Context: an optimization exercise on an open-source flow, tuned for small area. The choices shown serve that exercise and are no tape-out recipe. At most, simulation tests tie the RTL to the original design; equivalence was not proved. The series may have gaps, and a smaller design here may also do less where the tests do not look. No functional check of the RTL was part of run 3. In runs 4 to 11 the design's own scripts or RTL, not TritonCTS, make the clock network. The flow treats the clock pin as an ideal source. Dropping or thinning the clock tree relies on that and would not hold on a real chip.

Fig. 1: run 1, the routed nets
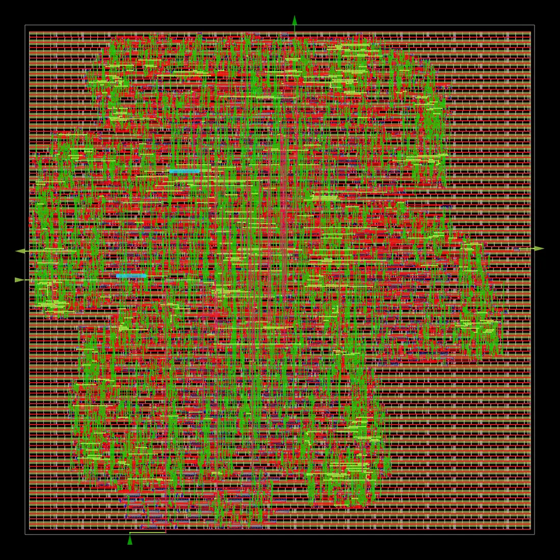
Fig. 2: run 1, local utilization
Drawn at 1.5 px/um. The die is cut into 26 by 26 equal tiles; white is low, dark blue is high, 0 to 100% covered.
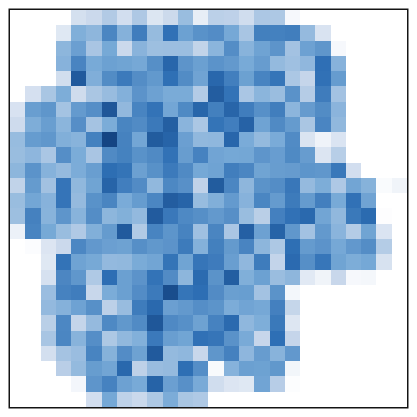
Fig. 3: run 1, drive-strength map
Drawn at 1.5 px/um.
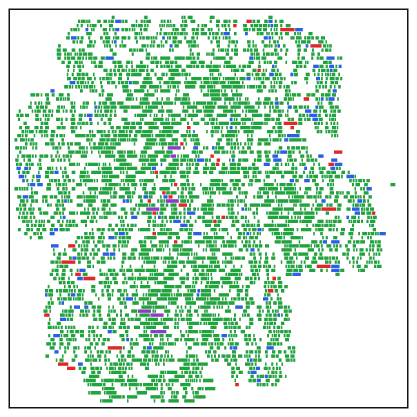
### flow/design.v
module mp2 #(
    parameter CLK_FREQ = 12000000,
    parameter INTERVAL = CLK_FREQ / 360
)(
    input logic clk,
    input logic rst,
    output logic RGB_R,
    output logic RGB_G,
    output logic RGB_B
);
    logic [31:0] counter;
    logic [8:0] hue;
    logic [7:0] pwm_r, pwm_g, pwm_b;
    logic [7:0] pwm_counter;
    always_ff @(posedge clk) begin
        if (rst) begin
            counter <= 0;
            hue <= 0;
        end
        else if (counter >= INTERVAL)
        begin
            counter <= 0;
            hue <= (hue >= 359) ? 0 : hue + 1;
        end
        else
        begin
            counter <= counter + 1;
        end
    end
    always_comb begin
        pwm_r = (hue < 60) ? 255 :
                (hue < 120) ? (255 * (120 - hue) / 60) :
                (hue < 180) ? 0 :
                (hue < 240) ? 0 :
                (hue < 300) ? (255 * (hue - 240) / 60) :
                255;
        pwm_g = (hue < 60) ? (255 * (hue - 0) / 60) :
                (hue < 180) ? 255 :
                (hue < 240) ? (255 * (240 - hue) / 60) :
                0;
        pwm_b = (hue < 120) ? 0 :
                (hue < 180) ? (255 * (hue - 120) / 60) :
                (hue < 300) ? 255 :
                (hue < 360) ? (255 * (360 - hue) / 60) :
                0;
    end
    always_ff @(posedge clk) begin
        if (rst) pwm_counter <= 0;
        else pwm_counter <= pwm_counter + 1;
    end
    assign {RGB_R, RGB_G, RGB_B} = {pwm_counter < pwm_r, pwm_counter < pwm_g, pwm_counter < pwm_b};
endmodule
### flow/run.sh
#!/bin/bash
# synth_recipe.tcl (not shown) runs the flow's synth.tcl, then flattens the netlist and writes it again
# the make line also repeats each setting of config.mk as NAME=value (left out here)
make -C /OpenROAD-flow-scripts/flow DESIGN_CONFIG=/design/flow/config.mk WORK_HOME=/design/flow/orfs CLKGATE_MAP_FILE= SYNTH_SCRIPT=/design/flow/synth_recipe.tcl finish
### flow/config.mk
export PLATFORM = sky130hd
export DESIGN_NAME = mp2
export DESIGN_NICKNAME = mp2
export VERILOG_FILES = /design/flow/design.v
export SDC_FILE = /design/flow/constraint.sdc
export NUM_CORES = 4
export LEC_CHECK = 0
export CAP_MARGIN = 20
export CORE_MARGIN = 2
export CORE_UTILIZATION = 40
export SLEW_MARGIN = 20
### flow/constraint.sdc
create_clock -name core_clock -period 30.0 [get_ports {clk}]
set_input_delay 6.0000 -clock core_clock [delete_from_list [all_inputs] [get_ports {clk}]]
set_output_delay 6.0000 -clock core_clock [all_outputs]
set_load 0.01 [all_outputs]
==> results.json, run 1 <==
{
  "tightest_slew_ns": 1.05,
  "cp.required_ns": 24.00,
  "ff2ff_path_depth": 12,
  "fmaxAchievable_mhz": 45.7,
  "final.fill_count": 6922,
  "clk_latency_ns": 0.31,
  "slew_headroom": 0.295,
  "cts_setup_buffers": 0,
  "route.met2.wl_um": 34200,
  "fin_tns_setup_ns": 0,
  "ioPinCount": 5,
  "finalSetupViolations": 0,
  "cts_buffers": 5,
  "end_kind": "output port",
  "rsz0062_at_grt": "false",
  "grt_max_degree": 22,
  "ant_nets": 0,
  "crit_top_cell": "inv_1",
  "clock_sinks": 49,
  "period_share": 0.729,
  "path_class": "reg2out",
  "grt.busiest_layer": "met2",
  "overflow": 0,
  "maxCapViolCount": 0,
  "start_kind": "flop",
  "critPathSlowestCell": "dfxtp_1",
  "die_area_um2": 70100,
  "cts_hold_buf": 0,
  "synth_edf_count": 0,
  "grtUsageMet1": 0.294,
  "gp_congestion": 0.972,
  "timing.hold.worst_path_depth": 2,
  "drt_iter0_drc": 1979,
  "whs_ns": 0.492,
  "rows": 95,
  "place_ws_ns": 8.80,
  "whs_endpoint": "counter[15]",
  "yosysWarningCount": 1,
  "regToRegStartpoint": "counter[1]",
  "min_path_type": "reg2reg",
  "synth_flop_cell": "dfxtp_1",
  "async_flop_share": 0,
  "antenna_found_initial": 2,
  "syn_inst": 3588,
  "root_buffer": "clkbuf_16",
  "hold_start": "counter[15]",
  "top_layer_used": "met5",
  "ys_seq_area_frac": 0.0361,
  "syn_area_per_cell_um2": 7.58,
  "cts_tree": "built",
  "htree_levels": 2,
  "synthTopCellsByArea": "fa_1 16%, ha_1 11%, inv_1 6.4%, xnor2_1 5.2%, a21oi_1 4.1%",
  "place_hpwl_um": 61100,
  "synth_area_um2": 27200,
  "fin_nets": 3991,
  "ys_types": 132,
  "drv_slew": 0,
  "slowest_delay_ns": 0.85,
  "synth.cells.most_frequent": "464 x inv_1, 243 x nor2_1, 242 x ha_1",
  "fin_crit_ns": 21.88,
  "r2r_end": "hue[3]",
  "wl_per_cell_um": 16.9,
  "critPathArrivalTime_ns": 15.88,
  "synth.top_cell.area_share": 0.162,
  "cts_resized": 0,
  "drc": 0,
  "yosysMostFrequentCell": "inv_1",
  "grtUsageMet3": 0.00892,
  "fin_skew_ns": 0.00894,
  "r2r_slack_ns": 27.18,
  "synth_largest_area_cell": "fa_1",
  "diodes": 0,
  "clkTransAtPathRegs_ns": 0.08,
  "status": "no timing/DRC/antenna violations",
  "clk_path_buf_depth": 2,
  "fp.dieW_um": 265,
  "drive_gt1_frac": 0.0530,
  "gr-usage-met2": 0.348,
  "ys_ff_latch": 49,
  "die_h_um": 265,
  "grt_pass1_vias": 24200,
  "numPortBuffers": 4,
  "viasPerCell": 5.92,
  "cp_max_fo": 17,
  "grt_pass1_wl_um": 124000,
  "hold_viol_final": 0,
  "first_pass_iters": 7,
  "grt_use_total": 0.208
}
Notes on Fig. 1 above:
final WL: 74500 um
metal1 wirelength: 35600 um
DR WL met3: 2900 um
vias: 26000

Notes on Fig. 2 above:
fullest tile	92%
mean over tiles	39%
nearly empty tiles	24%
area of the core: 67300 um^2
Final Util: 0.419
Starting Density: 0.404

Notes on Fig. 3 above:
size	color	cells	share
drive 2	blue	140	4.0%
drive 3 to 4	red	40	1.1%
drive 1 or less	green	3341	95%
drive 6 and up	purple	7	0.20%
Syn-to-layout area delta: 3.82%
post-route setup slack: 8.12 ns

==> run 1: layout by cell type (no fill, tap or decap), types with 84 or more instances in the layout <==
cell type,Yosys,layout
nand3_1,108,108
xor2_1,84,84
nor2_1,243,243
nor3_1,99,99
o21ai_0,154,154
ha_1,242,242
fa_1,220,220
a21oi_1,221,221
inv_1,464,464
nand2_1,233,233
xnor2_1,162,161
==> run 1: final cells by class <==
type,count,area [um^2],area share
Clock inverter,3,50.0,0.00177
Timing Repair Buffer,24,190,0.00674
Sequential cell,49,981,0.0348
Clock buffer,5,125,0.00443
Inverter,469,1760,0.0624
Tap cell,873,1090,0.0387
Multi-Input combinational cell,2978,24000,0.851
==> run 1: logic make-up (layout without fill, tap and decap cells) <==
family,count (synthesis),in the layout,synth area share
flip-flops,49,49,0.0361
buffers and inverters,576,501,0.0825
multiplexers,37,37,0.0148
AND/OR/NAND/NOR,1049,1049,0.196
XOR/XNOR,255,255,0.0852
other,1,16,0.000138
AO/OA/AOI/OAI,1153,1153,0.309
adder cells (fa/ha/maj),468,468,0.276
==> run 1: worst max path at each step <==
stage,start,end
floorplan,hue[2],RGB_G
detailed placement,hue[3],RGB_G
CTS,hue[3],RGB_G
global placement,hue[3],RGB_G
global route,hue[3],RGB_G
finish,hue[3],RGB_G
==> run 1: worst max-delay path, delay by kind of cell (launching register included) <==
family                   cells  cell delay [ns]
XOR/XNOR                     1             0.49
AO/OA/AOI/OAI               20             5.93
buffers and inverters        6             1.50
flip-flops                   1             0.85
adder cells (fa/ha/maj)      7             3.12
multiplexers                 1             0.23
AND/OR/NAND/NOR             14             3.43
==> run 1: state kept, by name, summed over array words and instances, names as in the netlist <==
name / flops
counter: 32
hue: 9
pwm_counter: 8
==> run 1: metrics by stage <==
step | std cells | util | instance area [um^2]
finish | 4401 | 0.419 | 28200
detailed placement | 4393 | 0.417 | 28000
floorplan | 3603 | - | 27200
global route | 4401 | 0.419 | 28200
global placement | 4393 | 0.417 | 28000
CTS | 4401 | 0.419 | 28200
Fig. 4: run 1, layout detail
Window x 112 to 152, y 59 to 99 um. Cells in gray, sequential cells in the stronger gray; small squares are vias.
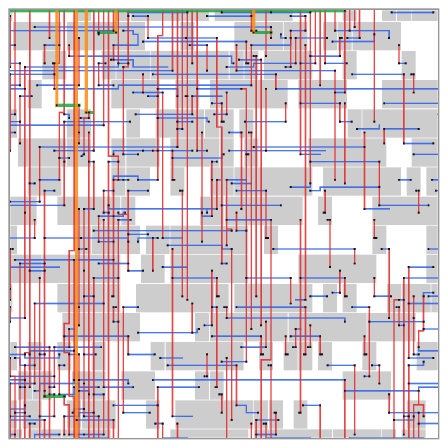

==> run 1 -> run 2 <==
==> flow/design.v (replaced) <==
module mp2 #(
    parameter CLK_FREQ = 12000000,
    parameter INTERVAL = CLK_FREQ / 360
)(
    input logic clk,
    input logic rst,
    output logic RGB_R,
    output logic RGB_G,
    output logic RGB_B
);
    logic [7:0] pwm;
    logic [5:0] d;
    logic [2:0] seg;
    logic       tick;
    generate
        if (INTERVAL == 33333) begin : g_lfsr
            logic [13:0] lf;
            always_ff @(posedge clk) begin
                if (rst || tick) lf <= 14'h2b91;
                else lf <= {~lf[12:0], lf[13] ^ lf[0]};
            end
            assign tick = ((lf ^ 14'h20fb) & 14'h18ff) == 14'h0 && pwm[0] && (pwm[1] == d[0]);
        end else begin : g_bin
            logic [31:0] counter;
            always_ff @(posedge clk) begin
                if (rst || tick) counter <= 0;
                else counter <= counter + 1;
            end
            assign tick = (counter >= INTERVAL);
        end
    endgenerate
    always_ff @(posedge clk) begin
        if (rst) pwm <= 8'd0;
        else pwm <= pwm + 8'd1;
    end
    wire down = seg[2] ^ seg[1] ^ seg[0];
    wire last = down ? (d[5:1] == 5'd0) : (d[5] & d[4] & d[3] & d[1] & d[0]);
    always_ff @(posedge clk) begin
        if (rst) begin
            d <= 6'd0;
            seg <= 3'b000;
        end else if (tick) begin
            d <= down ? d - 6'd1 : d + 6'd1;
            if (last) seg <= {~seg[0], seg[2:1]};
        end
    end
    wire [7:0] level = {d + {4'd0, d[5:4]}, d[3:2]};
    wire ramp = pwm < level;
    wire full = ~&pwm;
    assign RGB_R = (~seg[2] & ~seg[1] & full) | ((seg[2] ^ seg[1]) & ramp);
    assign RGB_G = (seg[2] & ~seg[0] & full) | ~(seg[2] ^ seg[0]) & ramp;
    assign RGB_B = (seg[1] & seg[0] & full) | ((seg[1] ^ seg[0]) & ramp);
endmodule
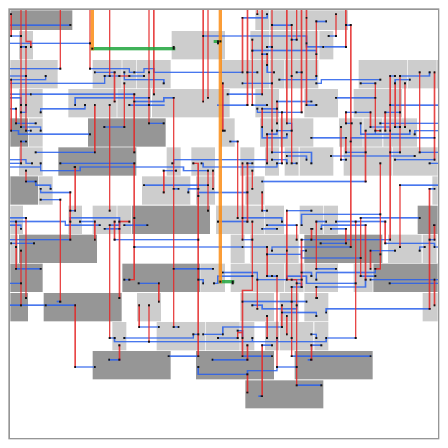
Fig. 5. Layout detail (run 2).
Window x 13 to 53, y 0 to 40 um. Cells in gray, sequential cells in the stronger gray; small squares are vias.
layer	color
met3	green
met1	blue
met2	red
met4	orange
netlist names of flops here include	pwm (7), g_lfsr.lf (5)
sequential cells in the window	13
cells with their middle in the window	84
most frequent	nor2_1 (15), dfxtp_1 (13), ha_1 (10)

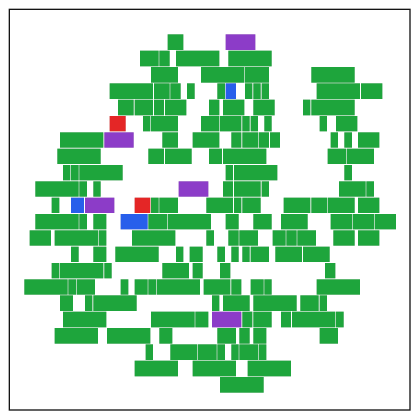
Fig. 6. Drive-strength map (run 2).
Drawn at 6 px/um.
size	color	cells	share
drive 2	blue	3	1.7%
drive 6 and up	purple	5	2.9%
drive 3 to 4	red	2	1.1%
drive 1 or less	green	165	94%

==> run 2 against run 1 <==
- still clean on timing, DRC and antenna
- global-route usage decreased by 6.6 points
- area after synthesis decreased by 94%
- worst hold slack got worse by 0.13 ns
- clock skew decreased by 0.00059 ns
- via count decreased by 96%
- clock-buffer cell count increased by 1
- first-iteration DRC count decreased by 99%
- cell area decreased by 94%
- sequential share of layout area increased by 32 points
- sequential cell count decreased by 18
- register-to-register slack got worse by 0.06 ns
- critical path type unchanged
- critical endpoint is now RGB_R
- largest cell class unchanged
==> results.json, run 2 <==
{
  "syn_area_per_cell_um2": 9.37,
  "critPathArrivalTime_ns": 3.37,
  "numPortBuffers": 4,
  "min_path_type": "reg2reg",
  "crit_start": "d[0]",
  "tightest_slew_ns": 0.862,
  "synth_area_um2": 1570,
  "grt_pass1_wl_um": 4720,
  "wl_um": 2670,
  "critPathCapture": "RGB_R",
  "cts_resized": 0,
  "mostFrequentLayoutCell": "dfxtp_1",
  "synthSimpleGateAreaFrac": 0.177,
  "viasPerCell": 5.04,
  "whs_ns": 0.364,
  "regToRegStartpoint": "seg[1]",
  "path_class": "reg2out",
  "critPathSlowestCell": "clkdlybuf4s50_1",
  "top_regs": "g_lfsr.lf x14, pwm x8, d x6",
  "async_flop_share": 0,
  "cp.depth": 10,
  "cts_buffers": 5,
  "synth_largest_area_cell": "dfxtp_1",
  "start_kind": "flop",
  "synth_mux_area_frac": 0.0520,
  "status": "no timing/DRC/antenna violations",
  "cp.buffers_inverters": 2,
  "fmaxAchievable_mhz": 107,
  "coreArea_um2": 3720,
  "grt_pass1_vias": 1089,
  "wl_per_cell_um": 12.0,
  "slew_headroom": 0.424,
  "synth_edf_count": 0,
  "first_pass_iters": 4,
  "area_growth_pct": 10.9,
  "synthTopCellsByArea": "dfxtp_1 40%, ha_1 14%, xnor2_1 6.7%, nor2_1 6.2%, mux2i_1 4.5%",
  "end_kind": "output port",
  "root_buffer": "clkbuf_8",
  "synth.top_cell.area_share": 0.396,
  "r2r_end": "d[5]",
  "hold_viol_final": 0,
  "finalSetupViolations": 0,
  "ys_ff_latch": 31,
  "largest-register": "g_lfsr.lf",
  "clk_latency_ns": 0.28,
  "cts_setup_buffers": 0,
  "fin_crit_ns": 9.37,
  "grt_use_total": 0.142,
  "mostFrequentLayoutCells": "31 x dfxtp_1, 26 x nor2_1, 17 x ha_1",
  "yosysMostFrequentCell": "dfxtp_1",
  "r2r_slack_ns": 27.12,
  "cts_hold_buf": 0,
  "synthXorXnorAreaFrac": 0.0951,
  "cts_tree": "built",
  "fin_tns_setup_ns": 0,
  "ys_seq_area_frac": 0.396,
  "path_delay_family": "adder cells",
  "fin_skew_ns": 0.00835,
  "syn_inst": 167,
  "ys_types": 30,
  "fp.dieW_um": 66.6,
  "clock_sinks": 31,
  "cp.required_ns": 24.00,
  "num_vias": 1123,
  "synth_top_family_by_area": "simple AND/OR/NAND/NOR gates",
  "period_share": 0.312,
  "ant_nets": 0,
  "synth-compound-area-share": 0.0823
}
run 2: changes by cell type after synthesis, moves of 215 or more:
cell,previous run,this run
nor2_1,243,26
a21oi_1,221,6
ha_1,242,17
nand2_1,233,10
fa_1,220,2
inv_1,464,9
run 2: logic make-up (layout without fill, tap and decap cells):
| group | Yosys count | after routing |
|---|---|---|
| AOI/OAI and AO/OA | 19 | 19 |
| xor gates and xnor gates | 17 | 17 |
| adders and majority gates | 19 | 19 |
| buffers and inverters | 14 | 22 |
| DFF | 31 | 31 |
| muxes | 8 | 8 |
| and+or+nand+nor | 59 | 59 |
run 2: stage by stage:
stage | setup WS, ns | std cells | cell area (um^2)
6_report | 20.63 | 223 | 1740
5_1_grt | 20.35 | 223 | 1740
4_1_cts | 20.61 | 223 | 1740
3_5_place_dp | 20.93 | 215 | 1650
3_3_place_gp | 21.01 | 215 | 1650
2_1_floorplan | 21.60 | 167 | 1570
run 2: worst min path at each step:
stage | slack (ns) | start | to | cells after the start
CTS | 0.37 | g_lfsr.lf[8] | g_lfsr.lf[9] | 1
global route | 0.37 | g_lfsr.lf[8] | g_lfsr.lf[9] | 1
finish | 0.36 | g_lfsr.lf[8] | g_lfsr.lf[9] | 1
global placement | 0.35 | g_lfsr.lf[10] | g_lfsr.lf[11] | 1
floorplan | 0.34 | g_lfsr.lf[10] | g_lfsr.lf[11] | 1
detailed placement | 0.35 | g_lfsr.lf[10] | g_lfsr.lf[11] | 1
run 2: layout make-up:
cell class | instances | area (um^2)
repair buffers | 5 | 47.5
flip-flops and latches | 31 | 621
clock inverters | 2 | 12.5
clock buffers | 6 | 72.6
multi-input cells | 122 | 888
well taps | 48 | 60.1
fillers | 357 | 1980
inverters | 9 | 33.8
run 2: per-layer routing:
metal  wire [um]  global-route usage  vias up
met1        1250               0.171      524
met3          69              0.0507        6
li1            -                   -      580
met5           0                   0        -
met4          54              0.0612        0
met2        1300               0.229       13
Fig. 7: run 2, clock wires, drivers and flops
Drawn at 12 px/um.
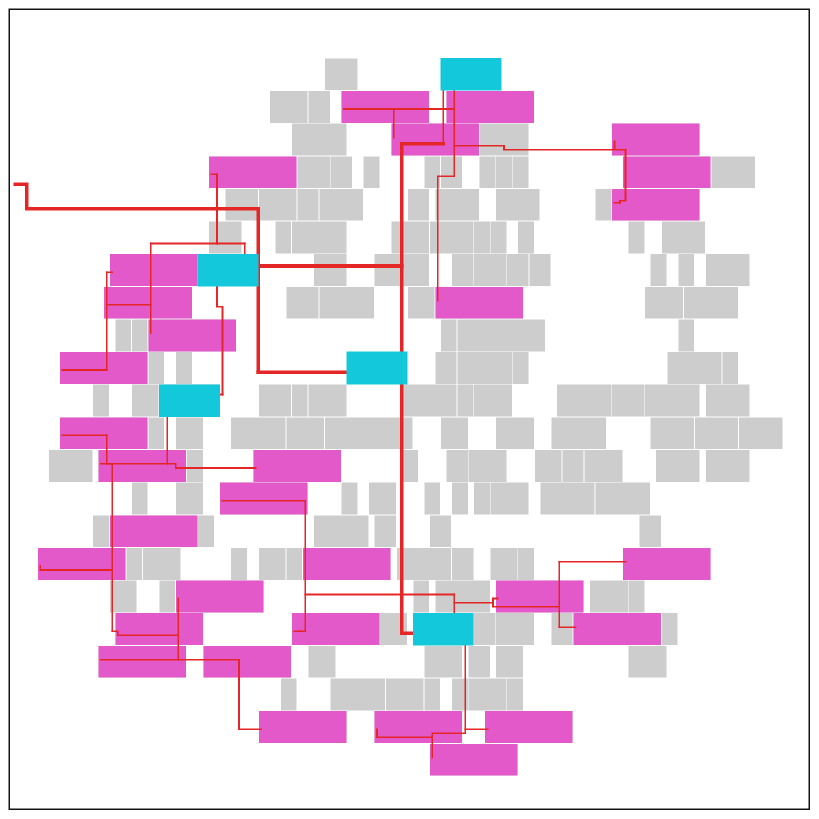

==> run 2 -> run 3 <==
==> flow/design.v (replaced) <==
module mp2 #(
    parameter CLK_FREQ = 12000000,
    parameter INTERVAL = CLK_FREQ / 360
)(
    input logic clk,
    input logic rst,
    output logic RGB_R,
    output logic RGB_G,
    output logic RGB_B
);
    logic [7:0] pwm;
    logic [5:0] d;
    logic [2:0] seg;
    logic       tick;
    generate
        if (INTERVAL == 33333) begin : g_lfsr
            logic [15:0] lf;
            always_ff @(posedge clk) begin
                if (rst || tick) lf <= 16'h4230;
                else lf <= {~lf[14:0], lf[15] ^ lf[2]};
            end
            assign tick = ((lf ^ 16'h9c51) & 16'h36df) == 16'h0;
        end else begin : g_bin
            logic [31:0] counter;
            always_ff @(posedge clk) begin
                if (rst || tick) counter <= 0;
                else counter <= counter + 1;
            end
            assign tick = (counter >= INTERVAL);
        end
    endgenerate
    logic [7:0] pc;    
    always_comb begin
        pc[0] = 1'b1;
        for (int i = 1; i < 8; i++) pc[i] = pc[i-1] & pwm[i-1];
    end
    always_ff @(posedge clk) begin
        if (rst) pwm <= 8'd0;
        else pwm <= pwm ^ pc;
    end
    wire down = seg[2] ^ seg[1] ^ seg[0];
    wire last = down ? (d[5:1] == 5'd0) : (d[5] & d[4] & d[3] & d[1] & d[0]);
    logic [5:0] dt;    
    always_comb begin
        dt[0] = tick;
        for (int i = 1; i < 6; i++) dt[i] = dt[i-1] & (d[i-1] ^ down);
    end
    always_ff @(posedge clk) begin
        if (rst) begin
            d <= 6'd0;
            seg <= 3'b000;
        end else begin
            d <= d ^ dt;
            if (tick && last) seg <= {~seg[0], seg[2:1]};
        end
    end
    logic [5:0] lh;    
    logic [6:0] lc;
    always_comb begin
        lc[0] = 1'b0;
        for (int i = 0; i < 6; i++) begin
            lh[i] = d[i] ^ (i < 2 ? d[i+4] : 1'b0) ^ lc[i];
            lc[i+1] = (i < 2) ? ((d[i] & d[i+4]) | (lc[i] & (d[i] ^ d[i+4]))) : (d[i] & lc[i]);
        end
    end
    wire [7:0] level = {lh, d[3:2]};
    logic [8:0] lt;
    always_comb begin
        lt[0] = 1'b0;
        for (int i = 0; i < 8; i++)
            lt[i+1] = (~pwm[i] & level[i]) | (~(pwm[i] ^ level[i]) & lt[i]);
    end
    wire ramp = lt[8];
    wire full = ~&pwm;
    wire a = seg[2] ^ seg[1];
    wire b = seg[1] ^ seg[0];
    assign RGB_R = (~seg[2] & ~seg[1] & full) | (a & ~b & ramp);
    assign RGB_G = (seg[2] & ~seg[0] & full) | (~a & ~b & ramp);
    assign RGB_B = (seg[1] & seg[0] & full) | (~a & b & ramp);
endmodule
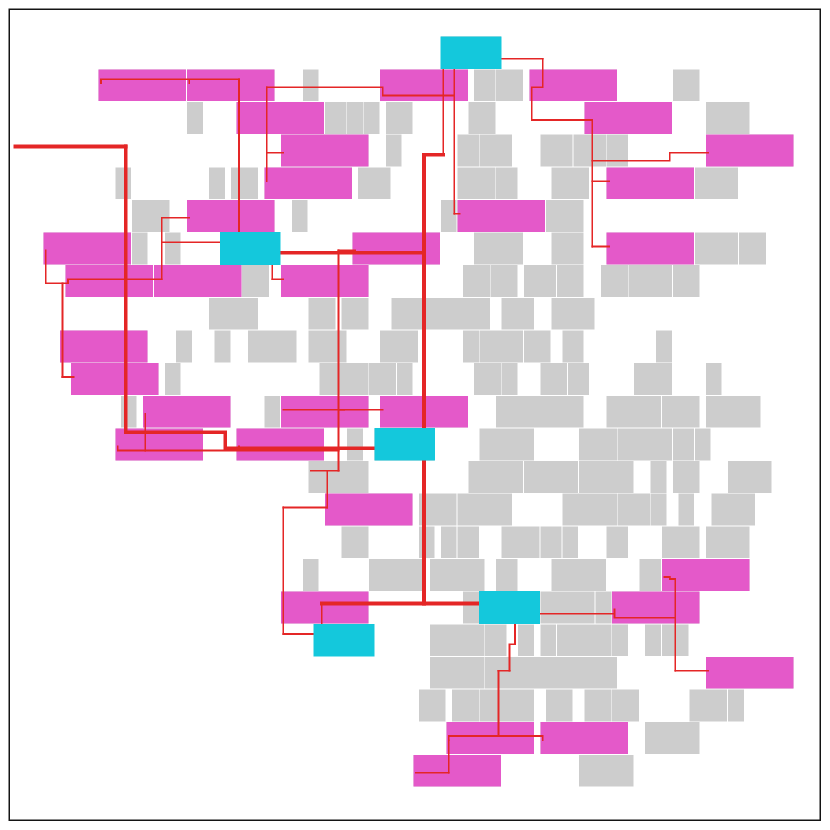
Fig. 8. Clock wires, drivers and flops (run 3).
Drawn at 12 px/um.
[flip-flops] magenta | count: 33
[clock wires] red | length: 413 um
[cells driving clock nets] cyan | count: 5
routed clock nets	6
flops lie	spread over the die
clock latency on the worst-skew pair: 0.28 ns
Clock Skews: 0.00501 ns

==> run 3 against run 2 <==
- still clean on timing, DRC and antenna
- critical path depth rose by 2
- global-route usage rose by 0.47 points
- worst hold slack improved by 0.017 ns
- sequential share of layout area rose by 1.0 points
- clock-buffer cell count rose by 1
- maximum frequency fell by 0.87%
- cell count fell by 0.45%
- highest routed layer unchanged
==> results.json, run 3 <==
{
  "status": "no timing/DRC/antenna violations",
  "wl_um": 2790,
  "gp_congestion": 0.820,
  "clkTransAtPathRegs_ns": 0.07,
  "ant_nets": 0,
  "fin_crit_ns": 9.45,
  "drt_iter0_drc": 46,
  "syn_area_per_cell_um2": 9.65,
  "drc": 0,
  "path_class": "reg2out",
  "die_h_um": 67.5,
  "die_area_um2": 4550,
  "whs_endpoint": "g_lfsr.lf[9]",
  "mostFrequentLayoutCells": "33 x dfxtp_1, 21 x nor2_1, 19 x ha_1",
  "numPortBuffers": 4,
  "async_flop_share": 0,
  "yosysWarningCount": 1,
  "rows": 23,
  "r2r_end": "d[5]",
  "synth_largest_area_cell": "dfxtp_1",
  "clock_sinks": 33,
  "route.met2.wl_um": 1370,
  "drt-met1-wl_um": 1260,
  "cts_buffers": 5,
  "ff2ff_path_depth": 6,
  "num_vias": 1143,
  "cp_max_fo": 9,
  "synthTopCellsByArea": "dfxtp_1 41%, ha_1 15%, nor2_1 4.9%, nor2b_1 3.5%, inv_1 2.8%",
  "gr-usage-met2": 0.252,
  "overflow": 0,
  "ioPinCount": 5,
  "grt_pass1_vias": 1132,
  "largest-register": "g_lfsr.lf",
  "start_kind": "flop",
  "grtUsageMet3": 0.0483,
  "root_buffer": "clkbuf_8",
  "finalSetupViolations": 0,
  "cts_setup_buffers": 0,
  "drv_slew": 0,
  "antenna_found_initial": 0,
  "fp.dieW_um": 67.5,
  "rsz0062_at_grt": "false",
  "fmaxAchievable_mhz": 106,
  "mostFrequentLayoutCell": "dfxtp_1",
  "grt.busiest_layer": "met2",
  "timing.hold.worst_path_depth": 1,
  "clk_path_buf_depth": 2,
  "fin_tns_setup_ns": 0,
  "drive_gt1_frac": 0.0640,
  "synth_area_um2": 1610,
  "initial_core_util": 0.409,
  "grt_max_degree": 29,
  "largest_reg_flops": 16,
  "wl_met3_um": 97,
  "end_kind": "output port",
  "hold_viol_final": 0,
  "top_regs": "g_lfsr.lf x16, pwm x8, d x6",
  "cp.required_ns": 24.00,
  "r2r_slack_ns": 27.72,
  "synth.top_cell.area_share": 0.410,
  "grt_use_total": 0.147,
  "tightest_slew_ns": 0.932
}
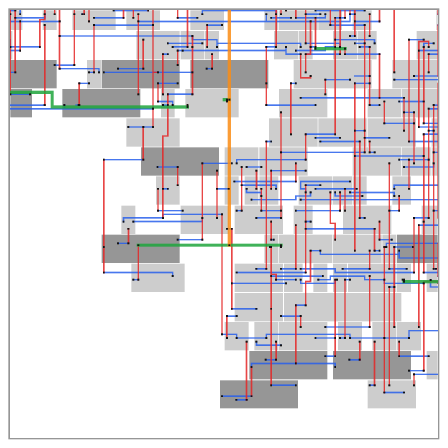
Fig. 9. Layout detail (run 3).
Window x 14 to 54, y 0 to 40 um. Cells in gray, sequential cells in the stronger gray; small squares are vias.
layer	color
met2	red
met1	blue
met4	orange
met3	green
sequential cells in the window	10
most frequent	ha_1 (17), dfxtp_1 (10)
netlist names of flops here include	pwm (6), d (3)
cells with their middle in the window	78

## run 3: metrics by stage
stage / hold WS (ns) / worst slack, ns / instance area [um^2] / utilization
floorplan: 0.343 / 21.51 / 1610 / -
global placement: 0.354 / 20.98 / 1680 / 0.426
detailed placement: 0.369 / 20.88 / 1680 / 0.426
CTS: 0.387 / 20.55 / 1800 / 0.456
global route: 0.397 / 20.40 / 1800 / 0.456
finish: 0.381 / 20.55 / 1800 / 0.456
## run 3: worst max-delay path by stage
| stage | end | slack [ns] |
|---|---|---|
| floorplan | RGB_G | 21.51 |
| global placement | RGB_G | 20.98 |
| detailed placement | RGB_G | 20.88 |
| CTS | RGB_G | 20.55 |
| global route | RGB_G | 20.40 |
| finish | RGB_G | 20.55 |
## run 3: logic make-up (layout without fill, tap and decap cells)
kind of cell / Yosys count / count (layout) / share of synthesized area
simple gates: 62 / 62 / 0.210
flops: 33 / 33 / 0.410
fa+ha+maj: 20 / 20 / 0.160
buf+inv: 19 / 24 / 0.0489
compound gates: 18 / 18 / 0.0745
xor+xnor: 9 / 9 / 0.0575
mux: 6 / 6 / 0.0388
## run 3: layout make-up
class | instances | area [um^2]
Clock buffer | 7 | 86.3
Clock inverter | 1 | 30.0
Fill cell | 373 | 2150
Inverter | 12 | 45.0
Multi-Input combinational cell | 115 | 872
Sequential cell | 33 | 661
Tap cell | 50 | 62.6
Timing Repair Buffer | 4 | 40.0
## run 3: critical path, stage by stage (launching register included)
cell and delay (ns):
dfxtp_1 0.39, ha_1 0.23, fa_1 0.36, ha_1 0.19, ha_1 0.17, ha_1 0.18
xor2_1 0.14, ha_1 0.28, o21a_1 0.11, nor2_1 0.06, or3_1 0.32, o32ai_1 0.15
clkdlybuf4s50_1 0.59
Fig. 10: run 3, local utilization
Drawn at 6 px/um. The die is cut into 7 by 7 equal tiles; white is low, dark blue is high, 0 to 100% covered.
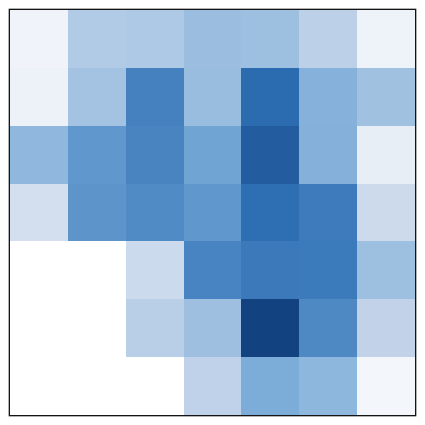

## Run 4: files that changed since run 3, shown whole
removed: flow/run.sh
==> flow/design.v <==
module mp2 #(
    parameter CLK_FREQ = 12000000,
    parameter INTERVAL = CLK_FREQ / 360
)(
    input logic clk,
    input logic rst,
    output logic RGB_R,
    output logic RGB_G,
    output logic RGB_B
);
    logic [7:0] pwm;
    logic [5:0] d;
    logic [2:0] seg;
    logic       tick;
    generate
        if (INTERVAL == 33333) begin : g_lfsr
            logic [13:0] lf;
            always_ff @(posedge clk) begin
                if (rst || tick) lf <= 14'h2b91;
                else lf <= {~lf[12:0], lf[13] ^ lf[0]};
            end
            assign tick = ((lf ^ 14'h20fb) & 14'h18ff) == 14'h0 && pwm[0] && (pwm[1] == d[0]);
        end else begin : g_bin
            logic [31:0] counter;
            always_ff @(posedge clk) begin
                if (rst || tick) counter <= 0;
                else counter <= counter + 1;
            end
            assign tick = (counter >= INTERVAL);
        end
    endgenerate
    always_ff @(posedge clk) begin
        if (rst) pwm <= 8'd0;
        else pwm <= pwm + 8'd1;
    end
    wire down = seg[2] ^ seg[1] ^ seg[0];
    wire last = down ? (d[5:1] == 5'd0) : (d[5] & d[4] & d[3] & d[1] & d[0]);
    always_ff @(posedge clk) begin
        if (rst) begin
            d <= 6'd0;
            seg <= 3'b000;
        end else if (tick) begin
            d <= down ? d - 6'd1 : d + 6'd1;
            if (last) seg <= {~seg[0], seg[2:1]};
        end
    end
    wire [7:0] level = {d + {4'd0, d[5:4]}, d[3:2]};
    wire ramp = pwm < level;
    wire full = ~&pwm;
    assign RGB_R = (~seg[2] & ~seg[1] & full) | ((seg[2] ^ seg[1]) & ramp);
    assign RGB_G = (seg[2] & ~seg[0] & full) | ~(seg[2] ^ seg[0]) & ramp;
    assign RGB_B = (seg[1] & seg[0] & full) | ((seg[1] ^ seg[0]) & ramp);
endmodule
==> flow/flow/run.sh <==
#!/bin/bash
# Own layout flow: the standard synthesis, then an area-oriented re-mapping of the
# combinational logic (registers untouched), then the standard layout with 1-cell port
# buffers and a clock tree collapsed to a single buffer.
set -euo pipefail
W=$(pwd)
F=$W/flow
R=$W/orfs/results/sky130hd/mp2/base
LIB=$FLOW_HOME/platforms/sky130hd/lib/sky130_fd_sc_hd__tt_025C_1v80.lib
YOSYS=$FLOW_HOME/../tools/install/yosys/bin/yosys
[[ -x $YOSYS ]] || YOSYS=$(command -v yosys)

# 1. standard synthesis
bash standard.sh synth > $W/log_1_synth.txt 2>&1

# 2. re-map the combinational logic for area; registers keep their cells and names
python3 $F/genmap.py $LIB $W/cells_func.v > $W/log_2_genmap.txt 2>&1
DU=$(grep -o -- "-dont_use [A-Za-z0-9_]*" $W/orfs/logs/sky130hd/mp2/base/1_2_yosys.log | sort -u | tr '\n' ' ')
cp $R/1_2_yosys.v $W/std_netlist.v
cat > $W/resynth.abc <<EOA
strash; &get -n; &deepsyn -S 2 -T 40; &put; dch -f; map -a; topo
EOA
cat > $W/resynth.ys <<EOY
read_liberty -lib $LIB
read_verilog $W/std_netlist.v
hierarchy -top $FLOW_TOP
techmap -map $W/cells_func.v
techmap
opt -purge
abc -liberty $LIB $DU -script $W/resynth.abc
opt_clean -purge
hilomap -singleton -hicell sky130_fd_sc_hd__conb_1 HI -locell sky130_fd_sc_hd__conb_1 LO
splitnets
opt_clean -purge
tee -o $W/resynth_stat.txt stat -liberty $LIB
write_verilog -noattr -nohex -nodec $W/resynth_netlist.v
EOY
# equivalence of the re-mapped netlist with the standard one: registers cut into
# inputs and outputs named after them, then a SAT proof of the combinational logic
cat > $W/equiv.ys <<EOY
read_verilog $W/std_cut.v
rename $FLOW_TOP gold
read_verilog $W/resynth_cut.v
rename $FLOW_TOP gate
read_verilog -lib $W/cells_func.v
hierarchy -check
techmap -map $W/cells_func.v
techmap
opt -purge
miter -equiv -flatten -make_assert gold gate miter
hierarchy -top miter
sat -verify -prove-asserts miter
EOY
if $YOSYS -l $W/log_2_resynth.txt -q $W/resynth.ys > /dev/null 2>&1 \
   && python3 $F/cutff.py $W/std_netlist.v $W/std_cut.v > $W/log_2_cut.txt 2>&1 \
   && python3 $F/cutff.py $W/resynth_netlist.v $W/resynth_cut.v >> $W/log_2_cut.txt 2>&1 \
   && $YOSYS -l $W/log_2_equiv.txt -q $W/equiv.ys > /dev/null 2>&1; then
  cp $W/resynth_netlist.v $R/1_2_yosys.v
  rm -f $R/1_synth.odb $R/1_synth.sdc
  echo "re-mapped netlist in use" >> $W/log_2_resynth.txt
else
  echo "re-mapping failed or not proven equivalent; standard netlist kept" >> $W/log_2_resynth.txt
fi

# 3. the standard layout from there
export MY_CLKBUF=sky130_fd_sc_hd__clkbuf_16
bash standard.sh POST_CTS_TCL=$F/post_cts.tcl "BUFFER_PORTS_ARGS=-buffer_cell sky130_fd_sc_hd__buf_1" finish > $W/log_3_layout.txt 2>&1
==> flow/flow/cutff.py <==
# Replace each flip-flop instance of a flat netlist by a primary input (its Q) and a
# primary output (its D), named after the instance, so two netlists whose registers have
# the same names can be compared as combinational logic.
import re, sys
src = open(sys.argv[1]).read()
inst_re = re.compile(r'\n\s*(sky130_fd_sc_hd__df\w+)\s+(\\\S+|\w+)\s*\((.*?)\);', re.S)
ports, decls = [], []
n = 0
def repl(m):
    global n
    cell, name, conns = m.group(1), m.group(2), m.group(3)
    pins = dict(re.findall(r'\.(\w+)\s*\(\s*(.*?)\s*\)\s*(?:,|$)', conns.strip(), re.S))
    key = re.sub(r'[^A-Za-z0-9_]', '_', name.lstrip('\\'))
    ports.extend(['ffq_' + key, 'ffd_' + key])
    decls.append('  input ffq_%s;\n  output ffd_%s;\n  assign %s = ffq_%s;\n  assign ffd_%s = %s;\n'
                 % (key, key, pins['Q'], key, key, pins['D']))
    n += 1
    return ''
body = inst_re.sub(repl, src)
mh = re.search(r'module\s+(\w+)\s*\((.*?)\);', body, re.S)
body = body[:mh.end(2)] + ', ' + ', '.join(ports) + body[mh.end(2):]
body = body.replace('endmodule', ''.join(decls) + 'endmodule', 1)
open(sys.argv[2], 'w').write(body)
print(n, 'registers cut')
==> flow/flow/genmap.py <==
import re,sys
txt=open(sys.argv[1]).read()
# split cells
out=[]
for m in re.finditer(r'\n\s*cell\s*\(\s*"?(sky130_fd_sc_hd__\w+)"?\s*\)\s*\{', txt):
    name=m.group(1); start=m.end()
    # find matching brace
    depth=1;i=start
    while depth:
        c=txt[i]
        if c=='{': depth+=1
        elif c=='}': depth-=1
        i+=1
    body=txt[start:i]
    if re.search(r'\b(ff|latch|statetable)\s*\(',body): continue
    pins=[]
    for pm in re.finditer(r'\n\s*pin\s*\(\s*"?(\w+)"?\s*\)\s*\{',body):
        ps=pm.end(); d=1;j=ps
        while d:
            c=body[j]
            if c=='{': d+=1
            elif c=='}': d-=1
            j+=1
        pb=body[ps:j]
        dr=re.search(r'direction\s*:\s*"?(\w+)"?',pb)
        fn=re.search(r'\bfunction\s*:\s*"([^"]*)"',pb)
        pins.append((pm.group(1), dr.group(1) if dr else None, fn.group(1) if fn else None))
    outs=[p for p in pins if p[1]=='output']
    ins=[p for p in pins if p[1]=='input']
    if not outs or any(f is None for _,_,f in outs): continue
    if re.search(r'three_state',body): continue
    ports=[p[0] for p in ins]+[p[0] for p in outs]
    s='module %s(%s);\n'%(name,', '.join(ports))
    for p in ins: s+='  input %s;\n'%p[0]
    for p in outs:
        f=p[2].replace('!','~')
        f=re.sub(r"\(\s*\)","",f)
        # liberty: space or juxtaposition may mean AND; sky130 uses explicit & | ^
        s+='  output %s;\n  assign %s = %s;\n'%(p[0],p[0],f)
    s+='endmodule\n'
    out.append(s)
open(sys.argv[2],'w').write(''.join(out))
print(len(out))
==> flow/flow/post_cts.tcl <==
# Collapse the clock tree to a single buffer: the root buffer drives every clock sink.
set block [ord::get_db_block]
set root [$block findInst clkbuf_0_clk]
set rootnet [[$root findITerm X] getNet]
set dead {}
foreach inst [$block getInsts] {
  if {$inst eq $root} continue
  set m [[$inst getMaster] getName]
  set n [$inst getName]
  if {[string match clkbuf_* $n] || [string match clkload* $n]} { lappend dead $inst }
}
foreach inst $dead {
  foreach it [$inst getITerms] {
    set net [$it getNet]
    if {$net eq "NULL" || $net eq ""} continue
    if {[$it isOutputSignal]} {
      foreach s [$net getITerms] {
        if {$s ne $it} { $s disconnect; $s connect $rootnet }
      }
      $it disconnect
      odb::dbNet_destroy $net
    } else {
      $it disconnect
    }
  }
  puts "removed [$inst getName]"
  odb::dbInst_destroy $inst
}
# one buffer strong enough to keep the flip-flop clock pins' slew low
$root swapMaster [[ord::get_db] findMaster $::env(MY_CLKBUF)]
set_propagated_clock [all_clocks]
estimate_parasitics -placement
detailed_placement
puts "clock sinks on [$rootnet getName]: [llength [$rootnet getITerms]]"
==> flow/standard.sh <==
#!/bin/bash
# synth_recipe.tcl (not shown) runs the flow's synth.tcl, then flattens the netlist and writes it again
# the make line also repeats each setting of config.mk as NAME=value (left out here)
make -C /OpenROAD-flow-scripts/flow DESIGN_CONFIG=/design/flow/config.mk WORK_HOME=/design/flow/orfs CLKGATE_MAP_FILE= SYNTH_SCRIPT=/design/flow/synth_recipe.tcl "${@:-finish}"
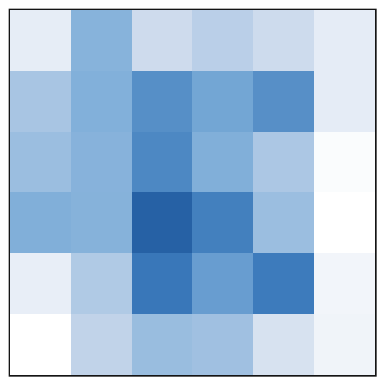
Fig. 11. Local utilization (run 4).
Drawn at 6 px/um. The die is cut into 6 by 6 equal tiles; white is low, dark blue is high, 0 to 100% covered.
fullest tile	80%
mean over tiles	36%
tiles over 75% full	2.8%
nearly empty tiles	5.6%
densest ninth of the die	middle
Final Util: 0.455
Starting Density: 0.423

==> run 4 against run 3 <==
- wire length shrank 13%
- worst hold slack gained 0.00086 ns
- clock-buffer cell count shrank 6
- register-to-register slack gained 0.14 ns
- die area shrank 19%
- maximum frequency grew 5.1%
- global-route usage grew 2.6 points
- setup slack gained 0.46 ns
- cell area shrank 23%
- critical path type unchanged
- critical endpoint is now RGB_B
- highest routed layer unchanged
==> results.json, run 4 <==
{
  "fin_crit_ns": 8.99,
  "slowest_delay_ns": 0.45,
  "path_class": "reg2out",
  "rsz0062_at_grt": "false",
  "clkTransAtPathRegs_ns": 0.11,
  "cp.buffers_inverters": 3,
  "timing.hold.worst_path_depth": 1,
  "drt_iter0_drc": 58,
  "hold_start": "g_lfsr.lf[10]",
  "first_pass_iters": 5,
  "die_h_um": 60.8,
  "drv_slew": 0,
  "r2r_slack_ns": 27.86,
  "num_vias": 1099,
  "overflow": 0,
  "finalSetupViolations": 0,
  "ff2ff_path_depth": 11,
  "cp_max_fo": 6,
  "area_growth_pct": 7.36,
  "antenna_found_initial": 0,
  "wl_per_cell_um": 10.7,
  "mostFrequentLayoutCells": "40 x nand2_1, 32 x nor2_1, 31 x dfxtp_1",
  "numPortBuffers": 4,
  "yosysWarningCount": 1,
  "whs_ns": 0.382,
  "grt_pass1_vias": 941,
  "regToRegStartpoint": "seg[0]",
  "ioPinCount": 5,
  "place_hpwl_um": 1800,
  "rows": 20,
  "die_area_um2": 3700,
  "gp_congestion": 0.772,
  "fmaxAchievable_mhz": 111,
  "period_share": 0.300,
  "status": "no timing/DRC/antenna violations",
  "r2r_end": "d[5]",
  "whs_endpoint": "g_lfsr.lf[11]",
  "largest_reg_flops": 14,
  "coreArea_um2": 3050,
  "grt_max_degree": 32,
  "critPathSlowestCell": "dfxtp_1",
  "syn_area_per_cell_um2": 7.26,
  "top_regs": "g_lfsr.lf x14, pwm x8, d x6",
  "clk_latency_ns": 0.17,
  "clock_sinks": 31,
  "largest-register": "g_lfsr.lf",
  "path_delay_family": "compound AO/OA/AOI/OAI gates",
  "diodes": 0,
  "hold_viol_final": 0,
  "grt_use_total": 0.173,
  "drc": 0,
  "fin_tns_setup_ns": 0,
  "cp.required_ns": 24.00,
  "wl_um": 2420,
  "syn_inst": 178,
  "min_path_type": "reg2reg",
  "final.fill_count": 343,
  "mostFrequentLayoutCell": "nand2_1",
  "critPathArrivalTime_ns": 2.99,
  "fin_skew_ns": 0.00260,
  "start_kind": "flop",
  "slew_headroom": 0.674,
  "viasPerCell": 4.84,
  "fp.dieW_um": 60.8,
  "grt_pass1_wl_um": 4130,
  "drive_gt1_frac": 0.00546,
  "ant_nets": 0,
  "crit_path_cell_trace": "clkinv_1, nor2_1, clkinv_1, o21bai_1, xor2_1, nor2_1, nor3_1, a21oi_1, maj3_1, maj3_1, nand2_1, o21ai_0, o31ai_1, buf_1",
  "fin_nets": 187,
  "end_kind": "output port",
  "maxCapViolCount": 0,
  "tightest_slew_ns": 0.490,
  "synth_area_um2": 1290
}
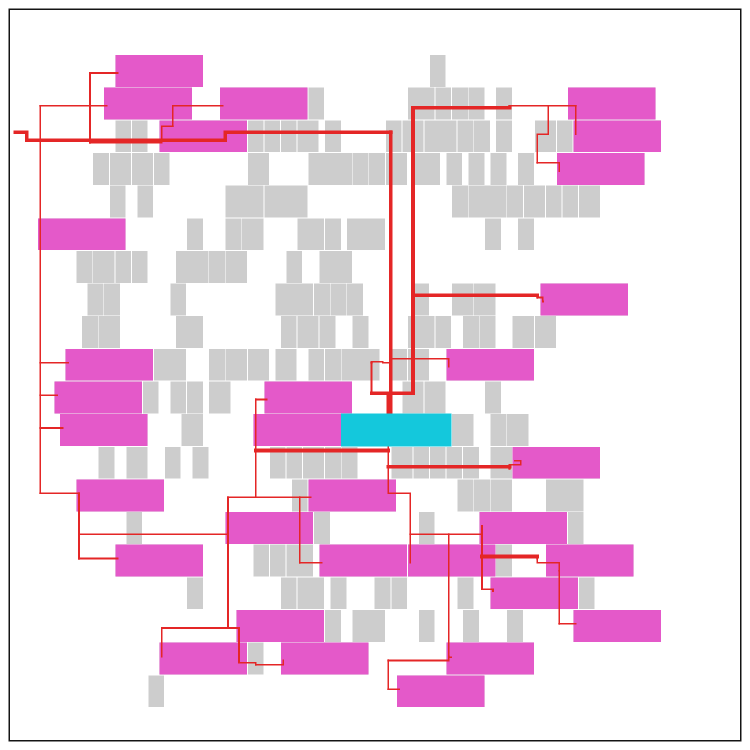
Fig. 12. Clock wires, drivers and flops (run 4).
Drawn at 12 px/um.
[flip-flops] magenta | count: 31
[clock wires] red | length: 364 um
[cells driving clock nets] cyan | count: 1
flops lie	spread over the die
routed clock nets	2

-- run 4: per-stage QoR --
step / area, um^2 / setup slack (ns) / std cells / utilization
2_1_floorplan: 1290 / 21.48 / 178 / -
3_3_place_gp: 1360 / 21.35 / 226 / 0.446
3_5_place_dp: 1360 / 21.23 / 226 / 0.446
5_1_grt: 1390 / 20.66 / 227 / 0.455
6_report: 1390 / 21.01 / 227 / 0.455
-- run 4: cell type report --
type,instances,area [um^2],area share
sequential,31,621,0.447
multi-input combinational,125,589,0.425
inverter,22,82.6,0.0595
tap,44,55.1,0.0397
clock buffer,1,25.0,0.0180
timing repair buffer,4,15.0,0.0108
-- run 4: worst reg2reg max path, cell delays in order (launching register included) --
cell and delay (ns):
dfxtp_1 0.42, clkinv_1 0.10, nand2_1 0.08, nand2_1 0.08
xor2_1 0.30, nand3_1 0.15, o21ai_0 0.10, nand3_1 0.17
nor3_1 0.30, nand2_1 0.12, o21ai_0 0.16, a21oi_1 0.06
-- run 4: routing by layer --
layer  routed length [um]  track usage
met1                 1230        0.253
met2                  997        0.273
met3                  144       0.0256
met4                   48       0.0373
met5                    0            0
-- run 4: worst max path at each step --
stage               startpoint    end  slack [ns]  depth (start not counted)
finish                    d[4]  RGB_B       21.01                         14
global route              d[4]  RGB_B       20.66                         14
detailed placement        d[4]  RGB_B       21.23                         14
global placement          d[4]  RGB_B       21.35                         14
floorplan                 d[4]  RGB_B       21.48                         13
Fig. 13: run 4, layout detail
Window x 10 to 50, y 0 to 40 um. Cells in gray, sequential cells in the stronger gray; small squares are vias.
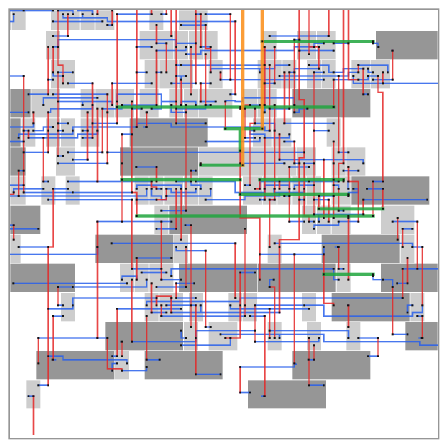

==> run 4 -> run 5 <==
==> flow/flow/run.sh (replaced) <==
#!/bin/bash
# Own layout flow: the standard synthesis, then an area-oriented re-mapping of the
# combinational logic (registers keep their cells and names), proven equivalent to the
# standard netlist, then the standard layout with one-cell port buffers and the clock
# tree collapsed to a single buffer.
set -euo pipefail
W=$(pwd)
F=$W/flow
R=$W/orfs/results/sky130hd/mp2/base
LIB=$FLOW_HOME/platforms/sky130hd/lib/sky130_fd_sc_hd__tt_025C_1v80.lib
YOSYS=$FLOW_HOME/../tools/install/yosys/bin/yosys
[[ -x $YOSYS ]] || YOSYS=$(command -v yosys)
SEEDS="1 2 3 4 5 6 7 8"
ABC_T=30

# 1. standard synthesis
bash standard.sh synth > $W/log_1_synth.txt 2>&1

# 2. re-map the combinational logic for area, with several abc seeds
python3 $F/genmap.py $LIB $W/cells_func.v > $W/log_2_genmap.txt 2>&1
DU=$(grep -o -- "-dont_use [A-Za-z0-9_]*" $W/orfs/logs/sky130hd/mp2/base/1_2_yosys.log | sort -u | tr '\n' ' ')
cp $R/1_2_yosys.v $W/std_netlist.v
python3 $F/cutff.py $W/std_netlist.v $W/std_cut.v > $W/log_2_cut_std.txt 2>&1
resynth() {
  local s=$1
  echo "strash; &get -n; &deepsyn -S $s -T $ABC_T; &put; dch -f; map -a; topo" > $W/resynth_$s.abc
  cat > $W/resynth_$s.ys <<EOY
read_liberty -lib $LIB
read_verilog $W/std_netlist.v
hierarchy -top $FLOW_TOP
techmap -map $W/cells_func.v
techmap
opt -purge
abc -liberty $LIB $DU -script $W/resynth_$s.abc
opt_clean -purge
hilomap -singleton -hicell sky130_fd_sc_hd__conb_1 HI -locell sky130_fd_sc_hd__conb_1 LO
splitnets
opt_clean -purge
tee -q -o $W/resynth_$s.stat stat -liberty $LIB
write_verilog -noattr -nohex -nodec $W/resynth_$s.v
EOY
  # equivalence with the standard netlist: registers cut into inputs and outputs named
  # after them, then a SAT proof over the combinational logic
  cat > $W/equiv_$s.ys <<EOY
read_verilog $W/std_cut.v
rename $FLOW_TOP gold
read_verilog $W/resynth_cut_$s.v
rename $FLOW_TOP gate
read_verilog -lib $W/cells_func.v
hierarchy -check
techmap -map $W/cells_func.v
techmap
opt -purge
miter -equiv -flatten -make_assert gold gate miter
hierarchy -top miter
sat -verify -prove-asserts miter
EOY
  if $YOSYS -q -l $W/log_2_resynth_$s.txt $W/resynth_$s.ys > /dev/null 2>&1 \
     && python3 $F/cutff.py $W/resynth_$s.v $W/resynth_cut_$s.v > $W/log_2_cut_$s.txt 2>&1 \
     && $YOSYS -q -l $W/log_2_equiv_$s.txt $W/equiv_$s.ys > /dev/null 2>&1; then
    echo "$(grep 'Chip area' $W/resynth_$s.stat | awk '{print $NF}') $s" > $W/resynth_$s.ok
  fi
}
n=0
for s in $SEEDS; do
  resynth $s &
  n=$((n + 1))
  if (( n % ${NUM_CORES:-4} == 0 )); then wait; fi
done
wait
best=$(cat $W/resynth_*.ok 2>/dev/null | sort -g | head -1 | awk '{print $2}')
if [[ -n "$best" ]]; then
  cp $W/resynth_$best.v $R/1_2_yosys.v
  rm -f $R/1_synth.odb $R/1_synth.sdc
  { echo "proven re-mappings (area seed):"; cat $W/resynth_*.ok; echo "using seed $best"; } > $W/log_2_choice.txt
else
  echo "no re-mapping proven equivalent; standard netlist kept" > $W/log_2_choice.txt
fi

# 3. the standard layout from there
export MY_CLKBUF=sky130_fd_sc_hd__clkbuf_16
bash standard.sh POST_CTS_TCL=$F/post_cts.tcl "BUFFER_PORTS_ARGS=-buffer_cell sky130_fd_sc_hd__buf_1" finish > $W/log_3_layout.txt 2>&1
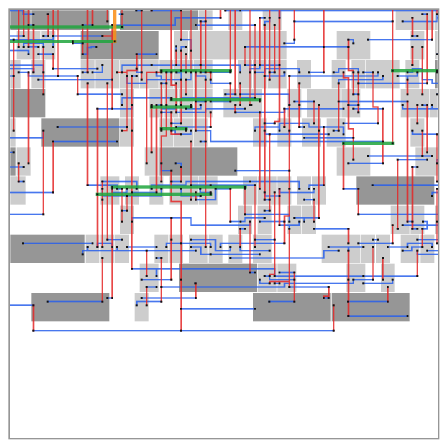
Fig. 14. Layout detail (run 5).
Window x 10 to 50, y 0 to 40 um. Cells in gray, sequential cells in the stronger gray; small squares are vias.
layer	color
met1	blue
met2	red
met4	orange
met3	green
cells with their middle in the window	99
sequential cells in the window	11
most frequent	nand2_1 (25), nor2_1 (17)
netlist names of flops here include	d (4), pwm (4), g_lfsr.lf (3)

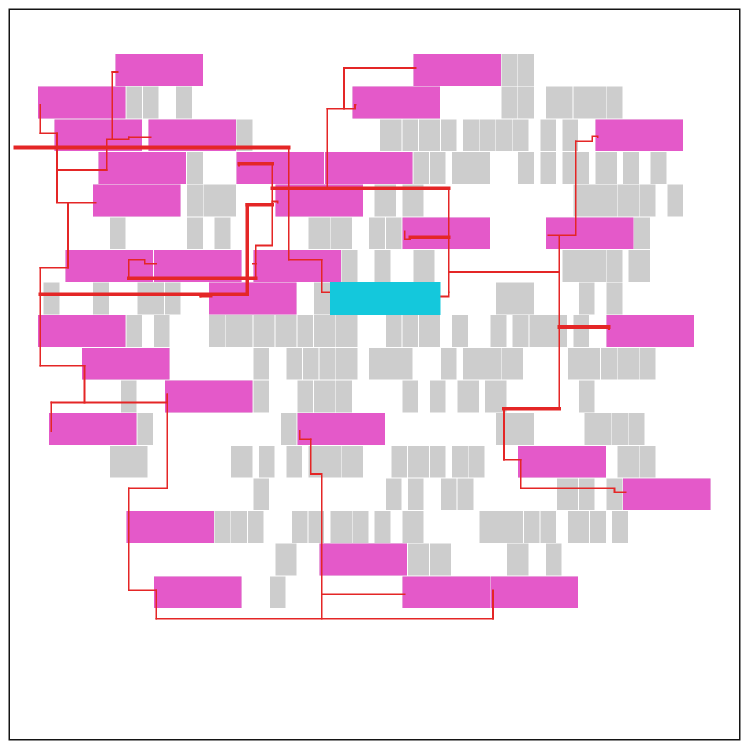
Fig. 15. Clock wires, drivers and flops (run 5).
Drawn at 12 px/um.
[cells driving clock nets] cyan | count: 1
[flip-flops] magenta | count: 31
[clock wires] red | length: 351 um
flops lie	spread over the die
routed clock nets	2

==> run 5 against run 4 <==
- first-iteration DRC count grew 90%
- global-route usage grew 0.11 points
- synthesized cell count shrank 1.1%
- area after synthesis shrank 0.29%
- non-clock buffer count is the same
- register-to-register slack lost 0.12 ns
- maximum frequency grew 1.3%
- cell count shrank 0.88%
- critical path type unchanged
==> results.json, run 5 <==
{
  "tightest_slew_ns": 0.465,
  "path_class": "reg2out",
  "ioPinCount": 5,
  "fin_cells": 225,
  "place_ws_ns": 21.33,
  "drt_iter0_drc": 110,
  "antenna_found_initial": 0,
  "fp.dieW_um": 60.8,
  "cp.required_ns": 24.00,
  "viasPerCell": 4.92,
  "fin_nets": 185,
  "rsz0062_at_grt": "false",
  "min_path_type": "reg2reg",
  "place_inst": 224,
  "status": "no timing/DRC/antenna violations",
  "synth_area_um2": 1290,
  "start_kind": "flop",
  "wl_per_cell_um": 10.8,
  "finalSetupViolations": 0,
  "first_pass_iters": 6,
  "yosysWarningCount": 1,
  "period_share": 0.296,
  "fin_skew_ns": 0.00411,
  "syn_area_per_cell_um2": 7.32,
  "ant_nets": 0,
  "largest-register": "g_lfsr.lf",
  "maxCapViolCount": 0,
  "grt_use_total": 0.175,
  "ff2ff_path_depth": 11,
  "cp_max_fo": 6,
  "coreArea_um2": 3050,
  "grt_pass1_vias": 977,
  "slew_headroom": 0.690,
  "hold_start": "g_lfsr.lf[8]",
  "top_regs": "g_lfsr.lf x14, pwm x8, d x6",
  "mostFrequentLayoutCell": "nand2_1",
  "regToRegStartpoint": "seg[0]",
  "place_area_um2": 1360,
  "largest_reg_flops": 14,
  "wl_um": 2420,
  "die_h_um": 60.8,
  "area_growth_pct": 7.38,
  "clock_sinks": 31,
  "num_vias": 1107,
  "final_cell_area_um2": 1380,
  "fmaxAchievable_mhz": 113,
  "crit_start": "d[2]",
  "fin_tns_setup_ns": 0,
  "whs_ns": 0.381,
  "r2r_slack_ns": 27.74,
  "end_kind": "output port",
  "worst_slack_ns": 21.12,
  "drv_slew": 0,
  "hold_viol_final": 0,
  "rows": 20,
  "fin_crit_ns": 8.88,
  "critPathCapture": "RGB_B",
  "grt_max_degree": 32,
  "mostFrequentLayoutCells": "40 x nand2_1, 33 x nor2_1, 31 x dfxtp_1",
  "drc": 0,
  "clkTransAtPathRegs_ns": 0.11,
  "utilization": 0.453,
  "critPathArrivalTime_ns": 2.88,
  "clk_latency_ns": 0.17,
  "numPortBuffers": 4,
  "grt_pass1_wl_um": 4130,
  "overflow": 0,
  "gp_congestion": 0.839,
  "die_area_um2": 3690,
  "diodes": 0,
  "place_hpwl_um": 1780,
  "syn_inst": 176,
  "initial_core_util": 0.422,
  "r2r_end": "d[5]"
}
-- run 5: final cells by class --
| cell class | instances | area (um^2) |
|---|---|---|
| well taps | 44 | 55.1 |
| repair buffers | 4 | 15.0 |
| clock buffers | 1 | 25.0 |
| inverters | 20 | 75.1 |
| flip-flops and latches | 31 | 621 |
| multi-input cells | 125 | 593 |
| fillers | 332 | 1670 |
-- run 5: worst max-delay path: stages, from the launching register on --
cell and delay, ns:
dfxtp_1 0.47, clkinv_1 0.16, nor3_1 0.21, nor2_1 0.07, maj3_1 0.32, a21oi_1 0.13, o22ai_1 0.08, o211ai_1 0.08
nand2_1 0.07, maj3_1 0.33, maj3_1 0.38, o31ai_1 0.22, buf_1 0.18
-- run 5: worst min-delay path by stage --
stage	endpoint	slack, ns	cells past startpoint
global route	g_lfsr.lf[9]	0.39	1
global placement	g_lfsr.lf[9]	0.35	1
finish	g_lfsr.lf[9]	0.38	1
floorplan	g_lfsr.lf[11]	0.35	1
detailed placement	g_lfsr.lf[9]	0.36	1
-- run 5: routing by layer --
layer  routed length, um  track usage  vias up
met2                1120        0.281       36
met3                 142       0.0192        2
met1                1150        0.258      487
li1                    -            -      582
met5                   0            0        -
met4                   7       0.0248        0
Fig. 16: run 5, local utilization
Drawn at 6 px/um. The die is cut into 6 by 6 equal tiles; white is low, dark blue is high, 0 to 100% covered.
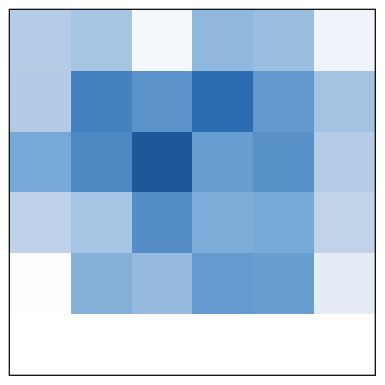

==> run 5 -> run 6 <==
==> flow/flow/run.sh (replaced) <==
#!/bin/bash
# Own layout flow:
#  1. the standard synthesis (its netlist names the registers);
#  2. area-oriented re-synthesis of the combinational logic with abc's deepsyn, several
#     seeds, both from the RTL (registers then renamed to the standard synthesis's names)
#     and by re-mapping the standard netlist; a candidate counts only if it holds the same
#     registers, in the same cells, and a SAT proof shows its logic equals the standard
#     netlist's; the smallest one is laid out;
#  3. the standard layout, with one-cell port buffers and the clock tree collapsed to a
#     single buffer.
set -euo pipefail
W=$(pwd)
F=$W/flow
R=$W/orfs/results/sky130hd/mp2/base
LIB=$FLOW_HOME/platforms/sky130hd/lib/sky130_fd_sc_hd__tt_025C_1v80.lib
YOSYS=$FLOW_HOME/../tools/install/yosys/bin/yosys
[[ -x $YOSYS ]] || YOSYS=$(command -v yosys)
# candidates: source (rtl or the standard netlist, map), abc mapper, deepsyn seed
CANDIDATES="map:amap:1 map:amap:2 map:amap:3 map:amap:4 map:amap:5 map:amap:6 map:amap:7 map:amap:8 map:amap:9 map:amap:10 map:amap:11 map:amap:12 rtl:amap:1 rtl:amap:2 rtl:amap:3 rtl:amap:4"
ABC_T=20

# 1. standard synthesis
bash standard.sh synth > $W/log_1_synth.txt 2>&1

# 2. re-synthesis candidates
python3 $F/genmap.py $LIB $W/cells_func.v > $W/log_2_genmap.txt 2>&1
DU=$(grep -o -- "-dont_use [A-Za-z0-9_]*" $W/orfs/logs/sky130hd/mp2/base/1_2_yosys.log | sort -u | tr '\n' ' ')
cp $R/1_2_yosys.v $W/std_netlist.v
python3 $F/cutff.py $W/std_netlist.v $W/std_cut.v > $W/log_2_cut_std.txt 2>&1

candidate() {
  local kind=$1 mapper=$2 s=$3 c=$1_$2_$3
  local m="amap"
  [[ $mapper == mapa ]] && m="map -a"
  echo "strash; &get -n; &deepsyn -S $s -T $ABC_T; &put; dch -f; $m; topo" > $W/cand_$c.abc
  if [[ $kind == rtl ]]; then
    cat > $W/cand_$c.ys <<EOY
read_verilog -sv $W/design.v
hierarchy -check -top $FLOW_TOP
synth -flatten -top $FLOW_TOP -nofsm -noshare -run :fine
opt -full
techmap
opt -fast
dfflegalize -cell \$_DFF_P_ 01
opt_clean -purge
abc -liberty $LIB $DU -script $W/cand_$c.abc
dfflibmap -liberty $LIB $DU
EOY
  else
    cat > $W/cand_$c.ys <<EOY
read_liberty -lib $LIB
read_verilog $W/std_netlist.v
hierarchy -top $FLOW_TOP
techmap -map $W/cells_func.v
techmap
opt -purge
abc -liberty $LIB $DU -script $W/cand_$c.abc
EOY
  fi
  cat >> $W/cand_$c.ys <<EOY
opt_clean -purge
hilomap -singleton -hicell sky130_fd_sc_hd__conb_1 HI -locell sky130_fd_sc_hd__conb_1 LO
splitnets
opt_clean -purge
rename -hide w:*\$func\$*
select -assert-none t:\$*
tee -q -o $W/cand_$c.stat stat -liberty $LIB
write_verilog -noattr -nohex -nodec $W/cand_${c}_raw.v
EOY
  cat > $W/equiv_$c.ys <<EOY
read_verilog $W/std_cut.v
rename $FLOW_TOP gold
read_verilog $W/cand_${c}_cut.v
rename $FLOW_TOP gate
read_verilog -lib $W/cells_func.v
hierarchy -check
techmap -map $W/cells_func.v
techmap
opt -purge
miter -equiv -flatten -make_assert gold gate miter
hierarchy -top miter
sat -verify -prove-asserts miter
EOY
  if $YOSYS -q -l $W/log_2_cand_$c.txt $W/cand_$c.ys > /dev/null 2>&1 \
     && if [[ $kind == rtl ]]; then
          python3 $F/matchff.py $W/std_netlist.v $W/cand_${c}_raw.v $W/cand_$c.v > $W/log_2_match_$c.txt 2>&1
        else
          cp $W/cand_${c}_raw.v $W/cand_$c.v
        fi \
     && python3 $F/cutff.py $W/cand_$c.v $W/cand_${c}_cut.v > $W/log_2_cut_$c.txt 2>&1 \
     && $YOSYS -q -l $W/log_2_equiv_$c.txt $W/equiv_$c.ys > /dev/null 2>&1; then
    echo "$(grep 'Chip area' $W/cand_$c.stat | awk '{print $NF}') $c" > $W/cand_$c.ok
  fi
}
n=0
for c in $CANDIDATES; do
  candidate $(echo $c | tr ':' ' ') &
  n=$((n + 1))
  if (( n % ${NUM_CORES:-4} == 0 )); then wait; fi
done
wait
best=$(cat $W/cand_*.ok 2>/dev/null | sort -g | head -1 | awk '{print $2}')
{ echo "standard netlist: $(grep 'Chip area' $W/orfs/reports/sky130hd/mp2/base/synth_stat.txt | awk '{print $NF}')"
  echo "proven candidates (area name):"; cat $W/cand_*.ok 2>/dev/null || true; } > $W/log_2_choice.txt
if [[ -n "$best" ]]; then
  cp $W/cand_$best.v $R/1_2_yosys.v
  rm -f $R/1_synth.odb $R/1_synth.sdc
  echo "using $best" >> $W/log_2_choice.txt
else
  echo "no candidate proven; standard netlist kept" >> $W/log_2_choice.txt
fi

# 3. the standard layout from there
export MY_CLKBUF=${MY_CLKBUF:-sky130_fd_sc_hd__buf_12}
bash standard.sh POST_CTS_TCL=$F/post_cts.tcl "BUFFER_PORTS_ARGS=-buffer_cell sky130_fd_sc_hd__buf_1" finish > $W/log_3_layout.txt 2>&1
==> flow/flow/matchff.py (new file) <==
# Give the flip-flops of netlist B the instance names of the flip-flops of netlist A that
# hold the same register bit (the bit its Q drives in B; the bit in A's instance name,
# which the standard synthesis forms as <register bit>$<cell kind>). Fails unless both
# netlists hold the same register bits in the same cell types.
import re, sys
inst_re = re.compile(r'(\n\s*)(sky130_fd_sc_hd__df\w+)(\s+)(\\\S+|\w+)(\s*\()(.*?)(\);)', re.S)
def norm(x):
    return re.sub(r'\s+', '', x.strip()).lstrip('\\')
a = open(sys.argv[1]).read()
b = open(sys.argv[2]).read()
ref = {}
for m in inst_re.finditer(a):
    name = m.group(4).lstrip('\\')
    bit = name.split('$')[0]
    assert bit not in ref, 'register bit twice in A: ' + bit
    ref[bit] = (m.group(2), m.group(4))
seen = set()
def repl(m):
    q = re.search(r'\.Q\s*\(\s*(.*?)\s*\)\s*(?:,|$)', m.group(6).strip(), re.S).group(1)
    bit = norm(q)
    assert bit in ref, 'register bit not in A: ' + bit
    assert ref[bit][0] == m.group(2), 'cell type differs for ' + bit
    assert bit not in seen, 'register bit twice in B: ' + bit
    seen.add(bit)
    return m.group(1) + m.group(2) + m.group(3) + ref[bit][1] + ' ' + m.group(5) + m.group(6) + m.group(7)
out = inst_re.sub(repl, b)
assert seen == set(ref), 'register bits differ: %s' % sorted(set(ref) ^ seen)
open(sys.argv[3], 'w').write(out)
print(len(seen), 'registers matched')
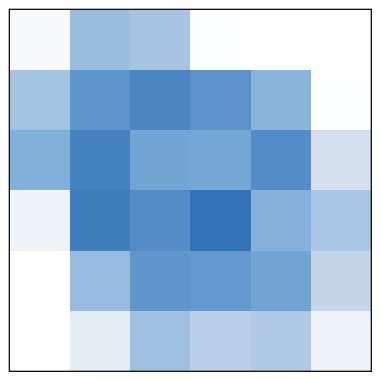
Fig. 17. Local utilization (run 6).
Drawn at 6 px/um. The die is cut into 6 by 6 equal tiles; white is low, dark blue is high, 0 to 100% covered.
nearly empty tiles	17%
fullest tile	73%
mean over tiles	36%
Starting Density: 0.416
area of the core: 3030 um^2

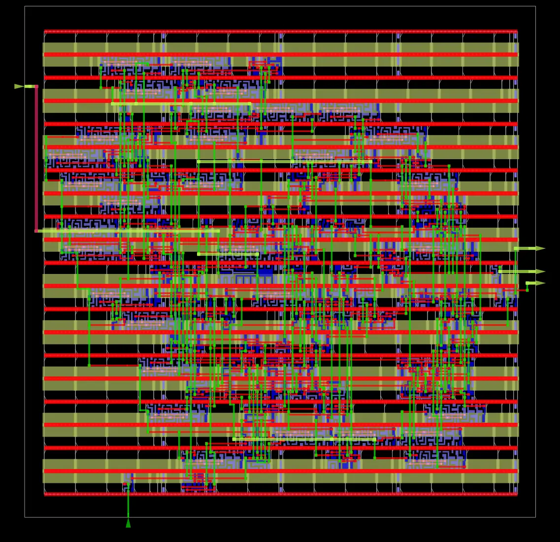
Fig. 18. The routed nets (run 6).
final WL: 2190 um
DR WL met3: 87 um
GRT Total Usage: 0.162
WL per Instance: 10.3 um

==> run 6 against run 5 <==
- non-clock buffer count did not move
- critical path depth grew 3
- clock-buffer cell count unchanged
- register-to-register slack lost 0.15 ns
- largest cell class unchanged
- highest routed layer unchanged
==> results.json, run 6 <==
{
  "regToRegStartpoint": "pwm[0]",
  "num_vias": 1065,
  "yosysWarningCount": 1,
  "grt_pass1_vias": 900,
  "top_regs": "g_lfsr.lf x14, pwm x8, d x6",
  "gp_congestion": 0.884,
  "overflow": 0,
  "path_class": "reg2out",
  "end_kind": "output port",
  "fin_nets": 173,
  "clock_sinks": 31,
  "hold_viol_final": 0,
  "min_path_type": "reg2reg",
  "numPortBuffers": 4,
  "largest_reg_flops": 14,
  "antenna_found_initial": 0,
  "clkTransAtPathRegs_ns": 0.11,
  "period_share": 0.283,
  "rows": 20,
  "grt_pass1_wl_um": 3800,
  "ioPinCount": 5,
  "grt_max_degree": 32,
  "fp.dieW_um": 60.1,
  "largest-register": "g_lfsr.lf",
  "fin_skew_ns": 0.00310,
  "timing.hold.worst_path_depth": 1,
  "place_hpwl_um": 1720,
  "hold_start": "g_lfsr.lf[8]",
  "ant_nets": 0,
  "syn_area_per_cell_um2": 7.68,
  "die_area_um2": 3610,
  "drv_slew": 0,
  "cp.required_ns": 24.00,
  "clk_latency_ns": 0.14,
  "die_h_um": 60.1,
  "diodes": 0,
  "ff2ff_path_depth": 12,
  "mostFrequentLayoutCell": "nor2_1",
  "status": "no timing/DRC/antenna violations",
  "start_kind": "flop",
  "mostFrequentLayoutCells": "32 x nor2_1, 31 x dfxtp_1, 23 x clkinv_1",
  "finalSetupViolations": 0,
  "first_pass_iters": 4,
  "synth_area_um2": 1260,
  "fin_tns_setup_ns": 0,
  "viasPerCell": 5.00,
  "tightest_slew_ns": 0.774,
  "fmaxAchievable_mhz": 118,
  "syn_inst": 164,
  "drt_iter0_drc": 53,
  "fin_crit_ns": 8.49,
  "rsz0062_at_grt": "false",
  "place_ws_ns": 21.66,
  "slew_headroom": 0.484,
  "worst_slack_ns": 21.51,
  "area_growth_pct": 7.16,
  "cp_max_fo": 5,
  "critPathArrivalTime_ns": 2.49,
  "utilization": 0.445,
  "drc": 0,
  "maxCapViolCount": 0,
  "drive_gt1_frac": 0.00592,
  "crit_start": "d[0]"
}
==> run 6: path summary, 6_finish.rpt <==
check / to / slack, ns
hold / removal: g_lfsr.lf[9] / 0.38
setup / recovery: RGB_R / 21.51
setup reg to reg: d[4] / 27.59
hold reg to reg: g_lfsr.lf[9] / 0.38
==> run 6: critical path, cell delays in order (launching register included) <==
cell and delay, ns:
dfxtp_1 0.42, clkinv_1 0.16, nor2_1 0.19, clkinv_1 0.12, o21ai_0 0.13, nor2_1 0.07
o221ai_1 0.17, nand2_1 0.07, a21oi_1 0.11, o22ai_1 0.08, nand3_1 0.08, o21ai_0 0.07
o21ai_0 0.06, a21boi_0 0.34, o22ai_1 0.14, buf_1 0.15
==> run 6: stage by stage <==
step / instances / hold slack, ns / area [um^2]
2_1_floorplan: 164 / 0.343 / 1260
3_3_place_gp: 212 / 0.345 / 1330
3_5_place_dp: 212 / 0.357 / 1330
5_1_grt: 213 / 0.399 / 1350
6_report: 213 / 0.379 / 1350
==> run 6: metal layers <==
layer / GRT usage / up-vias / wire [um]
met1: 0.212 / 459 / 1030
li1: - / 587 / -
met5: 0 / - / 0
met4: 0.0286 / 0 / 17
met2: 0.286 / 17 / 1060
met3: 0.0195 / 2 / 87
==> run 6: final cells by class <==
type / instances / area, um^2
Clock buffer: 1 / 20.0
Sequential cell: 31 / 621
Tap cell: 44 / 55.1
Multi-Input combinational cell: 110 / 552
Fill cell: 297 / 1680
Timing Repair Buffer: 4 / 15.0
Inverter: 23 / 86.3
Fig. 19: run 6, clock wires, drivers and flops
Drawn at 12 px/um.
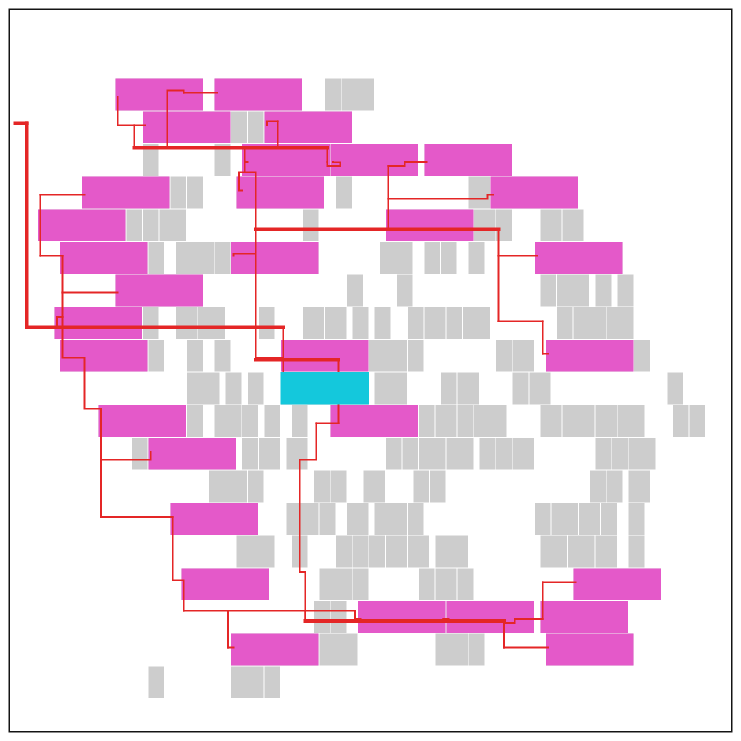

==> run 6 -> run 7 <==
--- a/flow/flow/run.sh
+++ b/flow/flow/run.sh
@@ -16,7 +16,7 @@
 YOSYS=$FLOW_HOME/../tools/install/yosys/bin/yosys
 [[ -x $YOSYS ]] || YOSYS=$(command -v yosys)
 # candidates: source (rtl or the standard netlist, map), abc mapper, deepsyn seed
-CANDIDATES="map:amap:1 map:amap:2 map:amap:3 map:amap:4 map:amap:5 map:amap:6 map:amap:7 map:amap:8 map:amap:9 map:amap:10 map:amap:11 map:amap:12 rtl:amap:1 rtl:amap:2 rtl:amap:3 rtl:amap:4"
+CANDIDATES="map:amap:1 map:amap:2 map:amap:3 map:amap:4 map:amap:5 map:amap:6 map:mapa:1 map:mapa:3 rtl:amap:1 rtl:amap:2 rtl:amap:3 rtl:mapa:1"
 ABC_T=20
 
 # 1. standard synthesis
@@ -111,5 +111,5 @@
 fi
 
 # 3. the standard layout from there
-export MY_CLKBUF=${MY_CLKBUF:-sky130_fd_sc_hd__buf_12}
+export MY_CLKBUF=sky130_fd_sc_hd__clkbuf_16
 bash standard.sh POST_CTS_TCL=$F/post_cts.tcl "BUFFER_PORTS_ARGS=-buffer_cell sky130_fd_sc_hd__buf_1" finish > $W/log_3_layout.txt 2>&1
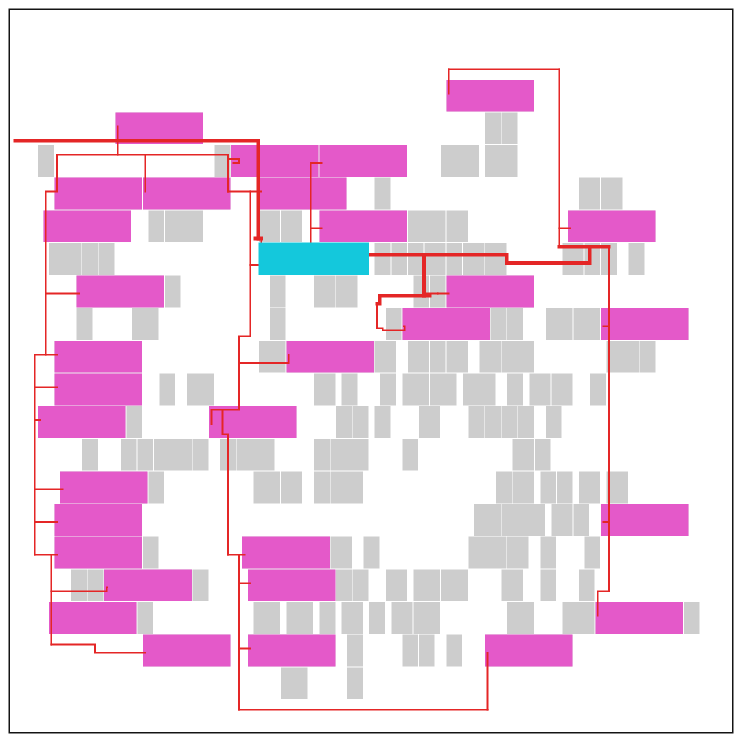
Fig. 20. Clock wires, drivers and flops (run 7).
Drawn at 12 px/um.
[clock wires] red | length: 326 um
[cells driving clock nets] cyan | count: 1
[flip-flops] magenta | count: 31
routed clock nets	2

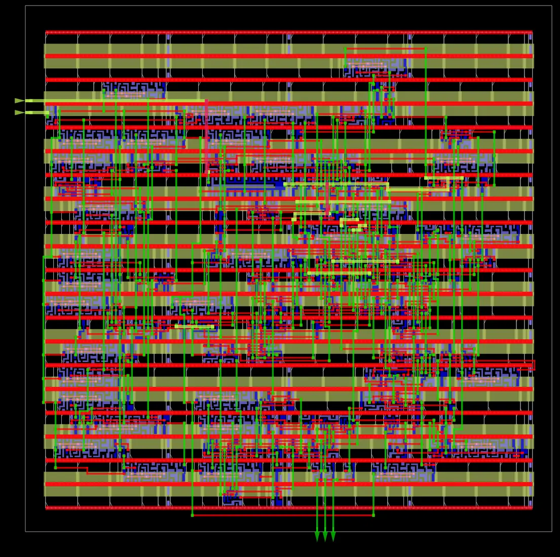
Fig. 21. The routed nets (run 7).
DR WL met3: 85 um
met2 wire len: 1260 um

==> run 7 against run 6 <==
- clock-buffer cell count unchanged
- core utilization increased by 0.29 points
- non-clock buffer count unchanged
- sequential share of layout area decreased by 0.30 points
- first-iteration DRC count increased by 55%
- register-to-register slack got worse by 0.24 ns
- via count increased by 0.56%
- maximum frequency decreased by 1.1%
- critical path type unchanged
- highest routed layer unchanged
==> results.json, run 7 <==
{
  "largest-register": "g_lfsr.lf",
  "mostFrequentLayoutCell": "dfxtp_1",
  "antenna_found_initial": 0,
  "critPathArrivalTime_ns": 2.59,
  "clock_sinks": 31,
  "gp_congestion": 0.797,
  "yosysWarningCount": 1,
  "syn_area_per_cell_um2": 7.75,
  "fp.dieW_um": 60.2,
  "synth_area_um2": 1260,
  "clk_latency_ns": 0.17,
  "place_hpwl_um": 1870,
  "clkTransAtPathRegs_ns": 0.11,
  "fin_nets": 172,
  "viasPerCell": 5.05,
  "diodes": 0,
  "cp.required_ns": 24.00,
  "mostFrequentLayoutCells": "31 x dfxtp_1, 26 x nor2_1, 23 x clkinv_1",
  "first_pass_iters": 7,
  "regToRegStartpoint": "g_lfsr.lf[2]",
  "drive_gt1_frac": 0.00595,
  "period_share": 0.286,
  "top_regs": "g_lfsr.lf x14, pwm x8, d x6",
  "place_ws_ns": 21.67,
  "die_h_um": 60.2,
  "slowest_delay_ns": 0.45,
  "maxCapViolCount": 0,
  "overflow": 0,
  "drv_slew": 0,
  "fin_skew_ns": 0.00385,
  "drt_iter0_drc": 82,
  "ff2ff_path_depth": 10,
  "syn_inst": 163,
  "timing.hold.worst_path_depth": 1,
  "drc": 0,
  "area_growth_pct": 7.53,
  "status": "no timing/DRC/antenna violations",
  "rsz0062_at_grt": "false",
  "start_kind": "flop",
  "numPortBuffers": 4,
  "coreArea_um2": 3030,
  "whs_endpoint": "g_lfsr.lf[9]",
  "grt_use_total": 0.178,
  "path_class": "reg2out",
  "rows": 20,
  "largest_reg_flops": 14,
  "ant_nets": 0,
  "crit_path_cell_trace": "clkinv_1, nor2_1, nand2_1, o21ai_0, nand2_1, nor2_1, clkinv_1, nor2_1, a21oi_1, a222oi_1, o22a_1, o22ai_1, buf_1",
  "hold_start": "g_lfsr.lf[8]",
  "cp_max_fo": 6,
  "r2r_slack_ns": 27.35,
  "slew_headroom": 0.499,
  "fin_crit_ns": 8.59,
  "tightest_slew_ns": 0.752,
  "crit_top_cell": "nor2_1",
  "num_vias": 1071,
  "path_delay_family": "compound AO/OA/AOI/OAI gates",
  "grt_max_degree": 32,
  "r2r_end": "d[4]",
  "end_kind": "output port",
  "wl_per_cell_um": 11.8,
  "critPathSlowestCell": "dfxtp_1",
  "worst_slack_ns": 21.41,
  "grt_pass1_wl_um": 4170,
  "cp.buffers_inverters": 3,
  "fin_tns_setup_ns": 0,
  "grt_pass1_vias": 983,
  "initial_core_util": 0.417,
  "finalSetupViolations": 0,
  "die_area_um2": 3620,
  "ioPinCount": 5,
  "hold_viol_final": 0,
  "wl_um": 2510,
  "min_path_type": "reg2reg",
  "fmaxAchievable_mhz": 116
}
## run 7: final cells by class
class	instances	area (um^2)
repair buffers	4	15.0
multi-input cells	109	556
inverters	23	86.3
fillers	313	1670
well taps	44	55.1
clock buffers	1	25.0
flip-flops and latches	31	621
## run 7: layer usage
metal | share of wire | up-vias | routed length (um) | global-route usage
li1 | - | 572 | - | -
met1 | 0.46 | 476 | 1160 | 0.246
met2 | 0.50 | 19 | 1260 | 0.303
met3 | 0.034 | 4 | 85 | 0.0195
met4 | 0.0044 | 0 | 11 | 0.0317
met5 | 0 | - | 0 | 0
## run 7: worst reg2reg max path, stage by stage (launching register included)
cell and delay [ns]:
dfxtp_1 0.32, or3b_1 0.37, nor4_1 0.39, clkinv_1 0.22, nor2_1 0.22, clkinv_1 0.12
a21oi_1 0.24, clkinv_1 0.13, nor3_1 0.30, nor2_1 0.07, a211oi_1 0.19
## run 7: worst max path at each step
stage	start	to	slack, ns	depth (start not counted)
finish	d[0]	RGB_R	21.41	13
global route	d[0]	RGB_R	21.07	13
floorplan	d[5]	RGB_B	22.07	12
global placement	d[0]	RGB_R	21.79	13
detailed placement	d[0]	RGB_R	21.67	13
## run 7: through the flow
step                      area (um^2)   util  hold WS [ns]  std cells
after floorplan                  1260      -         0.343        163
after global placement           1330  0.440         0.347        211
after detailed placement         1330  0.440         0.355        211
after global routing             1360  0.448         0.399        212
final                            1360  0.448         0.383        212
Fig. 22: run 7, drive-strength map
Drawn at 6 px/um.
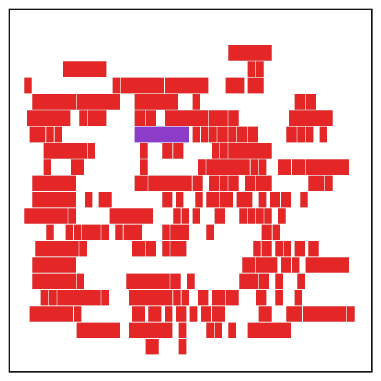

==> run 7 -> run 8 <==
--- a/flow/design.v
+++ b/flow/design.v
@@ -8,10 +8,13 @@
     output logic RGB_G,
     output logic RGB_B
 );
-    logic [7:0] pwm;
+    logic [3:0] a;
+    logic [4:0] s;
     logic [5:0] d;
     logic [2:0] seg;
     logic       tick;
+    wire top = &a;                         
+    wire [1:0] pm = a[1:0] + s[1:0];       
     generate
         if (INTERVAL == 33333) begin : g_lfsr
             logic [13:0] lf;
@@ -19,7 +22,7 @@
                 if (rst || tick) lf <= 14'h2b91;
                 else lf <= {~lf[12:0], lf[13] ^ lf[0]};
             end
-            assign tick = ((lf ^ 14'h20fb) & 14'h18ff) == 14'h0 && pwm[0] && (pwm[1] == d[0]);
+            assign tick = ((lf ^ 14'h20fb) & 14'h18ff) == 14'h0 && pm[0] && (pm[1] == d[0]);
         end else begin : g_bin
             logic [31:0] counter;
             always_ff @(posedge clk) begin
@@ -30,8 +33,15 @@
         end
     endgenerate
     always_ff @(posedge clk) begin
-        if (rst) pwm <= 8'd0;
-        else pwm <= pwm + 8'd1;
+        if (rst || top) begin
+            a <= 4'd0;
+            s <= 5'd0;
+        end else if (s[4]) begin
+            a <= a + 4'd1;
+            s <= 5'd0;
+        end else begin
+            s <= s + 5'd1;
+        end
     end
     wire down = seg[2] ^ seg[1] ^ seg[0];
     wire last = down ? (d[5:1] == 5'd0) : (d[5] & d[4] & d[3] & d[1] & d[0]);
@@ -44,9 +54,8 @@
             if (last) seg <= {~seg[0], seg[2:1]};
         end
     end
-    wire [7:0] level = {d + {4'd0, d[5:4]}, d[3:2]};
-    wire ramp = pwm < level;
-    wire full = ~&pwm;
+    wire ramp = {a, s[3:2] | {2{s[4]}}} < d;     
+    wire full = ~top;                             
     assign RGB_R = (~seg[2] & ~seg[1] & full) | ((seg[2] ^ seg[1]) & ramp);
     assign RGB_G = (seg[2] & ~seg[0] & full) | ~(seg[2] ^ seg[0]) & ramp;
     assign RGB_B = (seg[1] & seg[0] & full) | ((seg[1] ^ seg[0]) & ramp);
--- a/flow/flow/run.sh
+++ b/flow/flow/run.sh
@@ -16,7 +16,7 @@
 YOSYS=$FLOW_HOME/../tools/install/yosys/bin/yosys
 [[ -x $YOSYS ]] || YOSYS=$(command -v yosys)
 # candidates: source (rtl or the standard netlist, map), abc mapper, deepsyn seed
-CANDIDATES="map:amap:1 map:amap:2 map:amap:3 map:amap:4 map:amap:5 map:amap:6 map:mapa:1 map:mapa:3 rtl:amap:1 rtl:amap:2 rtl:amap:3 rtl:mapa:1"
+CANDIDATES="map:amap:1 map:amap:2 map:amap:3 map:amap:4 map:amap:5 map:amap:6 map:amap:7 map:amap:8 map:amap:9 map:amap:10 map:amap:11 map:amap:12 rtl:amap:1 rtl:amap:2 rtl:amap:3 rtl:amap:4"
 ABC_T=20
 
 # 1. standard synthesis
@@ -111,5 +111,5 @@
 fi
 
 # 3. the standard layout from there
-export MY_CLKBUF=sky130_fd_sc_hd__clkbuf_16
+export MY_CLKBUF=${MY_CLKBUF:-sky130_fd_sc_hd__buf_12}
 bash standard.sh POST_CTS_TCL=$F/post_cts.tcl "BUFFER_PORTS_ARGS=-buffer_cell sky130_fd_sc_hd__buf_1" finish > $W/log_3_layout.txt 2>&1
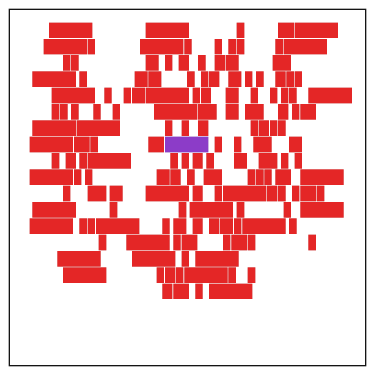
Fig. 23. Drive-strength map (run 8).
Drawn at 6 px/um.
size	color	cells	share
drive 1 or less	red	156	99%
drive 6 and up	purple	1	0.64%

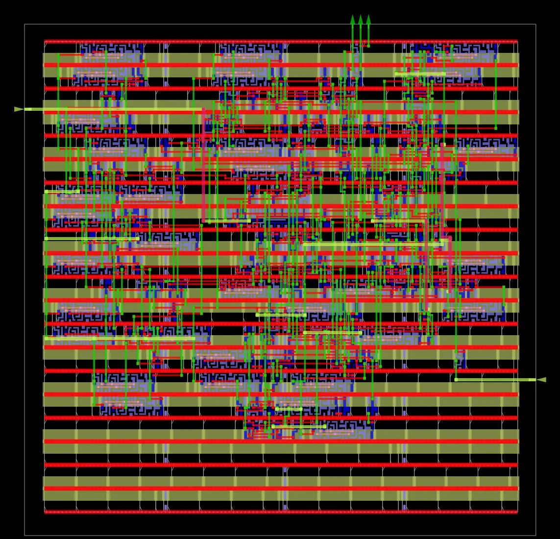
Fig. 24. The routed nets (run 8).
GRT Total Usage: 0.164
final WL: 2260 um
WL per Instance: 11.9 um

==> run 8 against run 7 <==
- still clean
- first-iteration DRC count fell by 29%
- clock skew fell by 0.00054 ns
- critical endpoint is now RGB_B
- highest routed layer unchanged
==> results.json, run 8 <==
{
  "status": "no timing/DRC/antenna violations",
  "critPathArrivalTime_ns": 1.72,
  "path_class": "reg2out",
  "fin_nets": 161,
  "end_kind": "output port",
  "cp_max_fo": 3,
  "grt_max_degree": 33,
  "coreArea_um2": 2980,
  "clock_sinks": 32,
  "cp.buffers_inverters": 2,
  "clkTransAtPathRegs_ns": 0.12,
  "overflow": 0,
  "gp_congestion": 0.866,
  "largest_reg_flops": 14,
  "largest-register": "g_lfsr.lf",
  "fin_tns_setup_ns": 0,
  "yosysWarningCount": 1,
  "mostFrequentLayoutCell": "dfxtp_1",
  "viasPerCell": 5.52,
  "ant_nets": 0,
  "drv_slew": 0,
  "die_area_um2": 3500,
  "hold_viol_final": 0,
  "crit_path_cell_trace": "clkinv_1, nor2_1, a21oi_1, o22ai_1, o221ai_1, o221ai_1, a32oi_1, o22ai_1, buf_1",
  "numPortBuffers": 4,
  "maxCapViolCount": 0,
  "synth_area_um2": 1220,
  "slew_headroom": 0.613,
  "drive_gt1_frac": 0.00637,
  "place_hpwl_um": 1720,
  "critPathSlowestCell": "dfxtp_1",
  "die_h_um": 59.1,
  "grt_pass1_vias": 930,
  "period_share": 0.257,
  "mostFrequentLayoutCells": "32 x dfxtp_1, 30 x nor2_1, 22 x clkinv_1",
  "first_pass_iters": 7,
  "utilization": 0.434,
  "initial_core_util": 0.408,
  "fin_crit_ns": 7.72,
  "start_kind": "flop",
  "path_delay_family": "compound AO/OA/AOI/OAI gates",
  "syn_inst": 152,
  "slowest_delay_ns": 0.38,
  "cp.required_ns": 24.00,
  "final.fill_count": 306,
  "fp.dieW_um": 59.1,
  "rsz0062_at_grt": "false",
  "num_vias": 1048,
  "place_area_um2": 1270,
  "ioPinCount": 5,
  "clk_latency_ns": 0.15,
  "finalSetupViolations": 0,
  "rows": 20,
  "final_cell_area_um2": 1290,
  "drt_iter0_drc": 58,
  "drc": 0,
  "grt_pass1_wl_um": 3770,
  "area_growth_pct": 6.28,
  "tightest_slew_ns": 0.580,
  "syn_area_per_cell_um2": 8.00,
  "antenna_found_initial": 0,
  "fmaxAchievable_mhz": 130,
  "min_path_type": "reg2reg",
  "fin_skew_ns": 0.00331,
  "diodes": 0,
  "top_regs": "g_lfsr.lf x14, d x6, s x5"
}
run 8: final timing paths:
| path | to | start | slack, ns | depth (start not counted) |
|---|---|---|---|---|
| min | g_lfsr.lf[9] | g_lfsr.lf[8] | 0.38 | 1 |
| min reg2reg | g_lfsr.lf[9] | g_lfsr.lf[8] | 0.38 | 1 |
| max | RGB_B | d[0] | 22.28 | 9 |
| max reg2reg | d[5] | g_lfsr.lf[2] | 27.56 | 13 |
run 8: final cells by class:
cell class              count  area [um^2]  area share
flip-flops and latches     32          641       0.496
multi-input cells          98          493       0.381
inverters                  22         82.6      0.0639
well taps                  33         41.3      0.0319
clock buffers               1         20.0      0.0155
repair buffers              4         15.0      0.0116
run 8: worst reg2reg max path, cell delays in order (launching register included):
cell      delay (ns)
dfxtp_1         0.34
nor2_1          0.11
nand3_1         0.09
nor4_1          0.37
o221ai_1        0.25
o21ai_0         0.15
nor2_1          0.11
nand3_1         0.18
nor2_1          0.06
o21ai_0         0.24
clkinv_1        0.12
o21ai_0         0.12
nor2_1          0.07
a211oi_1        0.16
run 8: metal layers:
| layer | share of wire | routed length (um) | vias up | track usage |
|---|---|---|---|---|
| met5 | 0 | 0 | - | 0 |
| met4 | 0.018 | 41 | 0 | 0.0325 |
| met3 | 0.051 | 115 | 7 | 0.0240 |
| met2 | 0.48 | 1080 | 25 | 0.289 |
| met1 | 0.45 | 1010 | 480 | 0.214 |
| li1 | - | - | 536 | - |
run 8: metrics by stage:
stage	worst slack [ns]	cells	hold slack (ns)
floorplan	22.72	152	0.343
global placement	22.51	189	0.353
detailed placement	22.50	189	0.358
global route	22.07	190	0.398
finish	22.28	190	0.379
==> run 8 -> run 9 <==
--- a/flow/flow/run.sh
+++ b/flow/flow/run.sh
@@ -16,7 +16,7 @@
 YOSYS=$FLOW_HOME/../tools/install/yosys/bin/yosys
 [[ -x $YOSYS ]] || YOSYS=$(command -v yosys)
 # candidates: source (rtl or the standard netlist, map), abc mapper, deepsyn seed
-CANDIDATES="map:amap:1 map:amap:2 map:amap:3 map:amap:4 map:amap:5 map:amap:6 map:amap:7 map:amap:8 map:amap:9 map:amap:10 map:amap:11 map:amap:12 rtl:amap:1 rtl:amap:2 rtl:amap:3 rtl:amap:4"
+CANDIDATES="$(for s in $(seq 1 16); do echo map:amap:$s; done; for s in $(seq 1 8); do echo map:amapm:$s; done) rtl:amap:1 rtl:amap:2 rtl:amap:3 rtl:amap:4"
 ABC_T=20
 
 # 1. standard synthesis
@@ -30,9 +30,10 @@
 
 candidate() {
   local kind=$1 mapper=$2 s=$3 c=$1_$2_$3
-  local m="amap"
-  [[ $mapper == mapa ]] && m="map -a"
-  echo "strash; &get -n; &deepsyn -S $s -T $ABC_T; &put; dch -f; $m; topo" > $W/cand_$c.abc
+  local m="dch -f; amap"
+  [[ $mapper == amapm ]] && m="dch; amap -m"
+  [[ $mapper == mapa ]] && m="dch -f; map -a"
+  echo "strash; &get -n; &deepsyn -S $s -T $ABC_T; &put; $m; topo" > $W/cand_$c.abc
   if [[ $kind == rtl ]]; then
     cat > $W/cand_$c.ys <<EOY
 read_verilog -sv $W/design.v
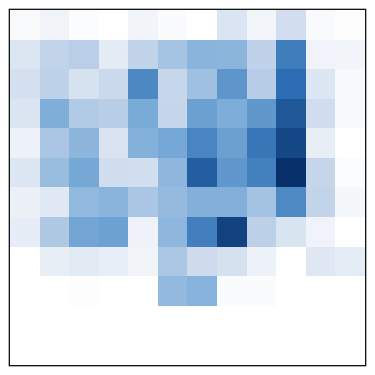
Fig. 25. Wire density map (run 9).
Drawn at 6 px/um. The die is cut into 12 by 12 equal tiles; white is low, dark blue is high, scaled to the fullest tile. Values are wire area over tile area, all layers added.
mean over tiles	0.10
densest ninth of the die	middle
nearly empty tiles	28%
vias: 1048

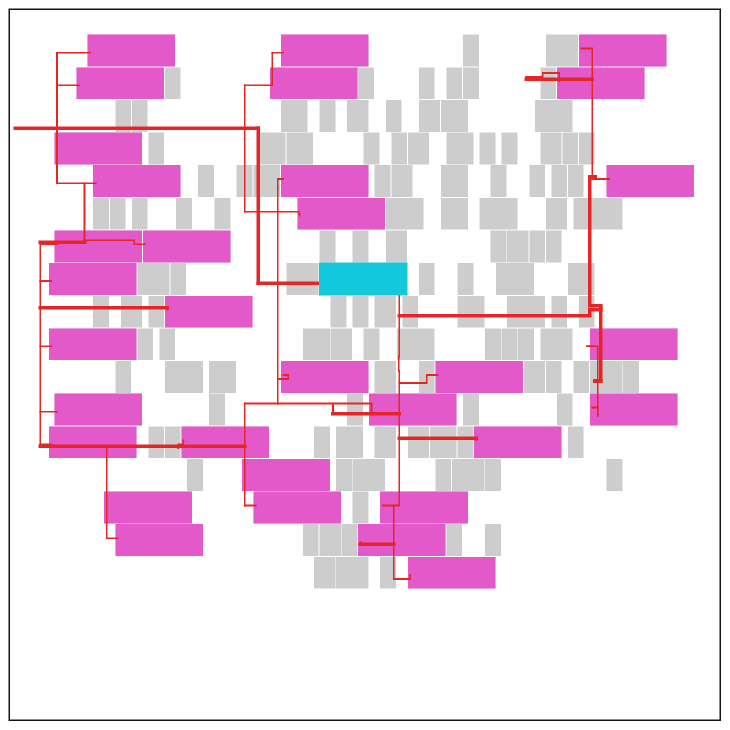
Fig. 26. Clock wires, drivers and flops (run 9).
Drawn at 12 px/um.
[cells driving clock nets] cyan | count: 1
[clock wires] red | length: 310 um
[flip-flops] magenta | count: 32
routed clock nets	2

==> run 9 against run 8 <==
- still clean on timing, DRC and antenna
- first-iteration DRC count unchanged
- cell count unchanged
- via count unchanged
- register-to-register slack about the same
- sequential cell count unchanged
- core utilization unchanged
- critical path depth unchanged
- synthesized cell count unchanged
==> results.json, run 9 <==
{
  "synth_area_um2": 1220,
  "overflow": 0,
  "place_area_um2": 1270,
  "timing.hold.worst_path_depth": 1,
  "cp_max_fo": 3,
  "syn_inst": 152,
  "grt_pass1_vias": 930,
  "tightest_slew_ns": 0.580,
  "grt_use_total": 0.164,
  "coreArea_um2": 2980,
  "wl_um": 2260,
  "finalSetupViolations": 0,
  "slew_headroom": 0.613,
  "cp.required_ns": 24.00,
  "end_kind": "output port",
  "maxCapViolCount": 0,
  "drt_iter0_drc": 58,
  "largest-register": "g_lfsr.lf",
  "mostFrequentLayoutCell": "dfxtp_1",
  "fin_skew_ns": 0.00331,
  "largest_reg_flops": 14,
  "ant_nets": 0,
  "wl_per_cell_um": 11.9,
  "numPortBuffers": 4,
  "fp.dieW_um": 59.1,
  "ff2ff_path_depth": 13,
  "hold_viol_final": 0,
  "clock_sinks": 32,
  "rows": 20,
  "drv_slew": 0,
  "grt_max_degree": 33,
  "diodes": 0,
  "fmaxAchievable_mhz": 130,
  "fin_nets": 161,
  "grt_pass1_wl_um": 3770,
  "min_path_type": "reg2reg",
  "clk_latency_ns": 0.15,
  "top_regs": "g_lfsr.lf x14, d x6, s x5",
  "clkTransAtPathRegs_ns": 0.12,
  "ioPinCount": 5,
  "fin_crit_ns": 7.72,
  "area_growth_pct": 6.28,
  "fin_tns_setup_ns": 0,
  "drive_gt1_frac": 0.00637,
  "final_cell_area_um2": 1290,
  "place_hpwl_um": 1720,
  "die_area_um2": 3500,
  "viasPerCell": 5.52,
  "rsz0062_at_grt": "false",
  "drc": 0,
  "antenna_found_initial": 0,
  "initial_core_util": 0.408,
  "path_class": "reg2out",
  "die_h_um": 59.1,
  "final.fill_count": 306,
  "mostFrequentLayoutCells": "32 x dfxtp_1, 30 x nor2_1, 22 x clkinv_1",
  "period_share": 0.257,
  "first_pass_iters": 7,
  "status": "no timing/DRC/antenna violations",
  "gp_congestion": 0.866,
  "syn_area_per_cell_um2": 8.00
}
==> run 9: critical path, cell delays in order (launching register included) <==
cell	delay, ns
dfxtp_1	0.38
clkinv_1	0.11
nor2_1	0.11
a21oi_1	0.05
o22ai_1	0.19
o221ai_1	0.13
o221ai_1	0.10
a32oi_1	0.18
o22ai_1	0.15
buf_1	0.16
==> run 9: area by class of cell <==
type / instances / area [um^2] / share of cell area
clock buffers: 1 / 20.0 / 0.0155
flip-flops and latches: 32 / 641 / 0.496
multi-input cells: 98 / 493 / 0.381
inverters: 22 / 82.6 / 0.0639
repair buffers: 4 / 15.0 / 0.0116
well taps: 33 / 41.3 / 0.0319
==> run 9: worst paths after layout <==
path | to | slack, ns | from
worst min-delay path | g_lfsr.lf[9] | 0.38 | g_lfsr.lf[8]
worst max register to register | d[5] | 27.56 | g_lfsr.lf[2]
worst max-delay path | RGB_B | 22.28 | d[0]
worst min register to register | g_lfsr.lf[9] | 0.38 | g_lfsr.lf[8]
==> run 9: stage by stage <==
| stage | hold WS (ns) | instances | utilization | setup slack [ns] |
|---|---|---|---|---|
| 2_1_floorplan | 0.343 | 152 | - | 22.72 |
| 3_3_place_gp | 0.353 | 189 | 0.427 | 22.51 |
| 3_5_place_dp | 0.358 | 189 | 0.427 | 22.50 |
| 5_1_grt | 0.398 | 190 | 0.434 | 22.07 |
| 6_report | 0.379 | 190 | 0.434 | 22.28 |
==> run 9: per-layer routing <==
metal / vias to the layer above / GRT usage / wire length, um
met4: 0 / 0.0325 / 41
li1: 536 / - / -
met3: 7 / 0.0240 / 115
met2: 25 / 0.289 / 1080
met5: - / 0 / 0
met1: 480 / 0.214 / 1010
Fig. 27: run 9, local utilization
Drawn at 6 px/um. The die is cut into 12 by 12 equal tiles; white is low, dark blue is high, 0 to 100% covered.
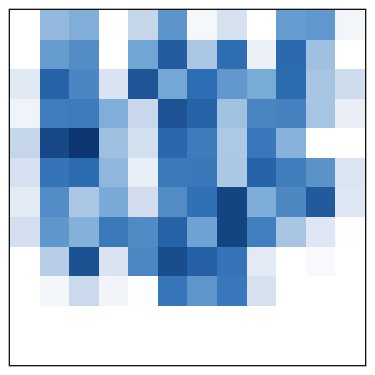

==> run 9 -> run 10 <==
--- a/flow/design.v
+++ b/flow/design.v
@@ -8,12 +8,13 @@
     output logic RGB_G,
     output logic RGB_B
 );
-    logic [3:0] a;
+    logic [3:0] an;
+    wire  [3:0] a = ~an;
     logic [4:0] s;
     logic [5:0] d;
     logic [2:0] seg;
     logic       tick;
-    wire top = &a;                         
+    wire top = (an == 4'd0);               
     wire [1:0] pm = a[1:0] + s[1:0];       
     generate
         if (INTERVAL == 33333) begin : g_lfsr
@@ -34,10 +35,10 @@
     endgenerate
     always_ff @(posedge clk) begin
         if (rst || top) begin
-            a <= 4'd0;
+            an <= 4'hf;
             s <= 5'd0;
         end else if (s[4]) begin
-            a <= a + 4'd1;
+            an <= an - 4'd1;
             s <= 5'd0;
         end else begin
             s <= s + 5'd1;
--- a/flow/flow/run.sh
+++ b/flow/flow/run.sh
@@ -16,7 +16,7 @@
 YOSYS=$FLOW_HOME/../tools/install/yosys/bin/yosys
 [[ -x $YOSYS ]] || YOSYS=$(command -v yosys)
 # candidates: source (rtl or the standard netlist, map), abc mapper, deepsyn seed
-CANDIDATES="$(for s in $(seq 1 16); do echo map:amap:$s; done; for s in $(seq 1 8); do echo map:amapm:$s; done) rtl:amap:1 rtl:amap:2 rtl:amap:3 rtl:amap:4"
+CANDIDATES="$(for s in $(seq 1 10); do echo map:amap:$s; done; for s in $(seq 1 6); do echo map:amapm:$s; done; for s in $(seq 1 12); do echo rtl:amap:$s; done)"
 ABC_T=20
 
 # 1. standard synthesis
--- a/flow/config.mk
+++ b/flow/config.mk
@@ -6,6 +6,6 @@
 export NUM_CORES = 4
 export LEC_CHECK = 0
 export CAP_MARGIN = 20
-export CORE_MARGIN = 2
-export CORE_UTILIZATION = 40
+export CORE_AREA = 2 2 60 60
+export DIE_AREA = 0 0 62 62
 export SLEW_MARGIN = 20
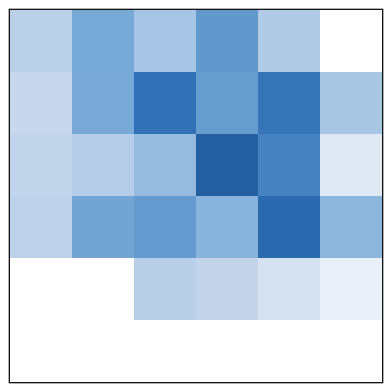
Fig. 28. Local utilization (run 10).
Drawn at 6 px/um. The die is cut into 6 by 6 equal tiles; white is low, dark blue is high, 0 to 100% covered.
emptiest ninth of the die	bottom left
mean over tiles	32%
fullest tile	81%

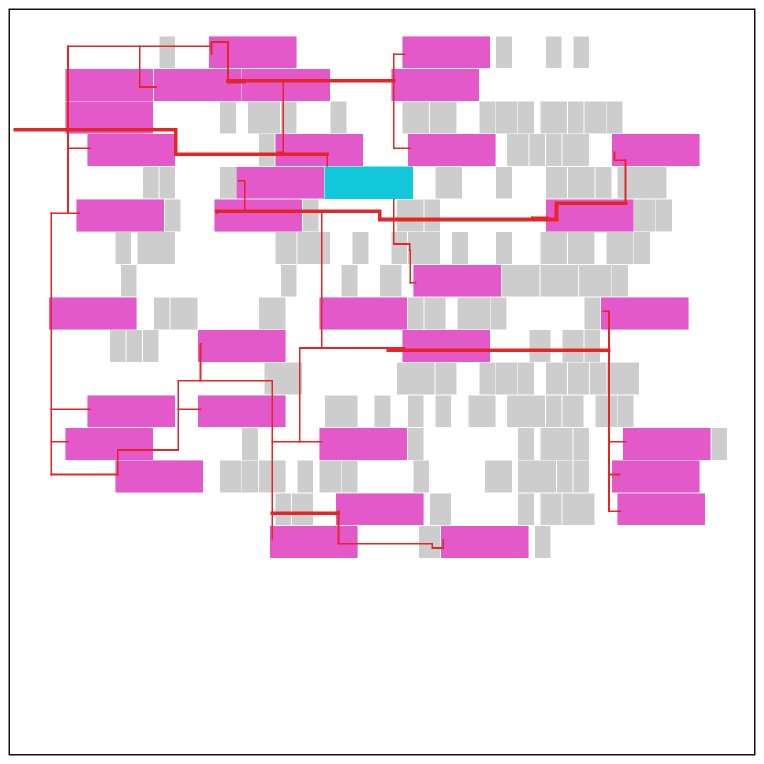
Fig. 29. Clock wires, drivers and flops (run 10).
Drawn at 12 px/um.
[clock wires] red | length: 319 um
[cells driving clock nets] cyan | count: 1
[flip-flops] magenta | count: 32
routed clock nets	2

==> run 10 against run 9 <==
- wire length grew 4.6%
- global-route usage fell by 1.5 points
- area after synthesis decreased by 0.82%
- cell count up 3.2%
- critical endpoint unchanged
- clock skew up 0.0054 ns
- worst hold slack improved by 0.00073 ns
- non-clock buffer count unchanged
- core utilization down 3.9 points
- highest routed layer unchanged
- setup slack got worse by 0.14 ns
==> results.json, run 10 <==
{
  "status": "no timing/DRC/antenna violations",
  "regArea_um2": 641,
  "area_growth_pct": 7.68,
  "gp_congestion": 0.862,
  "whs_endpoint": "g_lfsr.lf[9]",
  "clk_latency_ns": 0.15,
  "wl_um": 2360,
  "final.fill_count": 343,
  "grt_max_degree": 33,
  "numPortBuffers": 4,
  "mostFrequentLayoutCells": "32 x dfxtp_1, 22 x nor2_1, 20 x clkinv_1",
  "coreArea_um2": 3280,
  "drc": 0,
  "path_class": "reg2out",
  "cp.required_ns": 24.00,
  "tightest_slew_ns": 0.756,
  "synth_area_um2": 1210,
  "drive_gt1_frac": 0.00667,
  "grt_pass1_wl_um": 3690,
  "syn_area_per_cell_um2": 8.32,
  "fin_cells": 196,
  "drt-met1-wl_um": 1060,
  "clock_sinks": 32,
  "clkTransAtPathRegs_ns": 0.12,
  "multi_input_comb_area_um2": 490,
  "drt_iter0_drc": 172,
  "wl_met3_um": 116,
  "drv_slew": 0,
  "start_kind": "flop",
  "fin_skew_ns": 0.00875,
  "finalSetupViolations": 0,
  "hold_start": "g_lfsr.lf[8]",
  "initial_core_util": 0.367,
  "fp.dieW_um": 62,
  "hold_viol_final": 0,
  "fin_nets": 154,
  "period_share": 0.262,
  "die_h_um": 62,
  "ant_nets": 0,
  "regToRegStartpoint": "an[0]",
  "ioPinCount": 5,
  "mostFrequentLayoutCell": "dfxtp_1",
  "fmaxAchievable_mhz": 127,
  "fin_tns_setup_ns": 0,
  "grt_pass1_vias": 860,
  "route.met2.wl_um": 1160,
  "first_pass_iters": 4,
  "r2r_slack_ns": 27.00,
  "maxCapViolCount": 0,
  "min_path_type": "reg2reg",
  "end_kind": "output port",
  "overflow": 0,
  "place_inst": 195,
  "top_regs": "g_lfsr.lf x14, d x6, s x5",
  "top_layer_used": "met4",
  "cp_max_fo": 5,
  "r2r_end": "d[4]",
  "rows": 21,
  "critPathArrivalTime_ns": 1.86,
  "rsz0062_at_grt": "false",
  "slew_headroom": 0.491,
  "largest_reg_flops": 14,
  "viasPerCell": 5.16,
  "diodes": 0,
  "wl_per_cell_um": 12.0,
  "yosysWarningCount": 1,
  "num_vias": 1012,
  "ff2ff_path_depth": 11,
  "largest-register": "g_lfsr.lf",
  "antenna_found_initial": 0,
  "place_hpwl_um": 1750
}
[run 10: cell types whose count changed in the layout (fill, tap and decap cells not counted), sizes merged, moves of 2 or more]
cell    delta
o21ai      +2
o221ai     -2
a211oi     -2
clkinv     -2
nand2      -4
nor3       +3
a221oi     +2
nor2       -8
[run 10: worst max path at each step]
stage               from  cells past startpoint    end
finish              d[0]                      9  RGB_B
global route        d[0]                      9  RGB_G
detailed placement  d[0]                      9  RGB_B
global placement    d[0]                      9  RGB_B
floorplan           d[0]                      8  RGB_B
[run 10: per-stage QoR]
stage / setup WS, ns / hold slack, ns / cell area (um^2) / utilization
5_1_grt: 21.87 / 0.406 / 1300 / 0.395
2_1_floorplan: 22.55 / 0.343 / 1210 / -
3_3_place_gp: 22.39 / 0.346 / 1280 / 0.389
3_5_place_dp: 22.32 / 0.349 / 1280 / 0.389
6_report: 22.14 / 0.380 / 1300 / 0.395
[run 10: area by class of cell]
class | count | area share
clock buffers | 1 | 0.0154
inverters | 20 | 0.0578
multi-input cells | 93 | 0.378
flip-flops and latches | 32 | 0.493
well taps | 46 | 0.0443
repair buffers | 4 | 0.0116
[run 10: worst max-delay path: stages (launching register included)]
cell	delay, ns
dfxtp_1	0.42
clkinv_1	0.16
nor2_1	0.14
a21oi_1	0.05
a211oi_1	0.18
a221oi_1	0.07
a221oi_1	0.22
o22ai_1	0.16
o22ai_1	0.15
buf_1	0.17
[run 10: routing by layer]
| metal | up-vias | GRT usage |
|---|---|---|
| li1 | 525 | - |
| met1 | 464 | 0.208 |
| met2 | 21 | 0.249 |
| met3 | 2 | 0.0207 |
| met4 | 0 | 0.0243 |
| met5 | - | 0 |
Fig. 30: run 10, drive-strength map
Drawn at 6 px/um.
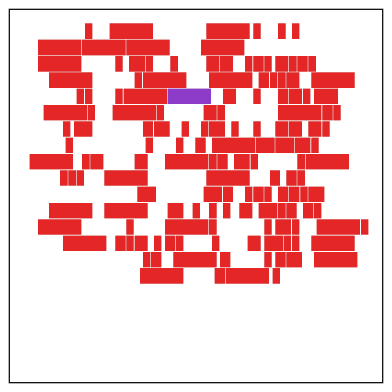

==> run 10 -> run 11 <==
==> flow/design.v (replaced) <==
module mp2 #(
    parameter CLK_FREQ = 12000000,
    parameter INTERVAL = CLK_FREQ / 360
)(
    input logic clk,
    input logic rst,
    output logic RGB_R,
    output logic RGB_G,
    output logic RGB_B
);
    logic [3:0] a;
    logic [4:0] s;
    logic [5:0] d;
    logic       dir;
    logic [1:0] ph;
    logic       tick;
    wire top = &a;                         
    wire [1:0] pm = a[1:0] + s[1:0];       
    generate
        if (INTERVAL == 33333) begin : g_lfsr
            logic [13:0] lf;
            always_ff @(posedge clk) begin
                if (rst || tick) lf <= 14'h2b91;
                else lf <= {~lf[12:0], lf[13] ^ lf[0]};
            end
            assign tick = ((lf ^ 14'h20fb) & 14'h18ff) == 14'h0 && pm[0] && (pm[1] == d[0]);
        end else begin : g_bin
            logic [31:0] counter;
            always_ff @(posedge clk) begin
                if (rst || tick) counter <= 0;
                else counter <= counter + 1;
            end
            assign tick = (counter >= INTERVAL);
        end
    endgenerate
    always_ff @(posedge clk) begin
        if (rst || top) begin
            a <= 4'd0;
            s <= 5'd0;
        end else if (s[4]) begin
            a <= a + 4'd1;
            s <= 5'd0;
        end else begin
            s <= s + 5'd1;
        end
    end
    wire last = dir ? (d[5:1] == 5'd0) : (d[5] & d[4] & d[3] & d[1] & d[0]);
    always_ff @(posedge clk) begin
        if (rst) begin
            d <= 6'd0;
            dir <= 1'b0;
            ph <= 2'd0;
        end else if (tick) begin
            d <= dir ? d - 6'd1 : d + 6'd1;
            if (last) begin
                dir <= ~dir;
                ph <= ph[1] ? 2'd0 : ph + 2'd1;
            end
        end
    end
    wire ramp = {a, s[3:2] | {2{s[4]}}} < d;     
    wire full = ~top;                             
    wire p0 = ~ph[1] & ~ph[0];
    wire p1 = ph[0];
    wire p2 = ph[1];
    assign RGB_R = (p1 & ramp) | (((~dir & p0) | (dir & p2)) & full);
    assign RGB_G = (p0 & ramp) | (((~dir & p2) | (dir & p1)) & full);
    assign RGB_B = (p2 & ramp) | (((~dir & p1) | (dir & p0)) & full);
endmodule
--- a/flow/flow/run.sh
+++ b/flow/flow/run.sh
@@ -16,7 +16,7 @@
 YOSYS=$FLOW_HOME/../tools/install/yosys/bin/yosys
 [[ -x $YOSYS ]] || YOSYS=$(command -v yosys)
 # candidates: source (rtl or the standard netlist, map), abc mapper, deepsyn seed
-CANDIDATES="$(for s in $(seq 1 10); do echo map:amap:$s; done; for s in $(seq 1 6); do echo map:amapm:$s; done; for s in $(seq 1 12); do echo rtl:amap:$s; done)"
+CANDIDATES="$(for s in $(seq 1 16); do echo map:amap:$s; done; for s in $(seq 1 8); do echo map:amapm:$s; done) rtl:amap:1 rtl:amap:2 rtl:amap:3 rtl:amap:4"
 ABC_T=20
 
 # 1. standard synthesis
--- a/flow/config.mk
+++ b/flow/config.mk
@@ -6,6 +6,6 @@
 export NUM_CORES = 4
 export LEC_CHECK = 0
 export CAP_MARGIN = 20
-export CORE_AREA = 2 2 60 60
-export DIE_AREA = 0 0 62 62
+export CORE_MARGIN = 2
+export CORE_UTILIZATION = 40
 export SLEW_MARGIN = 20
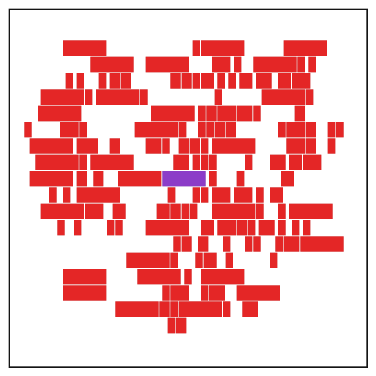
Fig. 31. Drive-strength map (run 11).
Drawn at 6 px/um.
size	color	cells	share
drive 1 or less	red	152	99%
drive 6 and up	purple	1	0.65%
Non-clock buffers: 4
Syn-to-layout area delta: 6.22%

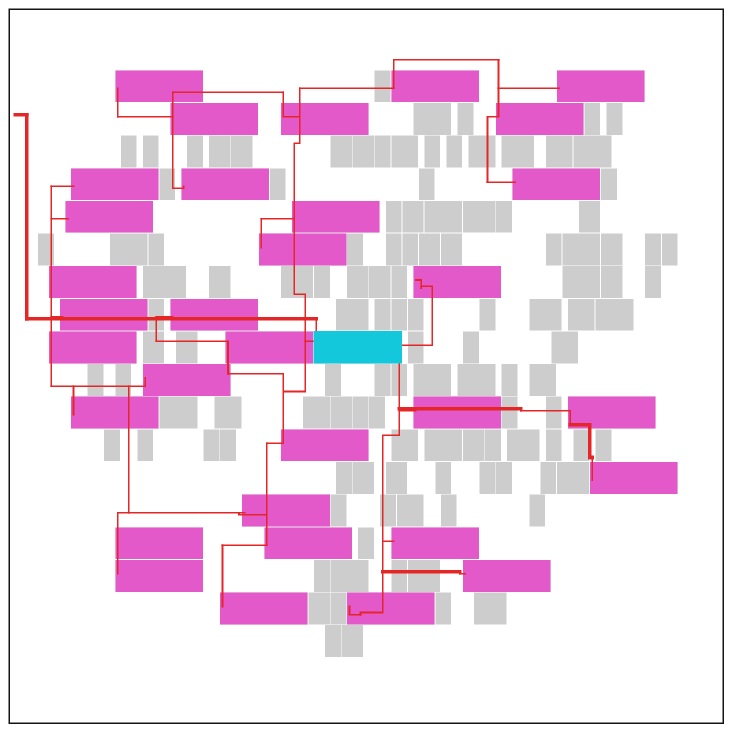
Fig. 32. Clock wires, drivers and flops (run 11).
Drawn at 12 px/um.
[flip-flops] magenta | count: 32
[clock wires] red | length: 319 um
[cells driving clock nets] cyan | count: 1
routed clock nets	2
clock latency on the worst-skew pair: 0.14 ns
Clock Skews: 0.00323 ns

==> run 11 against run 10 <==
- still clean
- critical path depth stayed put
- clock-buffer cell count unchanged
- sequential cell count is the same
- global-route usage increased by 2.2 points
- synthesized cell count grew 2.1%
- worst hold slack gained 0.023 ns
==> results.json, run 11 <==
{
  "rsz0062_at_grt": "false",
  "diodes": 0,
  "end_kind": "output port",
  "start_kind": "flop",
  "drv_slew": 0,
  "numPortBuffers": 4,
  "status": "no timing/DRC/antenna violations",
  "syn_inst": 148,
  "place_inst": 185,
  "wl_um": 2290,
  "final.fill_count": 316,
  "multi_input_comb_area_um2": 500,
  "fin_tns_setup_ns": 0,
  "grt_max_degree": 33,
  "clkTransAtPathRegs_ns": 0.11,
  "top_regs": "g_lfsr.lf x14, d x6, s x5",
  "critPathCapture": "RGB_G",
  "num_vias": 1028,
  "place_hpwl_um": 1700,
  "period_share": 0.257,
  "overflow": 0,
  "slew_headroom": 0.611,
  "maxCapViolCount": 0,
  "min_path_type": "reg2reg",
  "ff2ff_path_depth": 10,
  "crit_path_cell_trace": "clkinv_1, a21oi_1, o22ai_1, o221ai_1, o221ai_1, a22oi_1, o22a_1, o21ai_0, buf_1",
  "path_class": "reg2out",
  "regToRegStartpoint": "g_lfsr.lf[0]",
  "cp.required_ns": 24.00,
  "rows": 20,
  "r2r_end": "dir",
  "die_area_um2": 3530,
  "first_pass_iters": 4,
  "syn_area_per_cell_um2": 8.29,
  "antenna_found_initial": 0,
  "drive_gt1_frac": 0.00654,
  "drc": 0,
  "wl_per_cell_um": 12.3,
  "gp_congestion": 0.839,
  "fin_crit_ns": 7.71,
  "ioPinCount": 5,
  "largest-register": "g_lfsr.lf",
  "largest_reg_flops": 14,
  "slowest_delay_ns": 0.35,
  "critPathSlowestCell": "dfxtp_1",
  "die_h_um": 59.4,
  "fin_nets": 157,
  "finalSetupViolations": 0,
  "crit_start": "s[3]"
}
## run 11: area by class of cell
cell class,instances,share of cell area
flip-flops and latches,32,0.491
well taps,33,0.0317
clock buffers,1,0.0154
inverters,23,0.0662
multi-input cells,93,0.384
repair buffers,4,0.0115
## run 11: layer usage
metal	part of all wire	GRT usage	wire length, um
met1	0.46	0.240	1040
met2	0.49	0.283	1120
met3	0.041	0.0197	93
met4	0.014	0.0390	32
met5	0	0	0
## run 11: how the worst min path moves through the flow
stage	start	to	slack [ns]	cells after the start
floorplan	g_lfsr.lf[12]	g_lfsr.lf[13]	0.36	1
global placement	g_lfsr.lf[10]	g_lfsr.lf[11]	0.38	1
detailed placement	g_lfsr.lf[9]	g_lfsr.lf[10]	0.38	1
global route	g_lfsr.lf[9]	g_lfsr.lf[10]	0.42	1
finish	g_lfsr.lf[9]	g_lfsr.lf[10]	0.40	1
## run 11: through the flow
step	util	worst slack, ns
final	0.438	22.29
after global routing	0.438	22.06
after detailed placement	0.431	22.47
after global placement	0.431	22.49
after floorplan	-	22.68

==> gallery <==
Drive-strength map.
Drawn at 6 px/um.
panel A
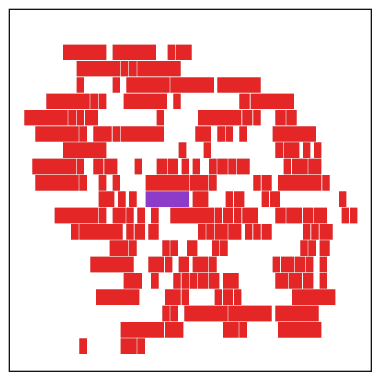
panel B
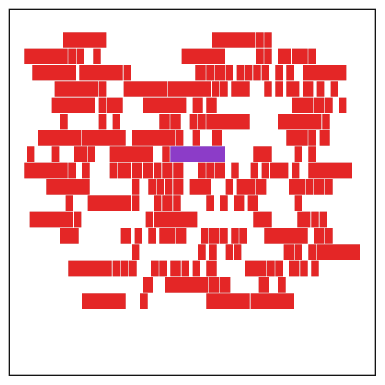
panel C
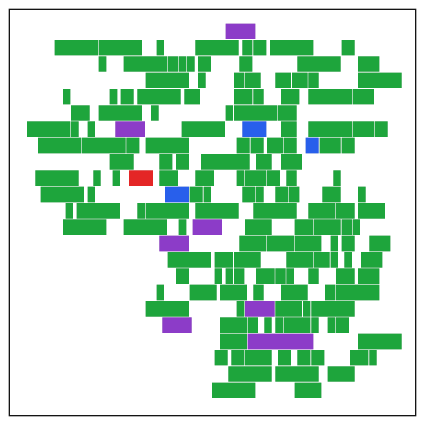
panel D
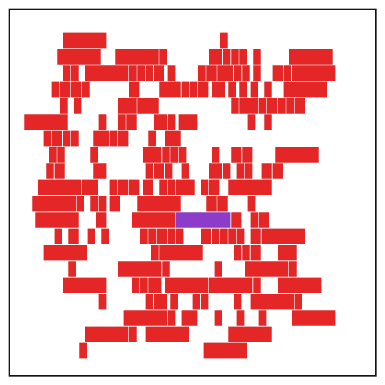
Of these, largest die: panel C
panel B -> run 5
panel A -> run 6
panel D -> run 4
panel C -> run 3

Key to panel C:
size	color	cells	share
drive 3 to 4	red	1	0.58%
drive 2	blue	3	1.7%
drive 1 or less	green	161	94%
drive 6 and up	purple	7	4.1%


==> notes/layouts.md <==
Pictures saved along the way, in no particular order.

The routed nets.
picture 1
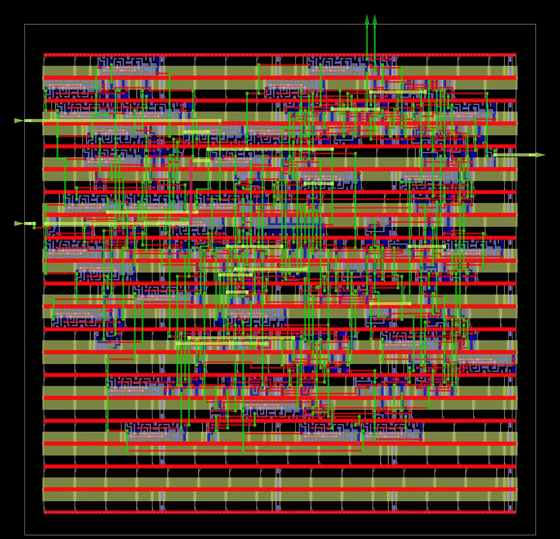
picture 2
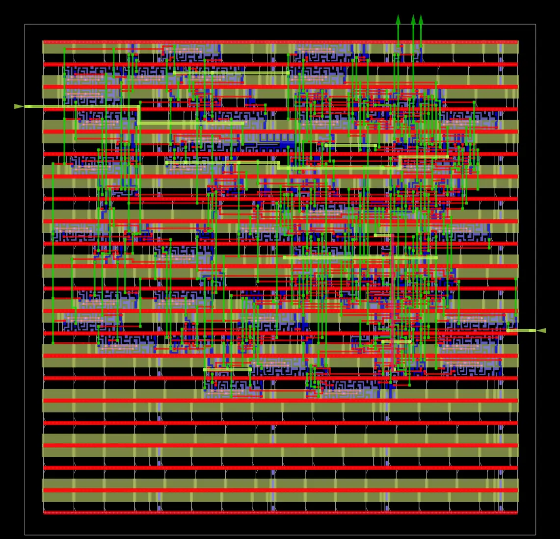
picture 3
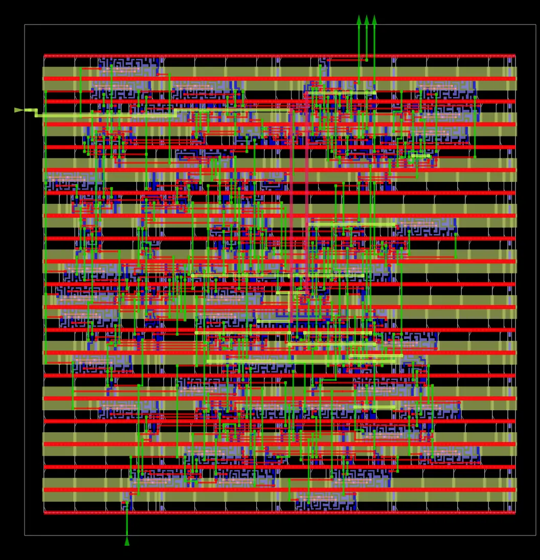
picture 2 -> run 10
picture 3 -> run 4
picture 1 -> run 5
- lowest track usage: picture 2

-- separate check: timing with driven ports --
No port has a modelled driver above. Below, the same layouts with a new extraction and two added sets of constraints.
Step 1 assumes that a clkbuf_16 drives the clock port and a buf_2 every other input.
Step 2 times the ports against the registers' clock, not the clock port: input delays grow and output delays shrink by t, the midpoint of the rising clock arrivals with the driver on.
a / b / c = no drivers / after step 1 / after step 2; a / b = the first two.
run | t (ns) | setup WS [ns] | hold WS [ns]
run 1 | 0.360 | 8.124 / 8.071 / 8.431 | 0.492 / 0.492 / 0.492
run 2 | 0.299 | 20.631 / 20.608 / 20.907 | 0.364 / 0.364 / 0.364
run 3 | 0.301 | 20.548 / 20.523 / 20.825 | 0.381 / 0.381 / 0.381
run 4 | 0.203 | 21.008 / 20.976 / 21.178 | 0.382 / 0.382 / 0.382
run 5 | 0.197 | 21.123 / 21.096 / 21.293 | 0.381 / 0.381 / 0.381
run 6 | 0.170 | 21.506 / 21.477 / 21.647 | 0.379 / 0.379 / 0.379
run 7 | 0.193 | 21.414 / 21.388 / 21.581 | 0.383 / 0.383 / 0.383
run 8 | 0.174 | 22.279 / 22.250 / 22.424 | 0.379 / 0.379 / 0.379
run 9 | 0.174 | 22.279 / 22.250 / 22.424 | 0.379 / 0.379 / 0.379
run 10 | 0.173 | 22.139 / 22.111 / 22.284 | 0.380 / 0.380 / 0.380
run 11 | 0.171 | 22.288 / 22.258 / 22.430 | 0.403 / 0.403 / 0.403
After both steps setup and hold are still met in every run listed.
